This is an optimization exercise on Yosys and OpenROAD, whose aim is small area and a short achievable clock period, not a production implementation. Where RTL was checked, it was by simulation tests only, not by an equivalence proof against the original. The series may have gaps, and a smaller design here may also do less where the tests do not look. No functional check of the RTL was part of runs 2 to 8. The flow treats the clock pin as an ideal source, which a real chip does not have.

Run 1, metal 1:
Bar = 200 µm. Supply wires on this layer in gray. Cells faint in the background.
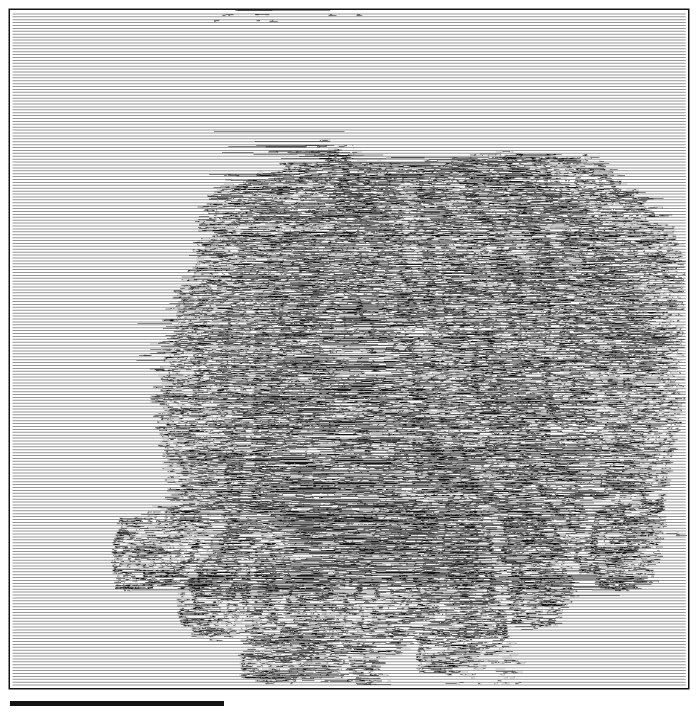
Run 1, supply network:
Bar = 200 µm. Pins as bars on the die edge.
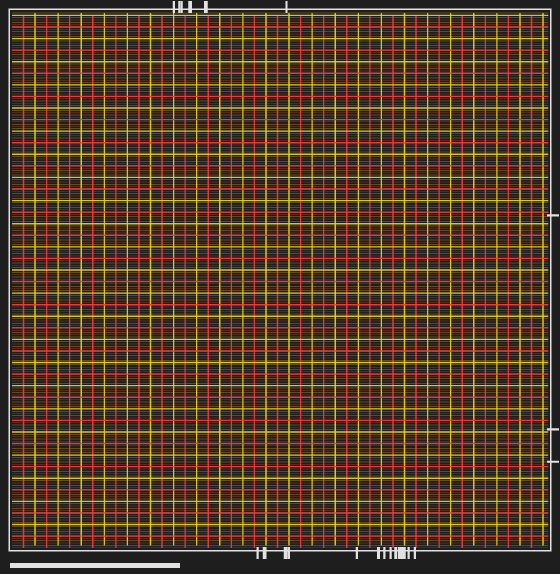
Run 1, full-chip view from the flow's report step:
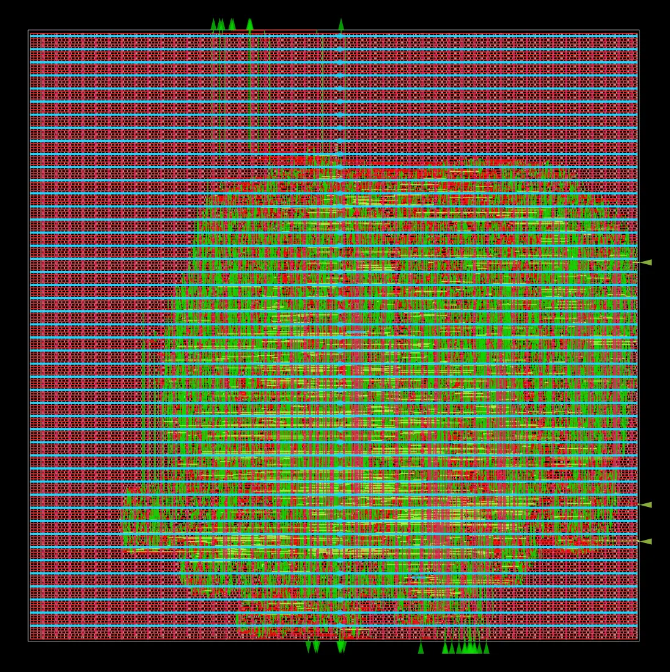
Run 1, clock network drawn from the DEF:
Bar = 200 µm.
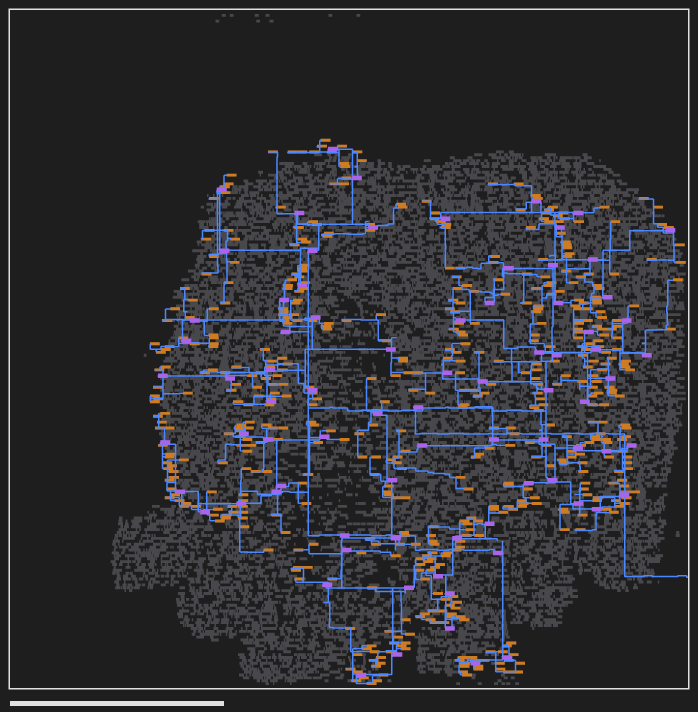
==> design/flow/design.v <==
module fir_32nd (
    input clk,
    input reset,
    input signed [15:0] data_in,
    output reg signed [15:0] filtered_output
);
    parameter signed [15:0] h0  = 16'sd2;
    parameter signed [15:0] h1  = 16'sd188;
    parameter signed [15:0] h2  = 16'sd187;
    parameter signed [15:0] h3  = 16'sd876;
    parameter signed [15:0] h4  = 16'sd1327;
    parameter signed [15:0] h5  = 16'sd2048;
    parameter signed [15:0] h6  = 16'sd2767;
    parameter signed [15:0] h7  = 16'sd3398;
    parameter signed [15:0] h8  = 16'sd3855;
    parameter signed [15:0] h9  = 16'sd4097;
    parameter signed [15:0] h10 = 16'sd3855;
    parameter signed [15:0] h11 = 16'sd3398;
    parameter signed [15:0] h12 = 16'sd2767;
    parameter signed [15:0] h13 = 16'sd2048;
    parameter signed [15:0] h14 = 16'sd1329;
    parameter signed [15:0] h15 = 16'sd702;
    parameter signed [15:0] h16 = 16'sd241;
    parameter signed [15:0] h17 = 16'sd2;  
    parameter signed [15:0] h18 = 16'sd241;
    parameter signed [15:0] h19 = 16'sd702;
    parameter signed [15:0] h20 = 16'sd1329;
    parameter signed [15:0] h21 = 16'sd2048;
    parameter signed [15:0] h22 = 16'sd2767;
    parameter signed [15:0] h23 = 16'sd3398;
    parameter signed [15:0] h24 = 16'sd3855;
    parameter signed [15:0] h25 = 16'sd4097;
    parameter signed [15:0] h26 = 16'sd3855;
    parameter signed [15:0] h27 = 16'sd3398;
    parameter signed [15:0] h28 = 16'sd2767;
    parameter signed [15:0] h29 = 16'sd2048;
    parameter signed [15:0] h30 = 16'sd1329;
    parameter signed [15:0] h31 = 16'sd702;
    parameter signed [15:0] h32 = 16'sd2;
    reg signed [15:0] x[0:32];
    reg signed [31:0] acc;
    integer i;
    always @(posedge clk or posedge reset) begin
        if (reset) begin
            for (i = 0; i < 33; i = i + 1)
                x[i] <= 0;
            acc <= 0;
            filtered_output <= 0;
        end else begin
            for (i = 32; i > 0; i = i - 1)
                x[i] <= x[i - 1];
            x[0] <= data_in;
            acc <= h0  * x[0]  + h1  * x[1]  + h2  * x[2]  + h3  * x[3] +
                   h4  * x[4]  + h5  * x[5]  + h6  * x[6]  + h7  * x[7] +
                   h8  * x[8]  + h9  * x[9]  + h10 * x[10] + h11 * x[11] +
                   h12 * x[12] + h13 * x[13] + h14 * x[14] + h15 * x[15] +
                   h16 * x[16] + h17 * x[17] + h18 * x[18] + h19 * x[19] +
                   h20 * x[20] + h21 * x[21] + h22 * x[22] + h23 * x[23] +
                   h24 * x[24] + h25 * x[25] + h26 * x[26] + h27 * x[27] +
                   h28 * x[28] + h29 * x[29] + h30 * x[30] + h31 * x[31] +
                   h32 * x[32];
            filtered_output <= (acc + (1 <<< 14)) >>> 15;
        end
    end
endmodule
==> design/flow/run.sh <==
#!/bin/bash
# synth_recipe.tcl (not shown) runs the flow's synth.tcl, then flattens the netlist and writes it again
# the make line also repeats each setting of config.mk as NAME=value (left out here)
make -C /OpenROAD-flow-scripts/flow DESIGN_CONFIG=/design/flow/config.mk WORK_HOME=/design/flow/orfs CLKGATE_MAP_FILE= SYNTH_SCRIPT=/design/flow/synth_recipe.tcl finish
==> design/flow/config.mk <==
export PLATFORM = sky130hd
export DESIGN_NAME = fir_32nd
export DESIGN_NICKNAME = fir_32nd
export VERILOG_FILES = /design/flow/design.v
export SDC_FILE = /design/flow/constraint.sdc
export NUM_CORES = 4
export LEC_CHECK = 0
export CAP_MARGIN = 20
export CORE_MARGIN = 2
export CORE_UTILIZATION = 30
export SLEW_MARGIN = 20
==> design/flow/constraint.sdc <==
create_clock -name core_clock -period 15.0 [get_ports {clk}]
set_input_delay 3.0000 -clock core_clock [delete_from_list [all_inputs] [get_ports {clk}]]
set_output_delay 3.0000 -clock core_clock [all_outputs]
set_load 0.01 [all_outputs]
==> metrics.yaml, run 1 <==
run_status:
  status: "timing/DRC/antenna clean"
synthesis:
  synth_top_area_share: 0.473
  ys.flop_type: "dfrtp_1"
  synth_top_cell_by_area: "fa_1"
  ys_types: 68
  synth_nets: 15465
  yosys_warnings: 2
  async_flop_share: 1.00
  yosysSeqAreaShare: 0.118
  yosys-top-cells-area: "fa_1 47%, ha_1 21%, dfrtp_1 12%"
  syn-cell-area_mm2: 0.119
  synth_seq_cells: 561
  synth_edf_count: 0
  syn_area_per_cell_um2: 11.2
  syn_inst: 10641
routing:
  antenna_left: 0
  wl_per_cell_um: 23.0
  first_pass_iters: 6
  via_per_inst: 4.43
  drtIter0Drc: 5079
  drc: 0
timing:
  final-setup-viol-count: 0
  worst_slew_pin_slew_ns: 1.14
  slew_headroom: 0.237
  rsz0062_at_grt: "false"
  slew_viol_final: 0
  final_hold_viol_count: 0
  max_freq_ghz: 0.0701
  tns_ns: 0
  period_share: 0.951
  skew_ns: 0.0406
  min_period_ns: 14.27
clocking:
  cts_root_buf: "clkbuf_16"
  clkLatencyLatePin_ns: 0.77
  cts_tree: "built"
  hold_buffers: 0
  cts_buffer_depth: 3
  cts_buffers: 80
  htreeDepth: 3
  clk_pin_slew_worst_paths_ns: 0.06
  cts.sinks: 561
worst_hold_path:
  min_path_type: "reg -> reg"
  holdPathEnd: "x[14][14]"
  hp-start: "x[13][14]"
  hold_path_depth: 0
setup_path:
  r2r_cells: 49
  r2r_setup_slack_ns: 0.73
  cpMaxStageDelayCell: "fa_1"
  cp_max_fo: 7
  required_ns: 15.61
  r2r-start: "x[15][2]"
  critPathMaxStageDelay_ns: 0.59
  crit_path_end_kind: "flop"
  worstSetupPathType: "reg -> reg"
  crit_arrival_ns: 14.88
  r2r-end: "acc[30]"
  crit_top_cell: "fa_1"
  startpoint_type: "flop"
global_route:
  gr-total-overflow: 0
  antenna_found_initial: 12
  grt_pass1_vias: 79602
  grt_start_max_net_pins: 125
  grt_pass1_wl_um: 549000
  gr-usage-all-layers: 0.191
finish:
  drive_above_1_share: 0.0244
  instances_no_fill: 16143
  area_growth_pct: 8.69
  fill_cells: 40092
  nets: 15623
  final_common_cell: "inv_1"
  final_cell_mix: "3731 x inv_1, 2818 x fa_1, 1988 x ha_1"
floorplanning:
  dieArea_mm2: 0.403
  initial_core_util: 0.301
place:
  place_congestion: 0.987
  hpwlAfterDp_um: 334000
  placed_cells: 15958
  port_buffers: 33
run:
  max_cap_viol_count: 0
-- 'metal 1' (at the start) --
The layer holds 44% of the routed length. The longest straight run is 150 µm. 14805 nets have wire on it. The layer carries 162 mm of wire.
routed wire length: 370000 µm
vias: 71.5k
GR Util met1: 0.261

-- 'supply network' (at the start) --
Key: VSS = red; VDD = yellow
46 straps on met5. 232 met1 rails follow the rows. 34 signal pins sit on the boundary. The core has 231 rows. 46 straps on met4.
Die X: 635 µm
Die Height: 635 µm
core area: 0.396 mm²

-- 'full-chip view from the flow's report step' (at the start) --
I/O pins: 34
fin util: 0.328
# rows: 231

-- 'clock network drawn from the DEF' (at the start) --
Key: clock wires = blue [length 12100 µm]; flip-flops = orange [count 561]; cells driving clock nets = purple [count 80]
There are 81 routed clock nets.

==> run 1: worst max path at each step <==
stage | from | slack [ns] | depth (start not counted) | end
after floorplan | x[1][4] | 2.01 | 46 | acc[30]
after detailed placement | x[1][4] | 0.26 | 47 | acc[30]
after CTS | x[1][4] | 0.18 | 47 | acc[30]
after global routing | x[15][2] | 0.01 | 49 | acc[30]
after global placement | x[1][4] | 0.35 | 47 | acc[30]
final | x[15][2] | 0.73 | 49 | acc[30]
==> run 1: timing repair <==
action	CTS	global route
setup endpoints to repair	0	4
setup buffers	0	1
endpoints found under the hold margin	0	0
resized for setup	0	6
==> run 1: cell usage after synthesis, types with 27 or more instances <==
cell type / number
o21a_1: 45
nor2_1: 164
nand2_1: 126
o21ai_0: 108
ha_1: 1988
xnor2_1: 299
nand2b_1: 31
xor2_1: 146
a21oi_1: 166
dfrtp_1: 561
a21o_1: 56
fa_1: 2818
inv_1: 3732
nand3_1: 40
nor3_1: 46
clkbuf_1: 27
==> run 1: logic make-up (layout without fill, tap and decap cells) <==
| family | after synthesis | count (layout) | synth area share |
|---|---|---|---|
| flip-flops | 561 | 561 | 0.118 |
| other | 0 | 37 | 0 |
| adder cells (fa/ha/maj) | 4806 | 4806 | 0.681 |
| AO/OA/AOI/OAI | 523 | 523 | 0.0279 |
| AND/OR/NAND/NOR | 521 | 521 | 0.0206 |
| buffers and inverters | 3767 | 3990 | 0.119 |
| XOR/XNOR | 445 | 445 | 0.0327 |
| multiplexers | 18 | 18 | 0.00151 |
==> run 1: final cells by class <==
class	instances	area, µm²	share of cell area
diodes	37	92.6	0.000714
clock buffers	106	2290	0.0177
flip-flops and latches	561	14000	0.108
multi-input cells	6313	91200	0.703
clock inverters	41	566	0.00436
inverters	3733	14000	0.108
well taps	5242	6560	0.0506
repair buffers	110	946	0.00729
==> run 1: flip-flops by register name, summed over array words and instances, names as in the netlist <==
name and cells:
acc 17, filtered_output 16, x 528
==> run 1: per-layer routing <==
layer / share of wire / up-vias / track usage
met3: 0.063 / 407 / 0.0313
met5: 0.000078 / - / 0
met4: 0.044 / 4 / 0.0679
met1: 0.44 / 37861 / 0.261
li1: - / 31423 / -
met2: 0.46 / 1759 / 0.306
==> run 1: critical path: cells and delay by family, from the launching register on <==
family	cells	cell delay [ns]
XOR/XNOR	3	0.68
buffers and inverters	14	1.13
AND/OR/NAND/NOR	1	0.05
AO/OA/AOI/OAI	11	2.51
flip-flops	1	0.50
adder cells (fa/ha/maj)	20	9.26
==> run 1: metrics by stage <==
step	cell area [µm²]	hold slack (ns)	worst slack [ns]	utilization
3_5_place_dp	127000	0.382	0.260	0.320
3_3_place_gp	127000	0.378	0.345	0.320
6_report	130000	0.399	0.734	0.328
4_1_cts	130000	0.400	0.176	0.327
2_1_floorplan	119000	0.372	2.01	-
5_1_grt	130000	0.413	0.0133	0.328
==> run 2: too many edits to list; what changed since run 1 <==
design/flow/design.v: 65 -> 2158 lines; modules unchanged: 0
  fir_32nd: edited, 65 -> 2150 lines
  fir_fa: new, 4 lines
  fir_ha: new, 4 lines
==> module fir_ha as of run 2 <==
module fir_ha (input a, input b, output s, output co);
  assign s = a ^ b;
  assign co = a & b;
endmodule
==> module fir_fa as of run 2 <==
module fir_fa (input a, input b, input c, output s, output co);
  assign s = a ^ b ^ c;
  assign co = (a & b) | (a & c) | (b & c);
endmodule
--- a/design/flow/config.mk
+++ b/design/flow/config.mk
@@ -8,4 +8,5 @@
 export CAP_MARGIN = 20
 export CORE_MARGIN = 2
-export CORE_UTILIZATION = 30
+export CORE_UTILIZATION = 45
 export SLEW_MARGIN = 20
+export SYNTH_HIERARCHICAL = 1
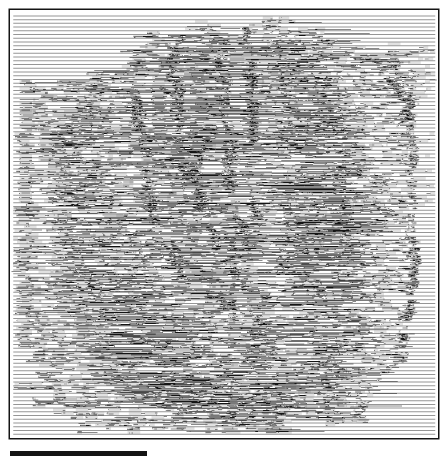
Run 2: metal 1
Bar = 100 µm. Supply wires on this layer in gray. Cells faint in the background.
The layer carries 50.4 mm of wire. The wires run mostly horizontal. The longest straight run is 134 µm. 3678 nets have wire on it. The layer holds 44% of the routed length.

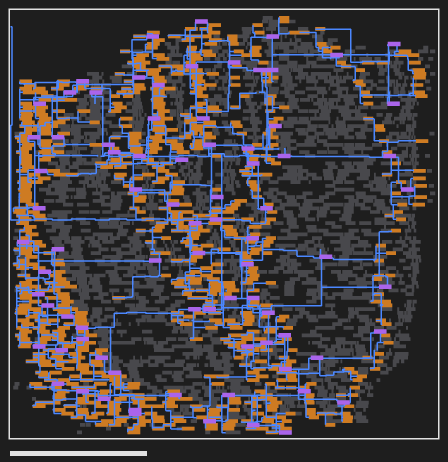
Run 2: clock network drawn from the DEF
Bar = 100 µm.
Key: clock wires = blue [length 9370 µm]; flip-flops = orange [count 751]; cells driving clock nets = purple [count 80]
Position of the flops: spread over the die. There are 81 routed clock nets.
clock skew: 0.0409 ns
worst skew pair latency: 0.67 ns

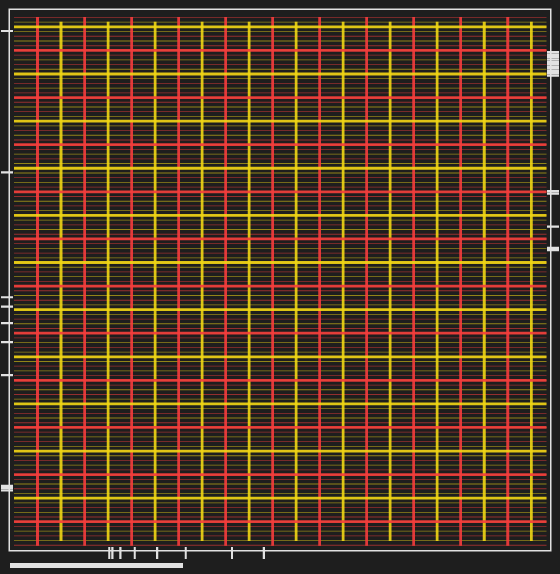
Run 2: supply network
Bar = 100 µm. Pins as bars on the die edge.
Key: VDD = yellow; VSS = red
The core has 112 rows. 34 signal pins sit on the boundary.

==> run 2 against run 1 <==
  * Still clean on timing, DRC and antenna
  * Synthesized cell count shrank 75%
  * Setup slack better by 9.1 ns
  * Cell count shrank 74%
  * Routed wire length fell by 69%
  * Non-clock buffer count decreased by 68
  * Register-to-register slack improved by 9.7 ns
  * Flip-flop and latch count is 190 higher
  * Global-route usage grew 5.5 points
  * Fmax rose to 2.8 times the previous value
  * Clock skew is essentially flat
  * Clock-buffer cell count up 3
  * Critical path type is now in -> async
  * Largest cell class unchanged
==> metrics.yaml, run 2 <==
timing:
  worst_slew_pin_slew_ns: 0.966  # -0.177 ns
  fin_ws_ns: 9.83  # +9.10 ns
  final-setup-viol-count: 0  # unchanged
  final_hold_viol_count: 0  # unchanged
  period_share: 0.344  # -0.607
  slew_viol_final: 0  # unchanged
  max_freq_ghz: 0.194  # +180%
  slew_headroom: 0.350  # +0.113
  rsz0062_at_grt: "false"
  min_period_ns: 5.17  # -9.10 ns
  whs_ns: 0.343  # -0.0561 ns
  tns_ns: 0  # unchanged
finish:
  final_cell_mix: "861 x fa_1, 541 x dfrtp_1, 280 x inv_1"
  post-route-util: 0.506  # +0.178
  drive_above_1_share: 0.0563  # +0.0319
  stdcell_area_mm2: 0.0473  # -64%
  nets: 3919  # -75%
  area_growth_pct: 11.1
  final_common_cell: "fa_1"
setup_path:
  path_delay_family: "buffers and inverters"
  worstSetupPathType: "in -> async"
  startpoint_type: "input pin"
  cp_max_fo: 77  # +70
  cpMaxStageDelayCell: "buf_4"
  crit_top_cell: "buf_4"
  r2r-end: "filtered_output[12]"
  crit_path_end_kind: "asynchronous set/reset pin"
  cp_num_buf_inv: 4  # -10
  required_ns: 15.65  # +0.04 ns
  r2r_setup_slack_ns: 10.39  # +9.66 ns
  r2r_cells: 12  # -76%
  critPathMaxStageDelay_ns: 0.83  # +0.24 ns
synthesis:
  synth_edf_count: 0  # unchanged
  ys.flop_type: "dfrtp_1"
  synth_common_cells: "861 x fa_1, 541 x dfrtp_1, 281 x inv_1"
  synth_top_cell_by_area: "fa_1"
  ys_types: 65  # -4.4%
  yosysSeqAreaShare: 0.417  # +0.299
  syn_area_per_cell_um2: 15.7  # +40%
  yosysMostFrequentCell: "fa_1"
  syn_inst: 2713  # -75%
  syn-cell-area_mm2: 0.0426  # -64%
  synth_seq_cells: 751  # +34%
  yosys_warnings: 7  # +5
  synth_top_area_share: 0.405  # -0.0681
global_route:
  gr-total-overflow: 0  # unchanged
  gr-usage-all-layers: 0.247  # +0.0554
  antenna_found_initial: 9  # -3
  grt_pass1_wl_um: 170000  # -69%
  grt_pass1_vias: 25226  # -68%
  grt_start_max_net_pins: 83  # -34%
clocking:
  cts_resized: 0  # unchanged
  post_cts_buffers: 0  # unchanged
  cts_buffers: 80  # unchanged
  htreeDepth: 3  # unchanged
  cts_root_buf: "clkbuf_16"
  cts_buffer_depth: 3  # unchanged
  clk_pin_slew_worst_paths_ns: 0.06  # about the same
  cts_tree: "built"
  cts.sinks: 751  # +34%
  hold_buffers: 0  # unchanged
place:
  hpwlAfterDp_um: 94200  # -72%
  pre_cts_ws_ns: 8.91  # +8.65 ns
  port_buffers: 33  # unchanged
  placed_area_mm2: 0.0445  # -65%
  place_congestion: 0.938  # -5.0%
routing:
  wl_per_cell_um: 27.4  # +19%
  drtIter0Drc: 1429  # -72%
  via_per_inst: 5.24  # +18%
  first_pass_iters: 5  # -1
  antenna_left: 0  # unchanged
  via_count: 21742  # -70%
  drc: 0  # unchanged
floorplanning:
  die_w_um: 312  # -51%
  dieArea_mm2: 0.0971  # -76%
  initial_core_util: 0.455  # +0.154
  io_pins: 34  # unchanged
  die_h_um: 312  # -51%
  core_mm2: 0.0936  # -76%
  rows: 112  # -52%
worst_hold_path:
  holdPathEnd: "x15[11]"
  min_path_type: "reg -> reg"
  hp-start: "x14[11]"
  hold_path_depth: 0  # unchanged
run:
  max_cap_viol_count: 0  # unchanged
run_status:
  status: "timing/DRC/antenna clean"
run 2: cell types whose count changed after synthesis, moves of 111 or more:
cell	delta
inv_1	-3451
fa_1	-1957
ha_1	-1779
xnor2_1	-242
dfxtp_1	+210
xor2_1	-111
run 2: kinds of logic (layout without fill, tap and decap cells):
kind of cell,count (synthesis),count (layout),synth area share
AO/OA/AOI/OAI,288,288,0.0469
XOR/XNOR,92,92,0.0189
adder cells (fa/ha/maj),1070,1070,0.466
buffers and inverters,287,470,0.0253
flip-flops,751,751,0.417
multiplexers,7,7,0.00167
other,1,3,0.0000880
AND/OR/NAND/NOR,217,217,0.0244
run 2: area by class of cell:
type | instances | area [µm²]
timing repair buffer | 42 | 402
tap | 1254 | 1570
antenna | 2 | 5.00
multi-input combinational | 1675 | 23800
clock buffer | 109 | 2270
inverter | 281 | 1060
fill | 7823 | 46300
sequential | 751 | 17700
clock inverter | 38 | 505
run 2: per-stage QoR:
| stage | std cells |
|---|---|
| after floorplan | 2713 |
| after global placement | 4003 |
| after detailed placement | 4003 |
| after CTS | 4150 |
| after global routing | 4150 |
| final | 4152 |
run 2: modules after synthesis (local to each module, per instance):
module	cells	copies in the design	area, µm²
fir_32nd	1807	1	24800
fir_fa	1	855	20.0
fir_ha	1	51	12.5
run 2: how the worst max path moves through the flow:
stage          startpoint            endpoint  cells past startpoint
6_report            reset               p7[9]                      4
3_3_place_gp        reset                 v1_                      4
3_5_place_dp        reset                 v1_                      4
5_1_grt             reset              p8[13]                      4
4_1_cts             reset  filtered_output[0]                      4
2_1_floorplan       reset  filtered_output[0]                      1
run 2: routing by layer:
metal,vias to the layer above,GRT usage,share of wire
met1,11953,0.347,0.44
met4,8,0.0751,0.031
met5,-,0,0.00045
li1,8922,-,-
met2,669,0.387,0.46
met3,190,0.0541,0.060
run 2: worst reg2reg max path, delay by kind of cell, from the launching register on:
family / cells / cell delay [ns]
adder cells (fa/ha/maj): 4 / 1.65
AO/OA/AOI/OAI: 3 / 1.13
flip-flops: 1 / 0.84
AND/OR/NAND/NOR: 2 / 0.64
multiplexers: 1 / 0.22
buffers and inverters: 2 / 0.08
==> inputs of run 3 (changes only) <==
--- a/design/flow/config.mk
+++ b/design/flow/config.mk
@@ -5,8 +5,8 @@
 export SDC_FILE = /design/flow/constraint.sdc
 export NUM_CORES = 4
 export LEC_CHECK = 0
-export CAP_MARGIN = 20
+export CAP_MARGIN = 50
 export CORE_MARGIN = 2
 export CORE_UTILIZATION = 45
-export SLEW_MARGIN = 20
+export SLEW_MARGIN = 70
 export SYNTH_HIERARCHICAL = 1
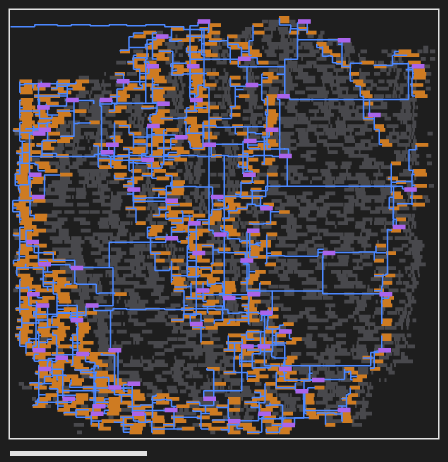
Run 3: clock network drawn from the DEF
Bar = 100 µm.
Key: clock wires = blue [length 9580 µm]; cells driving clock nets = purple [count 82]; flip-flops = orange [count 751]
Position of the flops: spread over the die.
clock skew: 0.0353 ns
worst skew pair latency: 0.66 ns

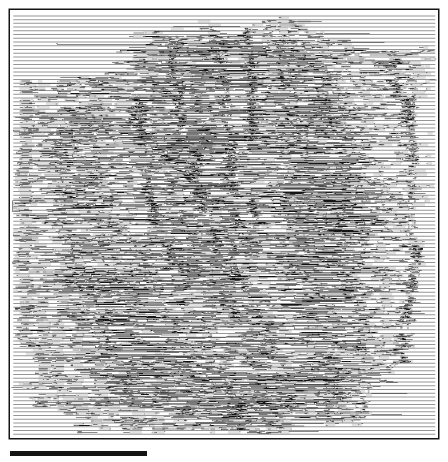
Run 3: metal 1
Bar = 100 µm. Supply wires on this layer in gray. Cells faint in the background.
3716 nets have wire on it. The layer carries 52.4 mm of wire. The longest straight run is 96.6 µm.
GR Util met1: 0.357
routed wire length: 115000 µm
vias: 21.9k

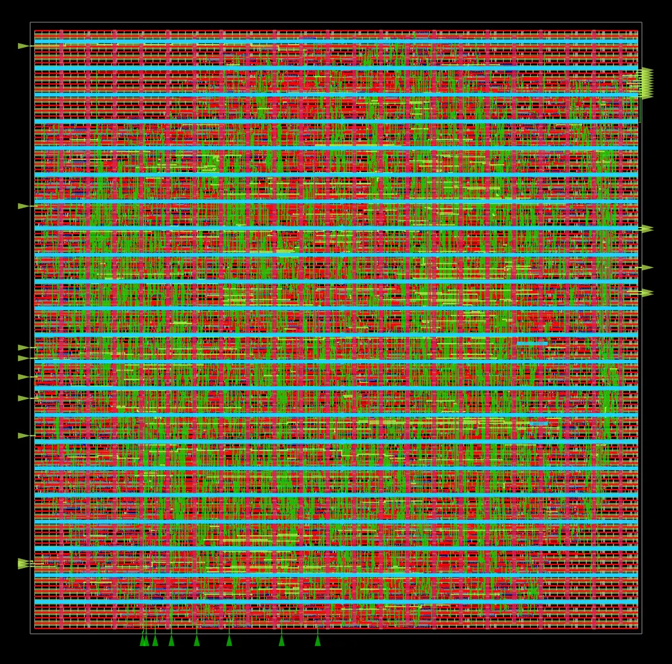
Run 3: full-chip view from the flow's report step
Non-Filler Instances: 4177
die area: 0.0971 mm²
Die Height: 312 µm
final instance area: 0.0481 mm²

==> run 3 against run 2 <==
  * Hold slack worse by 0.015 ns
  * Die area unchanged
  * Largest cell class unchanged
  * Highest routed layer unchanged
  * Fmax up 14%
  * Non-clock buffer count up 19
  * Still clean
  * Register-to-register slack better by 0.32 ns
  * Setup slack better by 0.63 ns
  * Core utilization up 0.83 points
  * Routed wire length up 1.3%
  * Sequential share of layout area down 0.22 points
==> metrics.yaml, run 3 <==
clocking:
  clk_pin_slew_worst_paths_ns: 0.06  # about the same
  cts_buffers: 82  # +2.5%
  cts.sinks: 751  # unchanged
  hold_buffers: 0  # unchanged
  cts_root_buf: "clkbuf_16"
  htreeDepth: 3  # unchanged
  cts_resized: 0  # unchanged
  post_cts_buffers: 0  # unchanged
routing:
  first_pass_iters: 5  # unchanged
  drtIter0Drc: 1503  # +5.2%
  wl_per_cell_um: 27.6  # +0.69%
  antenna_left: 0  # unchanged
  via_per_inst: 5.24  # about the same
synthesis:
  synth_top_area_share: 0.405  # unchanged
  ys.flop_type: "dfrtp_1"
  yosys_warnings: 7  # unchanged
  yosysMostFrequentCell: "fa_1"
  synth_seq_cells: 751  # unchanged
  synth_common_cells: "861 x fa_1, 541 x dfrtp_1, 281 x inv_1"
  syn-cell-area_mm2: 0.0426  # unchanged
  syn_inst: 2713  # unchanged
  synth_edf_count: 0  # unchanged
finish:
  drive_above_1_share: 0.118  # +0.0618
  fill_cells: 7797  # -0.33%
  post-route-util: 0.514  # +0.00831
  final_common_cell: "fa_1"
  multi_input_area_mm2: 0.0240  # +0.82%
  seq_area_mm2: 0.0179  # +1.0%
  final_cell_mix: "861 x fa_1, 491 x dfrtp_1, 280 x inv_1"
worst_hold_path:
  min_path_type: "reg -> reg"
  hp-start: "x14[7]"
timing:
  max_freq_ghz: 0.221  # +14%
  rsz0062_at_grt: "false"
  final_hold_viol_count: 0  # unchanged
  slew_viol_final: 0  # unchanged
  tns_ns: 0  # unchanged
  period_share: 0.302  # -0.0422
  min_period_ns: 4.53  # -0.633 ns
run_status:
  status: "timing/DRC/antenna clean"
setup_path:
  worstSetupPathType: "reg -> out"
  startpoint_type: "flop"
  crit_path_end_kind: "primary output"
  cp_max_fo: 1  # -99%
  cp_num_buf_inv: 1  # -3
  cpMaxStageDelayCell: "clkdlybuf4s50_1"
floorplanning:
  die_w_um: 312  # unchanged
  io_pins: 34  # unchanged
  initial_core_util: 0.455  # unchanged
  rows: 112  # unchanged
global_route:
  gr-usage-all-layers: 0.249  # +0.00213
  gr-total-overflow: 0  # unchanged
place:
  port_buffers: 33  # unchanged
  placed_cells: 4020  # +0.42%
  pre_cts_ws_ns: 9.72  # +0.807 ns
[run 3: cell counts after synthesis]
No cell type changed its count.
[run 3: cell type report]
class / instances / area share
Timing Repair Buffer: 61 / 0.0148
Antenna cell: 1 / 0.0000520
Inverter: 281 / 0.0220
Clock inverter: 32 / 0.00840
Tap cell: 1254 / 0.0326
Multi-Input combinational cell: 1675 / 0.498
Clock buffer: 122 / 0.0512
Sequential cell: 751 / 0.373
[run 3: stage by stage]
step | instance area, µm² | hold slack, ns
after floorplan | 42600 | 0.331
after global placement | 44500 | 0.331
after detailed placement | 45200 | 0.335
after CTS | 48000 | 0.331
after global routing | 48100 | 0.335
final | 48100 | 0.328
[run 3: per-layer routing]
metal	vias up	part of all wire	GRT usage
li1	8968	-	-
met5	-	0.00018	0
met2	574	0.47	0.399
met1	12154	0.46	0.357
met3	189	0.047	0.0400
met4	4	0.026	0.0655
[run 3: final timing paths]
kind,end,cells past startpoint
max,filtered_output[5],1
min,x15[7],0
max reg2reg,R1b[13],8
min reg2reg,x15[7],0
max in group asynchronous,filtered_output[5],10
min in group asynchronous,x6[2],2
[run 3: per-module statistics from Yosys, one instance, submodules excluded]
module,cells,times used
fir_ha,1,51
fir_fa,1,855
fir_32nd,1807,1
[run 3: cells by family (layout without fill, tap and decap cells)]
| kind of cell | count (synthesis) | count (layout) | synth area share |
|---|---|---|---|
| adder cells (fa/ha/maj) | 1070 | 1070 | 0.466 |
| flip-flops | 751 | 751 | 0.417 |
| AO/OA/AOI/OAI | 288 | 288 | 0.0469 |
| buffers and inverters | 287 | 496 | 0.0253 |
| AND/OR/NAND/NOR | 217 | 217 | 0.0244 |
| XOR/XNOR | 92 | 92 | 0.0189 |
| multiplexers | 7 | 7 | 0.00167 |
| other | 1 | 2 | 0.0000880 |
## Run 4: large edit since run 3, in outline
design/flow/design.v: 2158 -> 2128 lines; modules unchanged: 2
  fir_32nd: edited, 2150 -> 2120 lines
==> design/flow/flow/run.sh (new file) <==
#!/bin/bash
# Own flow: the standard synthesis, then the standard ORFS steps with
# buf_4 port buffers, no delay cells in buffering, a fanout limit that
# turns the reset net into a buffer tree, and a larger setup margin so
# timing repair works on the paths that set the achieved period.
set -e
H=$PWD/flow/hook.tcl
bash standard.sh synth > synth.log 2>&1
bash standard.sh SETUP_SLACK_MARGIN=12 BUFFER_PORTS_ARGS="-buffer_cell sky130_fd_sc_hd__buf_4" \
  PRE_GLOBAL_PLACE_TCL=$H PRE_RESIZE_TCL=$H PRE_CTS_TCL=$H PRE_GLOBAL_ROUTE_TCL=$H finish > layout.log 2>&1
==> design/flow/flow/hook.tcl (new file) <==
# Keep delay cells out of buffering and sizing; split high-fanout nets (the reset net).
set_dont_use [get_lib_cells {sky130_fd_sc_hd__clkdlybuf4s* sky130_fd_sc_hd__dlygate4sd* sky130_fd_sc_hd__dlymetal6s*}]
set_max_fanout 16 [current_design]
==> design/flow/standard.sh (new file) <==
#!/bin/bash
# synth_recipe.tcl (not shown) runs the flow's synth.tcl, then flattens the netlist and writes it again
# the make line also repeats each setting of config.mk as NAME=value (left out here)
make -C /OpenROAD-flow-scripts/flow DESIGN_CONFIG=/design/flow/config.mk WORK_HOME=/design/flow/orfs CLKGATE_MAP_FILE= SYNTH_SCRIPT=/design/flow/synth_recipe.tcl "${@:-finish}"
--- a/design/flow/config.mk
+++ b/design/flow/config.mk
@@ -6,7 +6,7 @@
 export NUM_CORES = 4
 export LEC_CHECK = 0
-export CAP_MARGIN = 50
+export CAP_MARGIN = 20
 export CORE_MARGIN = 2
 export CORE_UTILIZATION = 45
-export SLEW_MARGIN = 70
+export SLEW_MARGIN = 20
 export SYNTH_HIERARCHICAL = 1
removed: design/flow/run.sh
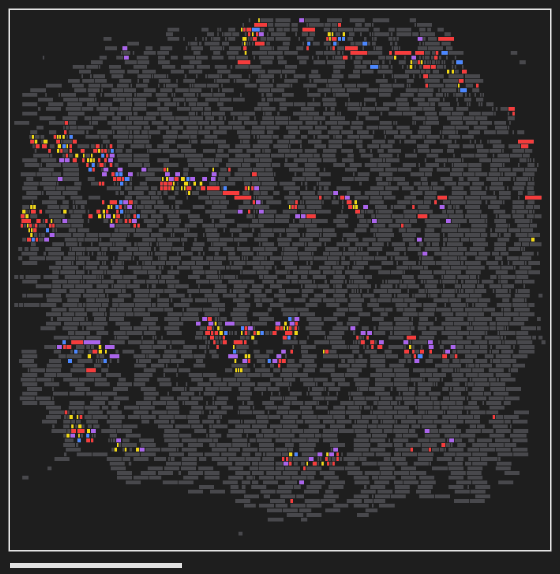
Run 4: gate families picked out
Bar = 100 µm.
Key: inverting AOI/OAI gates = red [cells 202, most used a21oi_1, where spread over the die]; AND and OR gates = blue [cells 43, most used or3_1]; NAND gates = yellow [cells 107, most used nand2_1]; XOR/XNOR gates = purple [cells 84, most used xnor2_1]
most common cell after layout, fill and taps aside: fa_1
fraction of area in multi-input gates: 0.443
Non-Filler Instances: 4797

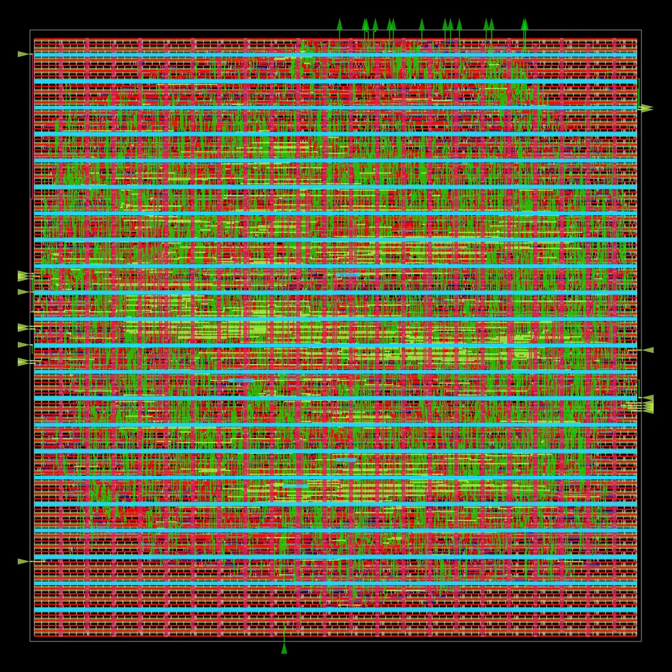
Run 4: full-chip view from the flow's report step
fin util: 0.579
final instance area: 0.0552 mm²
routed wire length: 123000 µm
die area: 0.0990 mm²

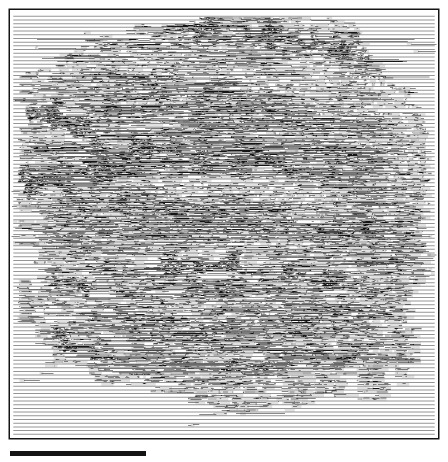
Run 4: metal 1
Bar = 100 µm. Supply wires on this layer in gray. Cells faint in the background.
The layer carries 50.6 mm of wire. The layer holds 41% of the routed length. The wires run mostly horizontal.
GR Util met1: 0.362
vias: 25.0k

==> run 4 against run 3 <==
  * Fmax increased by 7.5%
  * Synthesized cell count rose by 4.9%
  * Cell area rose by 15%
  * Non-clock buffer count is 482 higher
  * Hold slack lost 0.010 ns
  * Flip-flop and latch count is 37 higher
==> metrics.yaml, run 4 <==
run_status:
  status: "timing/DRC/antenna clean"
timing:
  max_freq_ghz: 0.237  # +7.5%
  slew_viol_final: 0  # unchanged
  rsz0062_at_grt: "true"
  min_period_ns: 4.22  # -0.318 ns
  skew_ns: 0.0519  # +0.0166 ns
  whs_ns: 0.317  # -0.0102 ns
  period_share: 0.281  # -0.0212
  slew_headroom: 0.498
  tns_ns: 0  # unchanged
  final_hold_viol_count: 0  # unchanged
routing:
  first_pass_iters: 5  # unchanged
  antenna_left: 0  # unchanged
  wl_per_cell_um: 25.6  # -7.3%
  drtIter0Drc: 1788  # +19%
  via_per_inst: 5.20  # -0.74%
floorplanning:
  rows: 113  # +0.89%
  initial_core_util: 0.456  # +0.000848
  io_pins: 34  # unchanged
  die_w_um: 315  # +0.98%
  die_h_um: 315  # +0.98%
synthesis:
  synth_edf_count: 0  # unchanged
  ys.flop_type: "dfrtp_1"
  yosys_warnings: 7  # unchanged
  syn-cell-area_mm2: 0.0434  # +2.0%
  ys_types: 74
  synth_nets: 3901
  synth_seq_cells: 788  # +4.9%
  yosysMostFrequentCell: "fa_1"
  synth_common_cells: "814 x fa_1, 588 x dfrtp_1, 380 x inv_1"
  syn_inst: 2847  # +4.9%
  synth_top_area_share: 0.375  # -0.0296
place:
  placed_area_mm2: 0.0455  # +0.79%
  port_buffers: 33  # unchanged
global_route:
  gr-total-overflow: 0  # unchanged
  met3_usage: 0.0471  # +0.00710
  grt.busiest_layer: "met2"
  gr-usage-met2: 0.408  # +0.00913
  gr-usage-all-layers: 0.257  # +0.00835
clocking:
  cts.sinks: 788  # +4.9%
  cts_buffers: 83  # +1.2%
  hold_buffers: 0  # unchanged
  clk_pin_slew_worst_paths_ns: 0.06  # about the same
  clkLatencyLatePin_ns: 0.68  # +0.02 ns
finish:
  largestRegisters: "R1a: 31 flops, R2a: 31 flops, R2b: 31 flops"
  nets: 4518
  fill_cells: 7326  # -6.0%
  final_cell_mix: "536 x fa_1, 505 x dfrtp_1, 312 x inv_1"
  drive_above_1_share: 0.319  # +0.201
setup_path:
  worstSetupPathType: "reg -> out"
  cp_cell_sequence: "buf_6"
  crit_path_end_kind: "primary output"
  cp_num_buf_inv: 1  # unchanged
  startpoint_type: "flop"
  cpMaxStageDelayCell: "dfrtp_1"
  cp_max_fo: 1  # unchanged
worst_hold_path:
  min_path_type: "reg -> reg"
-- run 4: cell count changes in the layout (fill, tap and decap cells not counted), sizes merged, moves of 15 or more --
cell / before / now
dfxtp: 210 / 177
nor3: 17 / 47
fa: 861 / 814
inv: 290 / 380
buf: 27 / 521
a21o: 54 / 29
clkdlybuf4s50: 33 / 0
dfstp: 0 / 23
nor2: 71 / 56
dfrtp: 541 / 588
-- run 4: kinds of logic after synthesis --
kind of cell    after synthesis  synth area share
buf+inv                     392            0.0340
mux                           2          0.000490
simple gates                280            0.0336
compound gates              264            0.0416
flops                       788             0.434
fa+ha+maj                  1036             0.439
other cells                   1         0.0000863
xor+xnor                     84            0.0169
-- run 4: path summary, 6_finish.rpt --
check | startpoint | to | cells after the start
min reg2reg | x13[14] | x14[14] | 0
max in group asynchronous | reset | p14[1] | 14
min | x13[14] | x14[14] | 0
min in group asynchronous | reset | x4[12] | 6
max reg2reg | x1[10] | filtered_output[15] | 16
max | filtered_output[3] | filtered_output[3] | 1
-- run 4: metrics by stage --
step | utilization | cells | setup WS [ns]
5_1_grt | 0.579 | 4796 | 10.75
3_3_place_gp | 0.478 | 4200 | 8.54
3_5_place_dp | 0.478 | 4200 | 8.36
2_1_floorplan | - | 2847 | 3.68
6_report | 0.579 | 4797 | 10.78
4_1_cts | 0.557 | 4625 | 10.75
-- run 4: final cells by class --
class / count / area [µm²] / area share
diodes: 1 / 2.50 / 0.0000454
inverters: 381 / 1440 / 0.0261
well taps: 1265 / 1580 / 0.0287
multi-input cells: 1667 / 24500 / 0.443
clock buffers: 111 / 2320 / 0.0421
flip-flops and latches: 788 / 19200 / 0.347
repair buffers: 543 / 5650 / 0.102
clock inverters: 41 / 543 / 0.00984
-- run 4: repair_timing --
action / 4_1_cts / 5_1_grt
resized for setup: 993 / 362
buffers inserted: 257 / 156
pin swaps: 280 / 134
cloned: 16 / 15
endpoints found under the setup margin: 765 / 639
-- run 4: layer usage --
| metal | up-vias | routed length, µm |
|---|---|---|
| li1 | 10345 | - |
| met1 | 13531 | 50600 |
| met2 | 813 | 57700 |
| met3 | 254 | 9140 |
| met4 | 8 | 5180 |
| met5 | - | 40 |
-- run 4: per-module statistics from Yosys (local to each module, per instance) --
module / area, µm² / flip-flops and latches
fir_fa: 20.0 / 0
fir_32nd: 26800 / 788
fir_ha: 12.5 / 0
==> inputs of run 5 (changes only) <==
--- a/design/flow/flow/run.sh
+++ b/design/flow/flow/run.sh
@@ -6,5 +6,5 @@
 set -e
 H=$PWD/flow/hook.tcl
 bash standard.sh synth > synth.log 2>&1
-bash standard.sh SETUP_SLACK_MARGIN=12 BUFFER_PORTS_ARGS="-buffer_cell sky130_fd_sc_hd__buf_4" \
+bash standard.sh SETUP_SLACK_MARGIN=11 BUFFER_PORTS_ARGS="-buffer_cell sky130_fd_sc_hd__buf_4" \
   PRE_GLOBAL_PLACE_TCL=$H PRE_RESIZE_TCL=$H PRE_CTS_TCL=$H PRE_GLOBAL_ROUTE_TCL=$H finish > layout.log 2>&1
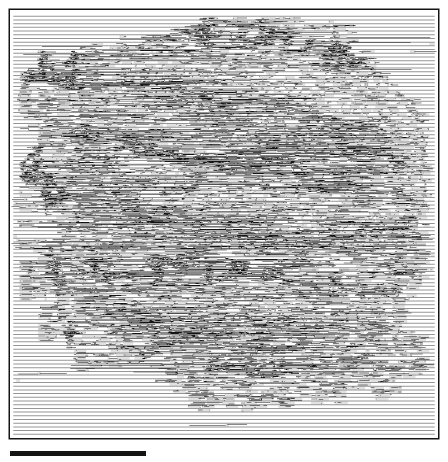
Run 5: metal 1
Bar = 100 µm. Supply wires on this layer in gray. Cells faint in the background.
The wires run mostly horizontal. The layer holds 40% of the routed length. The longest straight run is 92.5 µm. The layer carries 44.4 mm of wire.

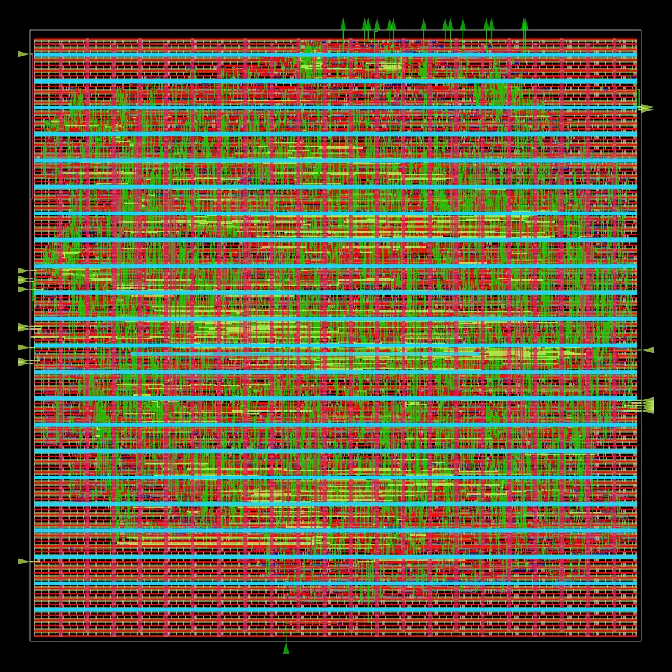
Run 5: full-chip view from the flow's report step
# rows: 113
fin util: 0.514
Die Height: 315 µm
Die X: 315 µm
Non-Filler Instances: 4384

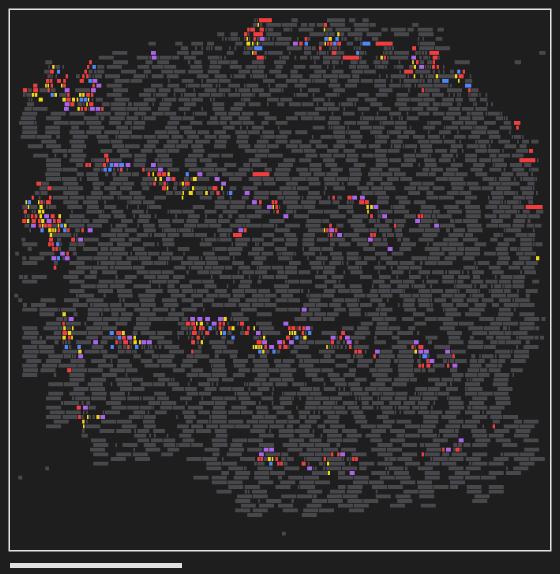
Run 5: gate families picked out
Bar = 100 µm.
Key: inverting AOI/OAI gates = red [cells 202, most used a21oi_1]; XOR/XNOR gates = purple [cells 84, most used xnor2_1]; NAND gates = yellow [cells 107, most used nand2_1]; AND and OR gates = blue [cells 43, most used or3_1]

==> run 5 against run 4 <==
  * Hold slack improved by 0.014 ns
  * Global-route usage down 1.5 points
  * Critical path type unchanged
==> metrics.yaml, run 5 <==
floorplanning:
  io_pins: 34  # unchanged
  dieArea_mm2: 0.0990  # unchanged
  initial_core_util: 0.456  # unchanged
synthesis:
  synth_edf_count: 0  # unchanged
  synth_top_area_share: 0.375  # unchanged
  yosysSeqAreaShare: 0.434
  ys.flop_type: "dfrtp_1"
  synth_nets: 3901  # unchanged
  ys_types: 74  # unchanged
  synth_seq_cells: 788  # unchanged
  yosysMostFrequentCell: "fa_1"
  syn_area_per_cell_um2: 15.3
  synth_common_cells: "814 x fa_1, 588 x dfrtp_1, 380 x inv_1"
  syn_inst: 2847  # unchanged
  syn-cell-area_mm2: 0.0434  # unchanged
timing:
  slew_viol_final: 0  # unchanged
  final_hold_viol_count: 0  # unchanged
  slew_headroom: 0.373  # -0.125
  max_freq_ghz: 0.238  # +0.28%
  tns_ns: 0  # unchanged
  period_share: 0.280  # -0.000800
  whs_ns: 0.332  # +0.0141 ns
  rsz0062_at_grt: "true"
  final-setup-viol-count: 0
  skew_ns: 0.0310  # -0.0208 ns
  min_period_ns: 4.20  # -0.0120 ns
routing:
  via_per_inst: 5.20  # about the same
  wl_per_cell_um: 25.5  # about the same
  via_count: 22812  # -8.6%
  drtIter0Drc: 1559  # -13%
  first_pass_iters: 5  # unchanged
  drt_wl_total_um: 112000  # -8.7%
  antenna_left: 0  # unchanged
global_route:
  gr-total-overflow: 0  # unchanged
  gr-usage-all-layers: 0.242  # -0.0146
setup_path:
  cp_max_fo: 1  # unchanged
  worstSetupPathType: "reg -> out"
  r2r_cells: 12  # -4
  cp_cell_sequence: "buf_6"
  r2r-start: "x1[13]"
  r2r-end: "filtered_output[15]"
  cpMaxStageDelayCell: "dfrtp_1"
  crit_path_end_kind: "primary output"
  startpoint_type: "flop"
run_status:
  status: "timing/DRC/antenna clean"
clocking:
  cts_buffers: 82  # -1.2%
  clk_pin_slew_worst_paths_ns: 0.06  # about the same
  clkLatencyLatePin_ns: 0.66  # -0.02 ns
  cts.sinks: 788  # unchanged
finish:
  drive_above_1_share: 0.104  # -0.215
  stdcell_area_mm2: 0.0490  # -11%
  largestRegisters: "R1a: 31 flops, R2a: 31 flops, R2b: 31 flops"
  fill_cells: 7951  # +8.5%
  final_common_cell: "fa_1"
  final_cell_mix: "812 x fa_1, 560 x dfrtp_1, 375 x inv_1"
  nets: 4103  # -9.2%
place:
  port_buffers: 33  # unchanged
worst_hold_path:
  hold_path_depth: 0  # unchanged
  min_path_type: "reg -> reg"
  holdPathEnd: "x9[10]"
  hp-start: "x8[10]"
-- run 5: changes by cell type in the layout (fill, tap and decap cells not counted), moves of 53 or more --
| cell | previous run | this run |
|---|---|---|
| fa_2 | 278 | 2 |
| fa_1 | 536 | 812 |
| buf_12 | 64 | 1 |
| buf_6 | 156 | 23 |
| inv_1 | 312 | 375 |
| dfrtp_2 | 74 | 21 |
| inv_2 | 65 | 3 |
| dfrtp_1 | 505 | 560 |
| buf_1 | 150 | 35 |
-- run 5: layout make-up --
class	instances	area, µm²	area share
diodes	1	2.50	0.0000511
clock buffers	122	2380	0.0487
clock inverters	31	470	0.00960
inverters	381	1440	0.0293
multi-input cells	1667	23300	0.476
flip-flops and latches	788	18900	0.386
well taps	1265	1580	0.0323
repair buffers	129	863	0.0176
-- run 5: modules after synthesis, one instance, submodules excluded --
module    cell area, µm²  flops+latches  copies in the design
fir_ha              12.5              0                    65
fir_fa              20.0              0                   791
fir_32nd           26800            788                     1
-- run 5: cell families after synthesis --
logic type | synth area share
mux | 0.000490
fa+ha+maj | 0.439
flops | 0.434
compound gates | 0.0416
xor+xnor | 0.0169
other cells | 0.0000863
simple gates | 0.0336
buf+inv | 0.0340
-- run 5: timing repair --
item / CTS / global route
resized for setup: 111 / 59
pin swaps: 2 / 20
hold buffers: 0 / 0
endpoints found under the setup margin: 468 / 178
setup buffers: 15 / 19
-- run 5: metrics by stage --
| stage | std cells | setup WS [ns] |
|---|---|---|
| CTS | 4364 | 10.75 |
| finish | 4384 | 10.80 |
| floorplan | 2847 | 3.68 |
| detailed placement | 4196 | 8.52 |
| global placement | 4196 | 8.70 |
| global route | 4383 | 10.76 |
-- run 5: routing by layer --
metal | vias to the layer above | wire length (µm) | global-route usage | part of all wire
li1 | 9514 | - | - | -
met1 | 12310 | 44400 | 0.316 | 0.40
met2 | 773 | 52500 | 0.376 | 0.47
met3 | 213 | 9600 | 0.0746 | 0.086
met4 | 2 | 5330 | 0.108 | 0.048
met5 | - | 177 | 0.0121 | 0.0016
-- run 5: worst reg2reg max path, cell delays in order, from the launching register on --
cell      delay [ns]
dfrtp_4         0.57
fa_2            0.56
fa_1            0.46
ha_4            0.27
ha_4            0.29
a21oi_4         0.06
o21a_1          0.20
o32ai_4         0.42
nor4b_4         0.08
buf_6           0.15
or4b_4          0.50
a31oi_4         0.21
o311ai_2        0.10
-- run 5: worst max-delay path by stage --
| stage | slack (ns) | cells past startpoint | startpoint | end |
|---|---|---|---|---|
| after floorplan | 3.68 | 1 | reset | G7[0] |
| after global routing | 10.76 | 1 | filtered_output[0] | filtered_output[0] |
| after global placement | 8.70 | 7 | reset | p9[10] |
| after detailed placement | 8.52 | 7 | reset | p9[11] |
| after CTS | 10.75 | 1 | filtered_output[0] | filtered_output[0] |
| final | 10.80 | 1 | filtered_output[0] | filtered_output[0] |
==> inputs of run 6 (changes only) <==
--- a/design/flow/config.mk
+++ b/design/flow/config.mk
@@ -8,5 +8,7 @@
 export CAP_MARGIN = 20
 export CORE_MARGIN = 2
 export CORE_UTILIZATION = 45
+export CTS_CLUSTER_DIAMETER = 120
+export CTS_CLUSTER_SIZE = 40
 export SLEW_MARGIN = 20
 export SYNTH_HIERARCHICAL = 1
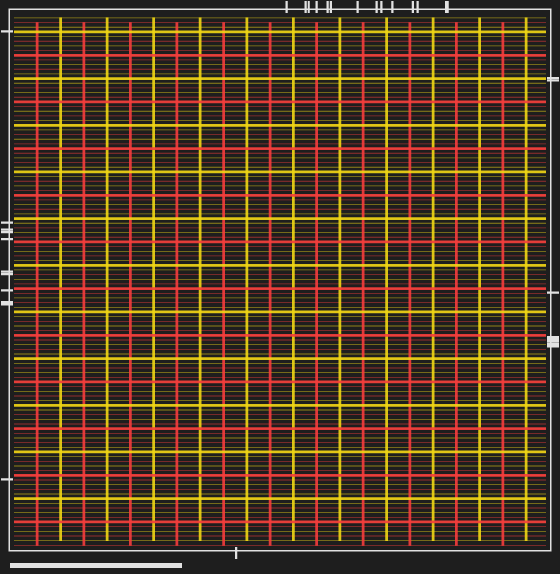
Run 6: supply network
Bar = 100 µm. Pins as bars on the die edge.
Key: VDD = yellow; VSS = red
34 signal pins sit on the boundary. 22 straps on met5. 22 straps on met4. 114 met1 rails follow the rows. The core has 113 rows.
core area: 0.0953 mm²

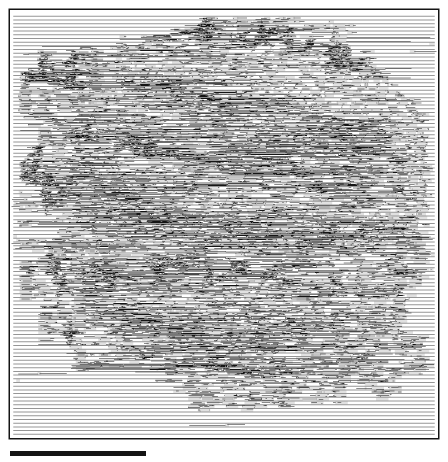
Run 6: metal 1
Bar = 100 µm. Supply wires on this layer in gray. Cells faint in the background.
The longest straight run is 89.7 µm. 3790 nets have wire on it. The layer holds 41% of the routed length. The layer carries 45.7 mm of wire. The wires run mostly horizontal.

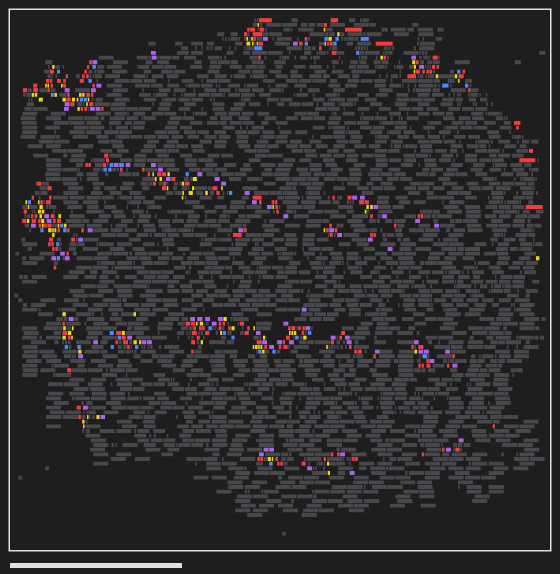
Run 6: gate families picked out
Bar = 100 µm.
Key: inverting AOI/OAI gates = red [cells 202, most used a21oi_1]; AND and OR gates = blue [cells 43, most used or3_1]; NAND gates = yellow [cells 107, most used nand2_1]; XOR/XNOR gates = purple [cells 84, most used xnor2_1]

==> run 6 against run 5 <==
  * Flip-flop and latch count did not move
  * Sequential share of layout area up 1.0 points
  * Cell area shrank 2.6%
  * Routed wire length about the same
  * Core utilization is 1.4 points lower
  * Clock skew is 0.012 ns higher
  * Critical path depth did not move
  * Die area stayed put
==> metrics.yaml, run 6 <==
setup_path:
  critPathMaxStageDelay_ns: 0.42
  r2r-start: "x1[13]"
  cp_num_buf_inv: 1
  path_delay_family: "flip-flops"
  r2r_setup_slack_ns: 10.88
  crit_path_end_kind: "primary output"
  startpoint_type: "flop"
  r2r_cells: 12  # unchanged
  worstSetupPathType: "reg -> out"
  cpMaxStageDelayCell: "dfrtp_1"
  required_ns: 12.00
  cp_cell_sequence: "buf_6"
  r2r-end: "filtered_output[15]"
  crit_arrival_ns: 1.23
  cp_max_fo: 1  # unchanged
global_route:
  grt_pass1_vias: 26602
  grt_start_max_net_pins: 18
  antenna_found_initial: 3
  gr-total-overflow: 0  # unchanged
  grt_pass1_wl_um: 170000
  gr-usage-all-layers: 0.241  # -0.00139
finish:
  final_cell_mix: "812 x fa_1, 561 x dfrtp_1, 377 x inv_1"
  area_growth_pct: 9.84
  drive_above_1_share: 0.0828  # -0.0214
  instances_no_fill: 4333  # -1.2%
  largestRegisters: "R1a: 31 flops, R2a: 31 flops, R2b: 31 flops"
  final_common_cell: "fa_1"
  post-route-util: 0.501  # -0.0135
  nets: 4075  # -0.68%
  antennaDiodeCount: 0  # -1
synthesis:
  synth_seq_cells: 788  # unchanged
  synth_common_cells: "814 x fa_1, 588 x dfrtp_1, 380 x inv_1"
  yosysMostFrequentCell: "fa_1"
  ys_types: 74  # unchanged
  yosys-top-cells-area: "fa_1 38%, dfrtp_1 34%, dfxtp_1 8.2%"
  syn_inst: 2847  # unchanged
  synth_edf_count: 0  # unchanged
  ys.flop_type: "dfrtp_1"
  synth_nets: 3901  # unchanged
  syn_area_per_cell_um2: 15.3  # unchanged
  synth_top_area_share: 0.375  # unchanged
  synth_top_cell_by_area: "fa_1"
  async_flop_share: 0.775
  syn-cell-area_mm2: 0.0434  # unchanged
  yosys_warnings: 7
  yosysSeqAreaShare: 0.434  # unchanged
timing:
  final-setup-viol-count: 0  # unchanged
  rsz0062_at_grt: "true"
  max_freq_ghz: 0.236  # -0.59%
  tns_ns: 0  # unchanged
  skew_ns: 0.0429  # +0.0118 ns
  worst_slew_pin_slew_ns: 0.980
  slew_headroom: 0.345  # -0.0277
  min_period_ns: 4.23  # +0.0248 ns
  fin_ws_ns: 10.77  # -0.0248 ns
  period_share: 0.282  # +0.00165
  slew_viol_final: 0  # unchanged
  final_hold_viol_count: 0  # unchanged
clocking:
  cts_tree: "built"
  clk_pin_slew_worst_paths_ns: 0.08  # +0.02 ns
  cts_buffers: 55  # -33%
  clkLatencyLatePin_ns: 0.68  # +0.02 ns
  cts.sinks: 788  # unchanged
worst_hold_path:
  holdPathEnd: "v2_"
  hold_path_depth: 0  # unchanged
  hp-start: "v1_"
  min_path_type: "reg -> reg"
run:
  max_cap_viol_count: 0
routing:
  via_per_inst: 5.27  # +1.3%
  drt_wl_total_um: 112000  # about the same
  routed-wl-met2_um: 53000  # +0.97%
  drc: 0
  wl_met3_um: 8490  # -12%
  top_layer: "met5"
  antenna_left: 0  # unchanged
  wl_per_cell_um: 25.9  # +1.2%
  drtIter0Drc: 1604  # +2.9%
  first_pass_iters: 5  # unchanged
  wl_met1_um: 45700  # +2.9%
  via_count: 22836  # +0.11%
place:
  hpwlAfterDp_um: 92700
  placed_cells: 4196  # unchanged
  place_congestion: 0.933
  port_buffers: 33  # unchanged
  pre_cts_ws_ns: 8.52  # unchanged
run_status:
  status: "timing/DRC/antenna clean"
floorplanning:
  rows: 113  # unchanged
  initial_core_util: 0.456  # unchanged
  io_pins: 34  # unchanged
  die_h_um: 315  # unchanged
  die_w_um: 315  # unchanged
  dieArea_mm2: 0.0990  # unchanged
==> run 6: worst max path at each step <==
stage / start / endpoint / slack [ns] / cells after the start
after floorplan: reset / G7[0] / 3.68 / 1
after global placement: reset / p9[10] / 8.70 / 7
after detailed placement: reset / p9[11] / 8.52 / 7
after CTS: filtered_output[0] / filtered_output[0] / 10.72 / 1
after global routing: filtered_output[0] / filtered_output[0] / 10.74 / 1
final: filtered_output[0] / filtered_output[0] / 10.77 / 1
==> run 6: per-module statistics from Yosys, one instance, submodules excluded <==
module / times used / cell area (µm²) / cells inside
fir_32nd: 1 / 26800 / 1991
fir_fa: 791 / 20.0 / 1
fir_ha: 65 / 12.5 / 1
==> run 6: per-layer routing <==
layer	global-route usage	vias to the layer above
met3	0.0629	202
met5	0	-
met2	0.382	769
met4	0.0893	4
met1	0.323	12446
li1	-	9415
==> run 6: area by class of cell <==
cell class,instances,area (µm²)
flip-flops and latches,788,18900
inverters,381,1430
repair buffers,128,853
fillers,8067,47600
well taps,1265,1580
clock buffers,99,1550
clock inverters,5,92.6
multi-input cells,1667,23300
==> run 6: logic make-up (layout without fill, tap and decap cells) <==
| family | Yosys count | after routing | share of synthesized area |
|---|---|---|---|
| muxes | 2 | 2 | 0.000490 |
| other | 1 | 1 | 0.0000863 |
| xor gates and xnor gates | 84 | 84 | 0.0169 |
| and+or+nand+nor | 280 | 280 | 0.0336 |
| AOI/OAI and AO/OA | 264 | 264 | 0.0416 |
| buffers and inverters | 392 | 613 | 0.0340 |
| adders and majority gates | 1036 | 1036 | 0.439 |
| DFF | 788 | 788 | 0.434 |
==> run 6: per-stage QoR <==
step,hold slack [ns],area (µm²)
6_report,0.310,47700
4_1_cts,0.306,47400
5_1_grt,0.321,47700
3_5_place_dp,0.335,45500
3_3_place_gp,0.331,45500
2_1_floorplan,0.331,43400
==> run 6: timing repair <==
action	CTS	global route
buffers inserted	12	21
setup endpoints to repair	469	263
pin swaps	5	12
hold buffers	0	0
resized for setup	114	51
==> run 7: too many edits to list; what changed since run 6 <==
design/flow/design.v: 2128 -> 2083 lines; modules unchanged: 2
  fir_32nd: edited, 2120 -> 2075 lines
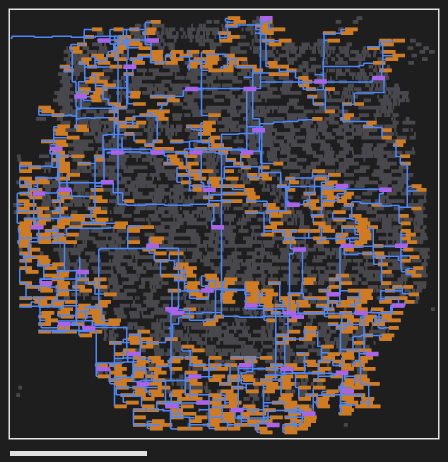
Run 7: clock network drawn from the DEF
Bar = 100 µm.
Key: clock wires = blue [length 9530 µm]; cells driving clock nets = purple [count 55]; flip-flops = orange [count 788]
Position of the flops: spread over the die.

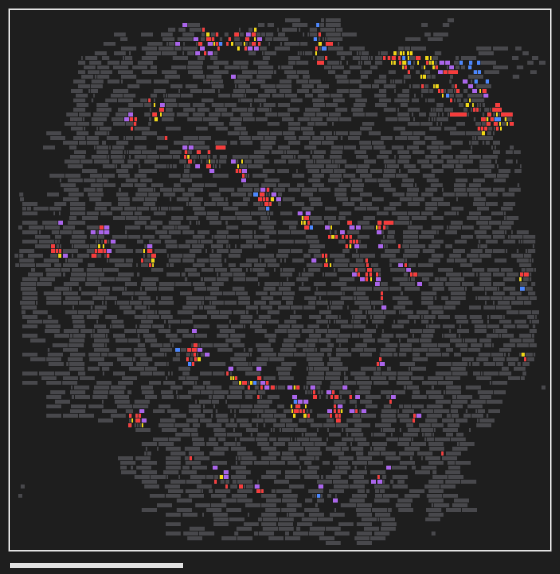
Run 7: gate families picked out
Bar = 100 µm.
Key: NAND gates = yellow [cells 83, most used nand2_1, where spread over the die]; XOR/XNOR gates = purple [cells 93, most used xnor2_1]; AND and OR gates = blue [cells 25, most used and2_1]; inverting AOI/OAI gates = red [cells 188, most used a21oi_1]

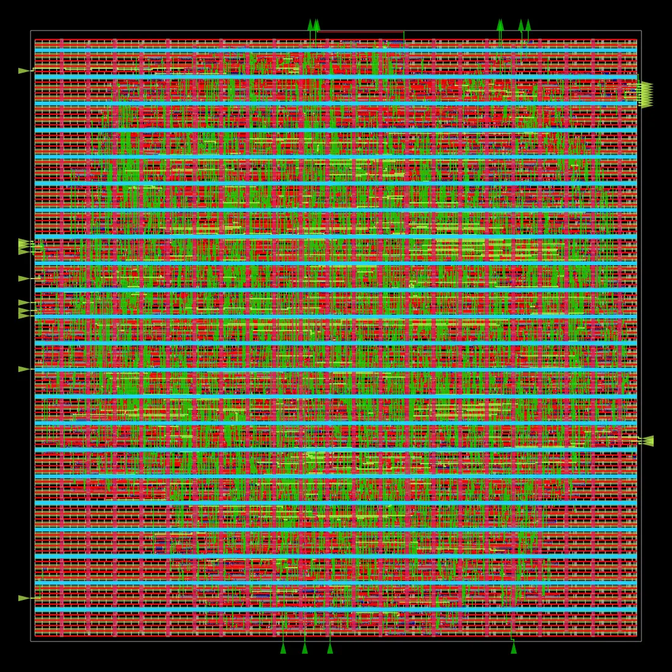
Run 7: full-chip view from the flow's report step
die area: 0.0973 mm²
final instance area: 0.0470 mm²

==> run 7 against run 6 <==
  * Still clean
  * Core utilization up 0.13 points
  * Global-route usage is 0.34 points lower
  * Register-to-register slack got worse by 0.11 ns
  * Flip-flop and latch count stayed put
  * Non-clock buffer count increased by 2
  * Critical path type is now reg -> reg
==> metrics.yaml, run 7 <==
floorplanning:
  die_w_um: 312  # -0.87%
  io_pins: 34  # unchanged
  rows: 112  # -0.88%
  die_h_um: 312  # -0.87%
synthesis:
  ys.flop_type: "dfrtp_1"
  synth_top_cell_by_area: "fa_1"
  synth_common_cells: "814 x fa_1, 588 x dfrtp_1, 302 x inv_1"
  syn_area_per_cell_um2: 15.8  # +3.8%
  syn_inst: 2694  # -5.4%
  yosys_warnings: 7  # unchanged
  yosysSeqAreaShare: 0.442  # +0.00775
  yosysMostFrequentCell: "fa_1"
  syn-cell-area_mm2: 0.0427  # -1.8%
  synth_nets: 3750  # -3.9%
  synth_top_area_share: 0.382  # +0.00670
  ys_types: 56  # -24%
setup_path:
  critPathMaxStageDelay_ns: 0.53  # +0.11 ns
  cp_max_fo: 5  # +4
  cpMaxStageDelayCell: "fa_1"
  crit_arrival_ns: 4.79  # +3.56 ns
  crit_path_end_kind: "flop"
  required_ns: 15.56  # +3.56 ns
  worstSetupPathType: "reg -> reg"
global_route:
  grt_pass1_wl_um: 167000  # -1.6%
  gr-usage-all-layers: 0.238  # -0.00339
  gr-total-overflow: 0  # unchanged
finish:
  antennaDiodeCount: 0  # unchanged
  drive_above_1_share: 0.0821  # -0.000711
  multi_input_area_mm2: 0.0228  # -1.9%
  nets: 3933  # -3.5%
  area_growth_pct: 10.1
  largestRegisters: "R1a: 31 flops, R2a: 31 flops, R2b: 31 flops"
  final_cell_mix: "812 x fa_1, 565 x dfrtp_1, 300 x inv_1"
  seq_area_mm2: 0.0189  # about the same
  fill_cells: 7983  # -1.0%
run:
  max_cap_viol_count: 0  # unchanged
clocking:
  cts_buffers: 55  # unchanged
  clkLatencyLatePin_ns: 0.68  # about the same
  clk_pin_slew_worst_paths_ns: 0.07  # about the same
routing:
  antenna_left: 0  # unchanged
  via_per_inst: 5.14  # -2.5%
  drtIter0Drc: 1586  # -1.1%
  wl_per_cell_um: 26.1  # +0.97%
  drc: 0  # unchanged
timing:
  slew_headroom: 0.256  # -0.0887
  final-setup-viol-count: 0  # unchanged
  period_share: 0.282  # +0.000307
  slew_viol_final: 0  # unchanged
  whs_ns: 0.327  # +0.0171 ns
  skew_ns: 0.0483  # +0.00547 ns
  final_hold_viol_count: 0  # unchanged
  tns_ns: 0  # unchanged
  min_period_ns: 4.23  # +0.00460 ns
  worst_slew_pin_slew_ns: 1.10  # +0.123 ns
  rsz0062_at_grt: "true"
place:
  port_buffers: 33  # unchanged
  place_congestion: 0.898  # -3.8%
  hpwlAfterDp_um: 90400  # -2.5%
worst_hold_path:
  min_path_type: "reg -> reg"
run_status:
  status: "timing/DRC/antenna clean"
[run 7: logic make-up after synthesis]
group                      Yosys count  share of synthesized area
AOI/OAI and AO/OA                  263                     0.0408
xor gates and xnor gates            93                     0.0191
adders and majority gates         1038                      0.448
buffers and inverters              306                     0.0269
DFF                                788                      0.442
muxes                                5                    0.00120
other                                1                  0.0000879
and+or+nand+nor                    200                     0.0225
[run 7: through the flow]
stage | worst slack (ns) | area, µm² | utilization | std cells
2_1_floorplan | 3.68 | 42700 | - | 2694
3_3_place_gp | 8.60 | 44700 | 0.478 | 4041
3_5_place_dp | 8.24 | 44700 | 0.478 | 4041
4_1_cts | 10.76 | 46800 | 0.499 | 4161
5_1_grt | 10.63 | 47000 | 0.502 | 4178
6_report | 10.77 | 47000 | 0.502 | 4178
[run 7: final cells by class]
type / instances / area share
Inverter: 302 / 0.0242
Sequential cell: 788 / 0.403
Multi-Input combinational cell: 1600 / 0.486
Clock inverter: 4 / 0.00186
Tap cell: 1254 / 0.0334
Clock buffer: 100 / 0.0331
Timing Repair Buffer: 130 / 0.0186
[run 7: path summary, 6_finish.rpt]
check	start	endpoint	slack, ns	cells past startpoint
max	x1[13]	filtered_output[15]	10.77	14
min	x13[6]	x14[6]	0.33	0
max reg2reg	x1[13]	filtered_output[15]	10.77	14
min reg2reg	x13[6]	x14[6]	0.33	0
max in group asynchronous	reset	G7[8]	11.21	5
min in group asynchronous	reset	x6[10]	2.38	3
[run 7: timing repair]
| action | 4_1_cts | 5_1_grt |
|---|---|---|
| hold buffers | 0 | 0 |
| setup endpoints to repair | 532 | 230 |
| pin swaps | 8 | 7 |
| buffers inserted | 16 | 17 |
| resized for setup | 109 | 61 |
[run 7: per-module statistics from Yosys, one instance, submodules excluded]
module | flip-flops and latches | times used | cells inside | cell area, µm²
fir_fa | 0 | 791 | 1 | 20.0
fir_32nd | 788 | 1 | 1836 | 26000
fir_ha | 0 | 67 | 1 | 12.5
[run 7: metal layers]
metal / vias to the layer above / global-route usage / wire [µm]
li1: 8930 / - / -
met1: 11907 / 0.336 / 47500
met2: 509 / 0.391 / 53200
met3: 128 / 0.0370 / 5650
met4: 0 / 0.0567 / 2700
met5: - / 0 / 0
[run 7: critical path: cells and delay by family (launching register included)]
kind / cells / cell delay, ns
fa+ha+maj: 4 / 1.49
compound gates: 5 / 1.21
simple gates: 3 / 0.63
flops: 1 / 0.48
buf+inv: 2 / 0.35
==> inputs of run 8 (changes only) <==
--- a/design/flow/config.mk
+++ b/design/flow/config.mk
@@ -7,8 +7,9 @@
 export LEC_CHECK = 0
 export CAP_MARGIN = 20
 export CORE_MARGIN = 2
-export CORE_UTILIZATION = 45
+export CORE_UTILIZATION = 65
 export CTS_CLUSTER_DIAMETER = 120
 export CTS_CLUSTER_SIZE = 40
 export SLEW_MARGIN = 20
 export SYNTH_HIERARCHICAL = 1
+export TNS_END_PERCENT = 5
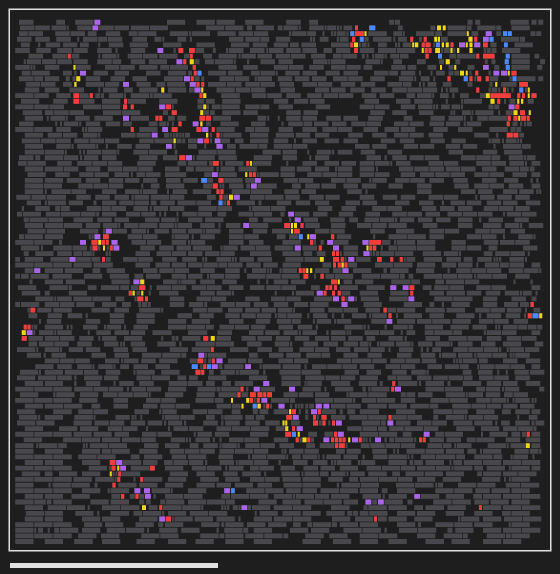
Run 8: gate families picked out
Bar = 100 µm.
Key: inverting AOI/OAI gates = red [cells 188, most used a21oi_1, where spread over the die]; XOR/XNOR gates = purple [cells 93, most used xnor2_1]; AND and OR gates = blue [cells 25, most used and2_1]; NAND gates = yellow [cells 83, most used nand2_1, where spread over the die]

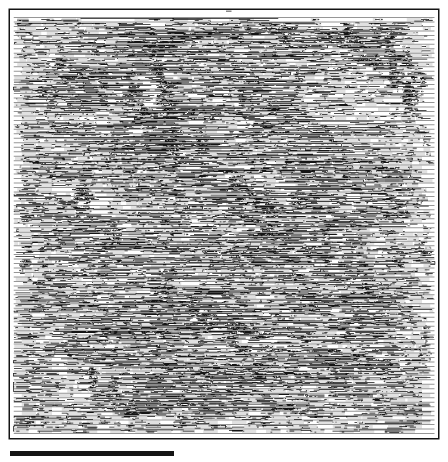
Run 8: metal 1
Bar = 100 µm. Supply wires on this layer in gray. Cells faint in the background.
The longest straight run is 120 µm. 3647 nets have wire on it. The wires run mostly horizontal. The layer holds 41% of the routed length. The layer carries 43.7 mm of wire.
vias: 21.9k
GR Util met1: 0.485

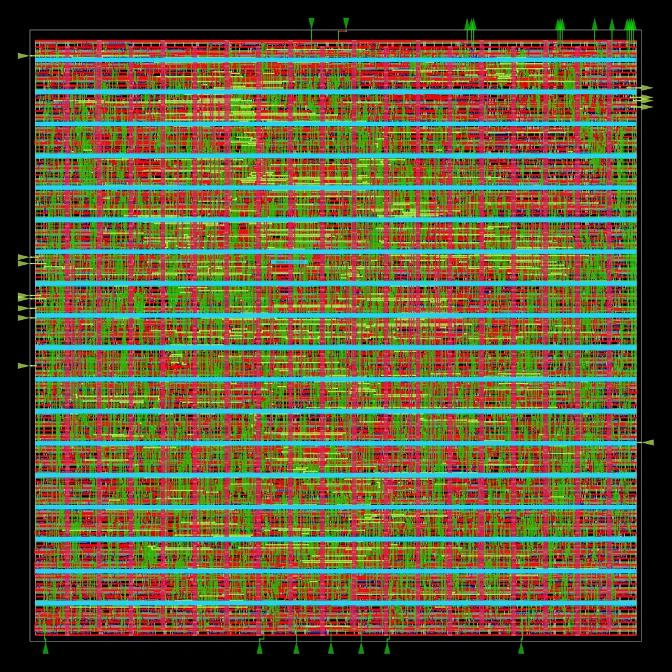
Run 8: full-chip view from the flow's report step
die area: 0.0677 mm²
Die Height: 260 µm
final instance area: 0.0462 mm²
Non-Filler Instances: 3764

==> run 8 against run 7 <==
  * Still clean on timing, DRC and antenna
  * Synthesized cell count did not move
  * Sequential share of layout area rose by 0.68 points
  * Area after synthesis did not move
  * Fmax rose by 2.1%
  * First-iteration DRC count rose by 3.2%
  * Die area fell by 30%
  * Clock-buffer cell count did not move
  * Routed wire length fell by 3.1%
  * Cell count fell by 9.9%
  * Clock skew fell by 0.027 ns
  * Global-route usage rose by 10 points
==> metrics.yaml, run 8 <==
finish:
  drive_above_1_share: 0.0702  # -0.0119
  nets: 3916  # -0.43%
  area_growth_pct: 8.20
  final_cell_mix: "814 x fa_1, 566 x dfrtp_1, 301 x inv_1"
  largestRegisters: "R1a: 31 flops, R2a: 31 flops, R2b: 31 flops"
routing:
  drc: 0  # unchanged
  drt_wl_total_um: 106000
  drtIter0Drc: 1636  # +3.2%
  antenna_left: 0  # unchanged
  wl_per_cell_um: 28.1  # +7.6%
  via_per_inst: 5.83  # +13%
synthesis:
  syn_area_per_cell_um2: 15.8  # unchanged
  synth_top_family_by_area: "adder cells"
  ys_types: 56  # unchanged
  synth_simple_gate_area_frac: 0.0225  # unchanged
  yosysMostFrequentCell: "fa_1"
  synth_common_cells: "814 x fa_1, 588 x dfrtp_1, 302 x inv_1"
  synth.mux.area_fraction: 0.00120  # unchanged
  synth_compound_area_frac: 0.0408  # unchanged
  synthAdderAreaFrac: 0.448  # unchanged
  syn-cell-area_mm2: 0.0427  # unchanged
  synth_top_cell_by_area: "fa_1"
  synth_xor_area_frac: 0.0191  # unchanged
  syn_inst: 2694  # unchanged
  yosys_warnings: 7  # unchanged
  synth_edf_count: 0
  ys.flop_type: "dfrtp_1"
  synth_nets: 3750  # unchanged
  yosysSeqAreaShare: 0.442  # unchanged
clocking:
  cts_buffers: 55  # unchanged
  hold_buffers: 0  # unchanged
  clkLatencyLatePin_ns: 0.64  # -0.04 ns
  clk_pin_slew_worst_paths_ns: 0.08  # about the same
setup_path:
  cp_cell_sequence: "buf_4"
  cp.depth: 1  # -13
  required_ns: 12.00  # -3.56 ns
  worstSetupPathType: "reg -> out"
  cp_num_buf_inv: 1  # -1
  crit_arrival_ns: 1.15  # -3.64 ns
  critPathMaxStageDelay_ns: 0.38  # -0.15 ns
  crit_path_end_kind: "primary output"
  r2r_cells: 13  # -1
  cpMaxStageDelayCell: "dfrtp_1"
  path_delay_family: "flip-flops"
  cp_max_fo: 1  # -4
timing:
  tns_ns: 0  # unchanged
  slew_viol_final: 0  # unchanged
  worst_slew_pin_slew_ns: 0.969  # -0.135 ns
  final-setup-viol-count: 0  # unchanged
  rsz0062_at_grt: "true"
  skew_ns: 0.0213  # -0.0270 ns
  min_period_ns: 4.15  # -0.0860 ns
  slew_headroom: 0.347  # +0.0910
  period_share: 0.277  # -0.00573
  final_hold_viol_count: 0  # unchanged
global_route:
  gr-usage-all-layers: 0.339  # +0.102
  grt_pass1_wl_um: 161000  # -3.3%
  gr-total-overflow: 0  # unchanged
floorplanning:
  io_pins: 34  # unchanged
  rows: 93  # -17%
  die_w_um: 260  # -17%
run:
  max_cap_viol_count: 0  # unchanged
place:
  place_congestion: 0.942  # +4.9%
  placed_area_mm2: 0.0442  # -1.2%
  hpwlAfterDp_um: 86200  # -4.7%
  port_buffers: 33  # unchanged
run_status:
  status: "timing/DRC/antenna clean"
worst_hold_path:
  min_path_type: "reg -> reg"
  hold_path_depth: 0  # unchanged
[run 8: kinds of logic (layout without fill, tap and decap cells)]
logic type,Yosys count,after routing
other cells,1,4
xor+xnor,93,93
fa+ha+maj,1038,1038
mux,5,5
buf+inv,306,518
flops,788,788
compound gates,263,263
simple gates,200,200
[run 8: worst reg2reg max path, cell delays in order, from the launching register on]
cell and delay (ns):
dfrtp_4 0.55, fa_1 0.47, fa_1 0.57, ha_4 0.22, ha_4 0.23, a21o_1 0.20
a311o_1 0.31, a2111oi_4 0.32, nor4_2 0.09, o311ai_2 0.22, buf_4 0.18, a31oi_1 0.12
or3_1 0.37, and3_1 0.17
[run 8: final timing paths]
kind | to | slack, ns | start
worst max-delay path | filtered_output[5] | 10.85 | filtered_output[5]
worst min-delay path | p8[4] | 0.34 | p7[4]
min in group asynchronous | x13[10] | 2.51 | reset
worst max register to register | filtered_output[15] | 10.87 | x1[11]
max in group asynchronous | p7[4] | 11.00 | reset
worst min register to register | p8[4] | 0.34 | p7[4]
[run 8: timing repair]
action / 4_1_cts / 5_1_grt
gates resized for setup: 53 / 50
endpoints found under the setup margin: 473 / 230
buffers inserted: 4 / 20
hold endpoints to repair: 0 / 0
pin swaps: 1 / 13
[run 8: routing by layer]
metal,wire (µm),track usage
met1,43700,0.485
met2,50600,0.541
met3,6920,0.0581
met4,4510,0.120
met5,13,0
[run 8: metrics by stage]
step           hold WS [ns]  cells  worst slack, ns
5_1_grt               0.349   3761            10.75
4_1_cts               0.342   3741            10.66
6_report              0.343   3764            10.85
2_1_floorplan         0.331   2694             3.68
3_3_place_gp          0.332   3634             8.51
3_5_place_dp          0.335   3634             8.26
[run 8: cell type report]
class	count	area, µm²
antenna	3	7.51
sequential	788	18900
tap	855	1070
timing repair buffer	113	672
clock buffer	100	1550
inverter	302	1140
clock inverter	3	45.0
multi-input combinational	1600	22800
fill	4280	18500
[run 8: per-module statistics from Yosys (local to each module, per instance)]
module    cells  flops+latches  copies in the design  area (µm²)
fir_32nd   1836            788                     1       26000
fir_fa        1              0                   791        20.0
fir_ha        1              0                    67        12.5

## separate check: timing with driven ports
Ports are ideal in the flow. The routed layouts listed here were re-timed in OpenROAD.
Step 1 (the two cells are an assumption about what drives the block):
set clk [get_ports {clk}]
set_driving_cell -lib_cell sky130_fd_sc_hd__clkbuf_16 $clk
set_driving_cell -lib_cell sky130_fd_sc_hd__buf_2 [delete_from_list [all_inputs] $clk]
Step 2 adds t to the input delays and takes it off the output delays; t is the mean of the earliest and latest rising clock arrival at the registers after step 1. Input paths then give back, and output paths get back, about the clock's delay inside the block.
Slacks: no drivers / after step 1 / after step 2; pairs: no drivers / after step 1.
run	shift t [ns]	setup slack, ns	hold slack, ns	worst register clock-pin slew, ns	worst slew at a driven data input, ns
run 1	0.844	0.734 / 0.734 / 0.734	0.399 / 0.399 / 0.399	0.07 / 0.07	0.04
run 2	0.712	9.833 / 9.869 / 9.158	0.343 / 0.343 / 0.343	0.07 / 0.07	0.03
run 3	0.712	10.466 / 10.397 / 9.817	0.328 / 0.328 / 0.328	0.07 / 0.07	0.04
run 4	0.719	10.783 / 10.716 / 10.716	0.317 / 0.317 / 0.317	0.07 / 0.07	0.04
run 5	0.710	10.795 / 10.729 / 10.512	0.332 / 0.332 / 0.332	0.06 / 0.06	0.04
run 6	0.724	10.770 / 10.704 / 10.477	0.310 / 0.310 / 0.310	0.09 / 0.09	0.04
run 7	0.722	10.766 / 10.709 / 10.535	0.327 / 0.327 / 0.327	0.09 / 0.09	0.04
run 8	0.691	10.852 / 10.786 / 10.339	0.343 / 0.343 / 0.343	0.09 / 0.09	0.05
After both steps every run listed still meets setup and hold. For run 2, which loses most, drivers alone change the setup slack by +0.036 ns; drivers and shift together by -0.675 ns. Setup slack includes reset recovery checks.
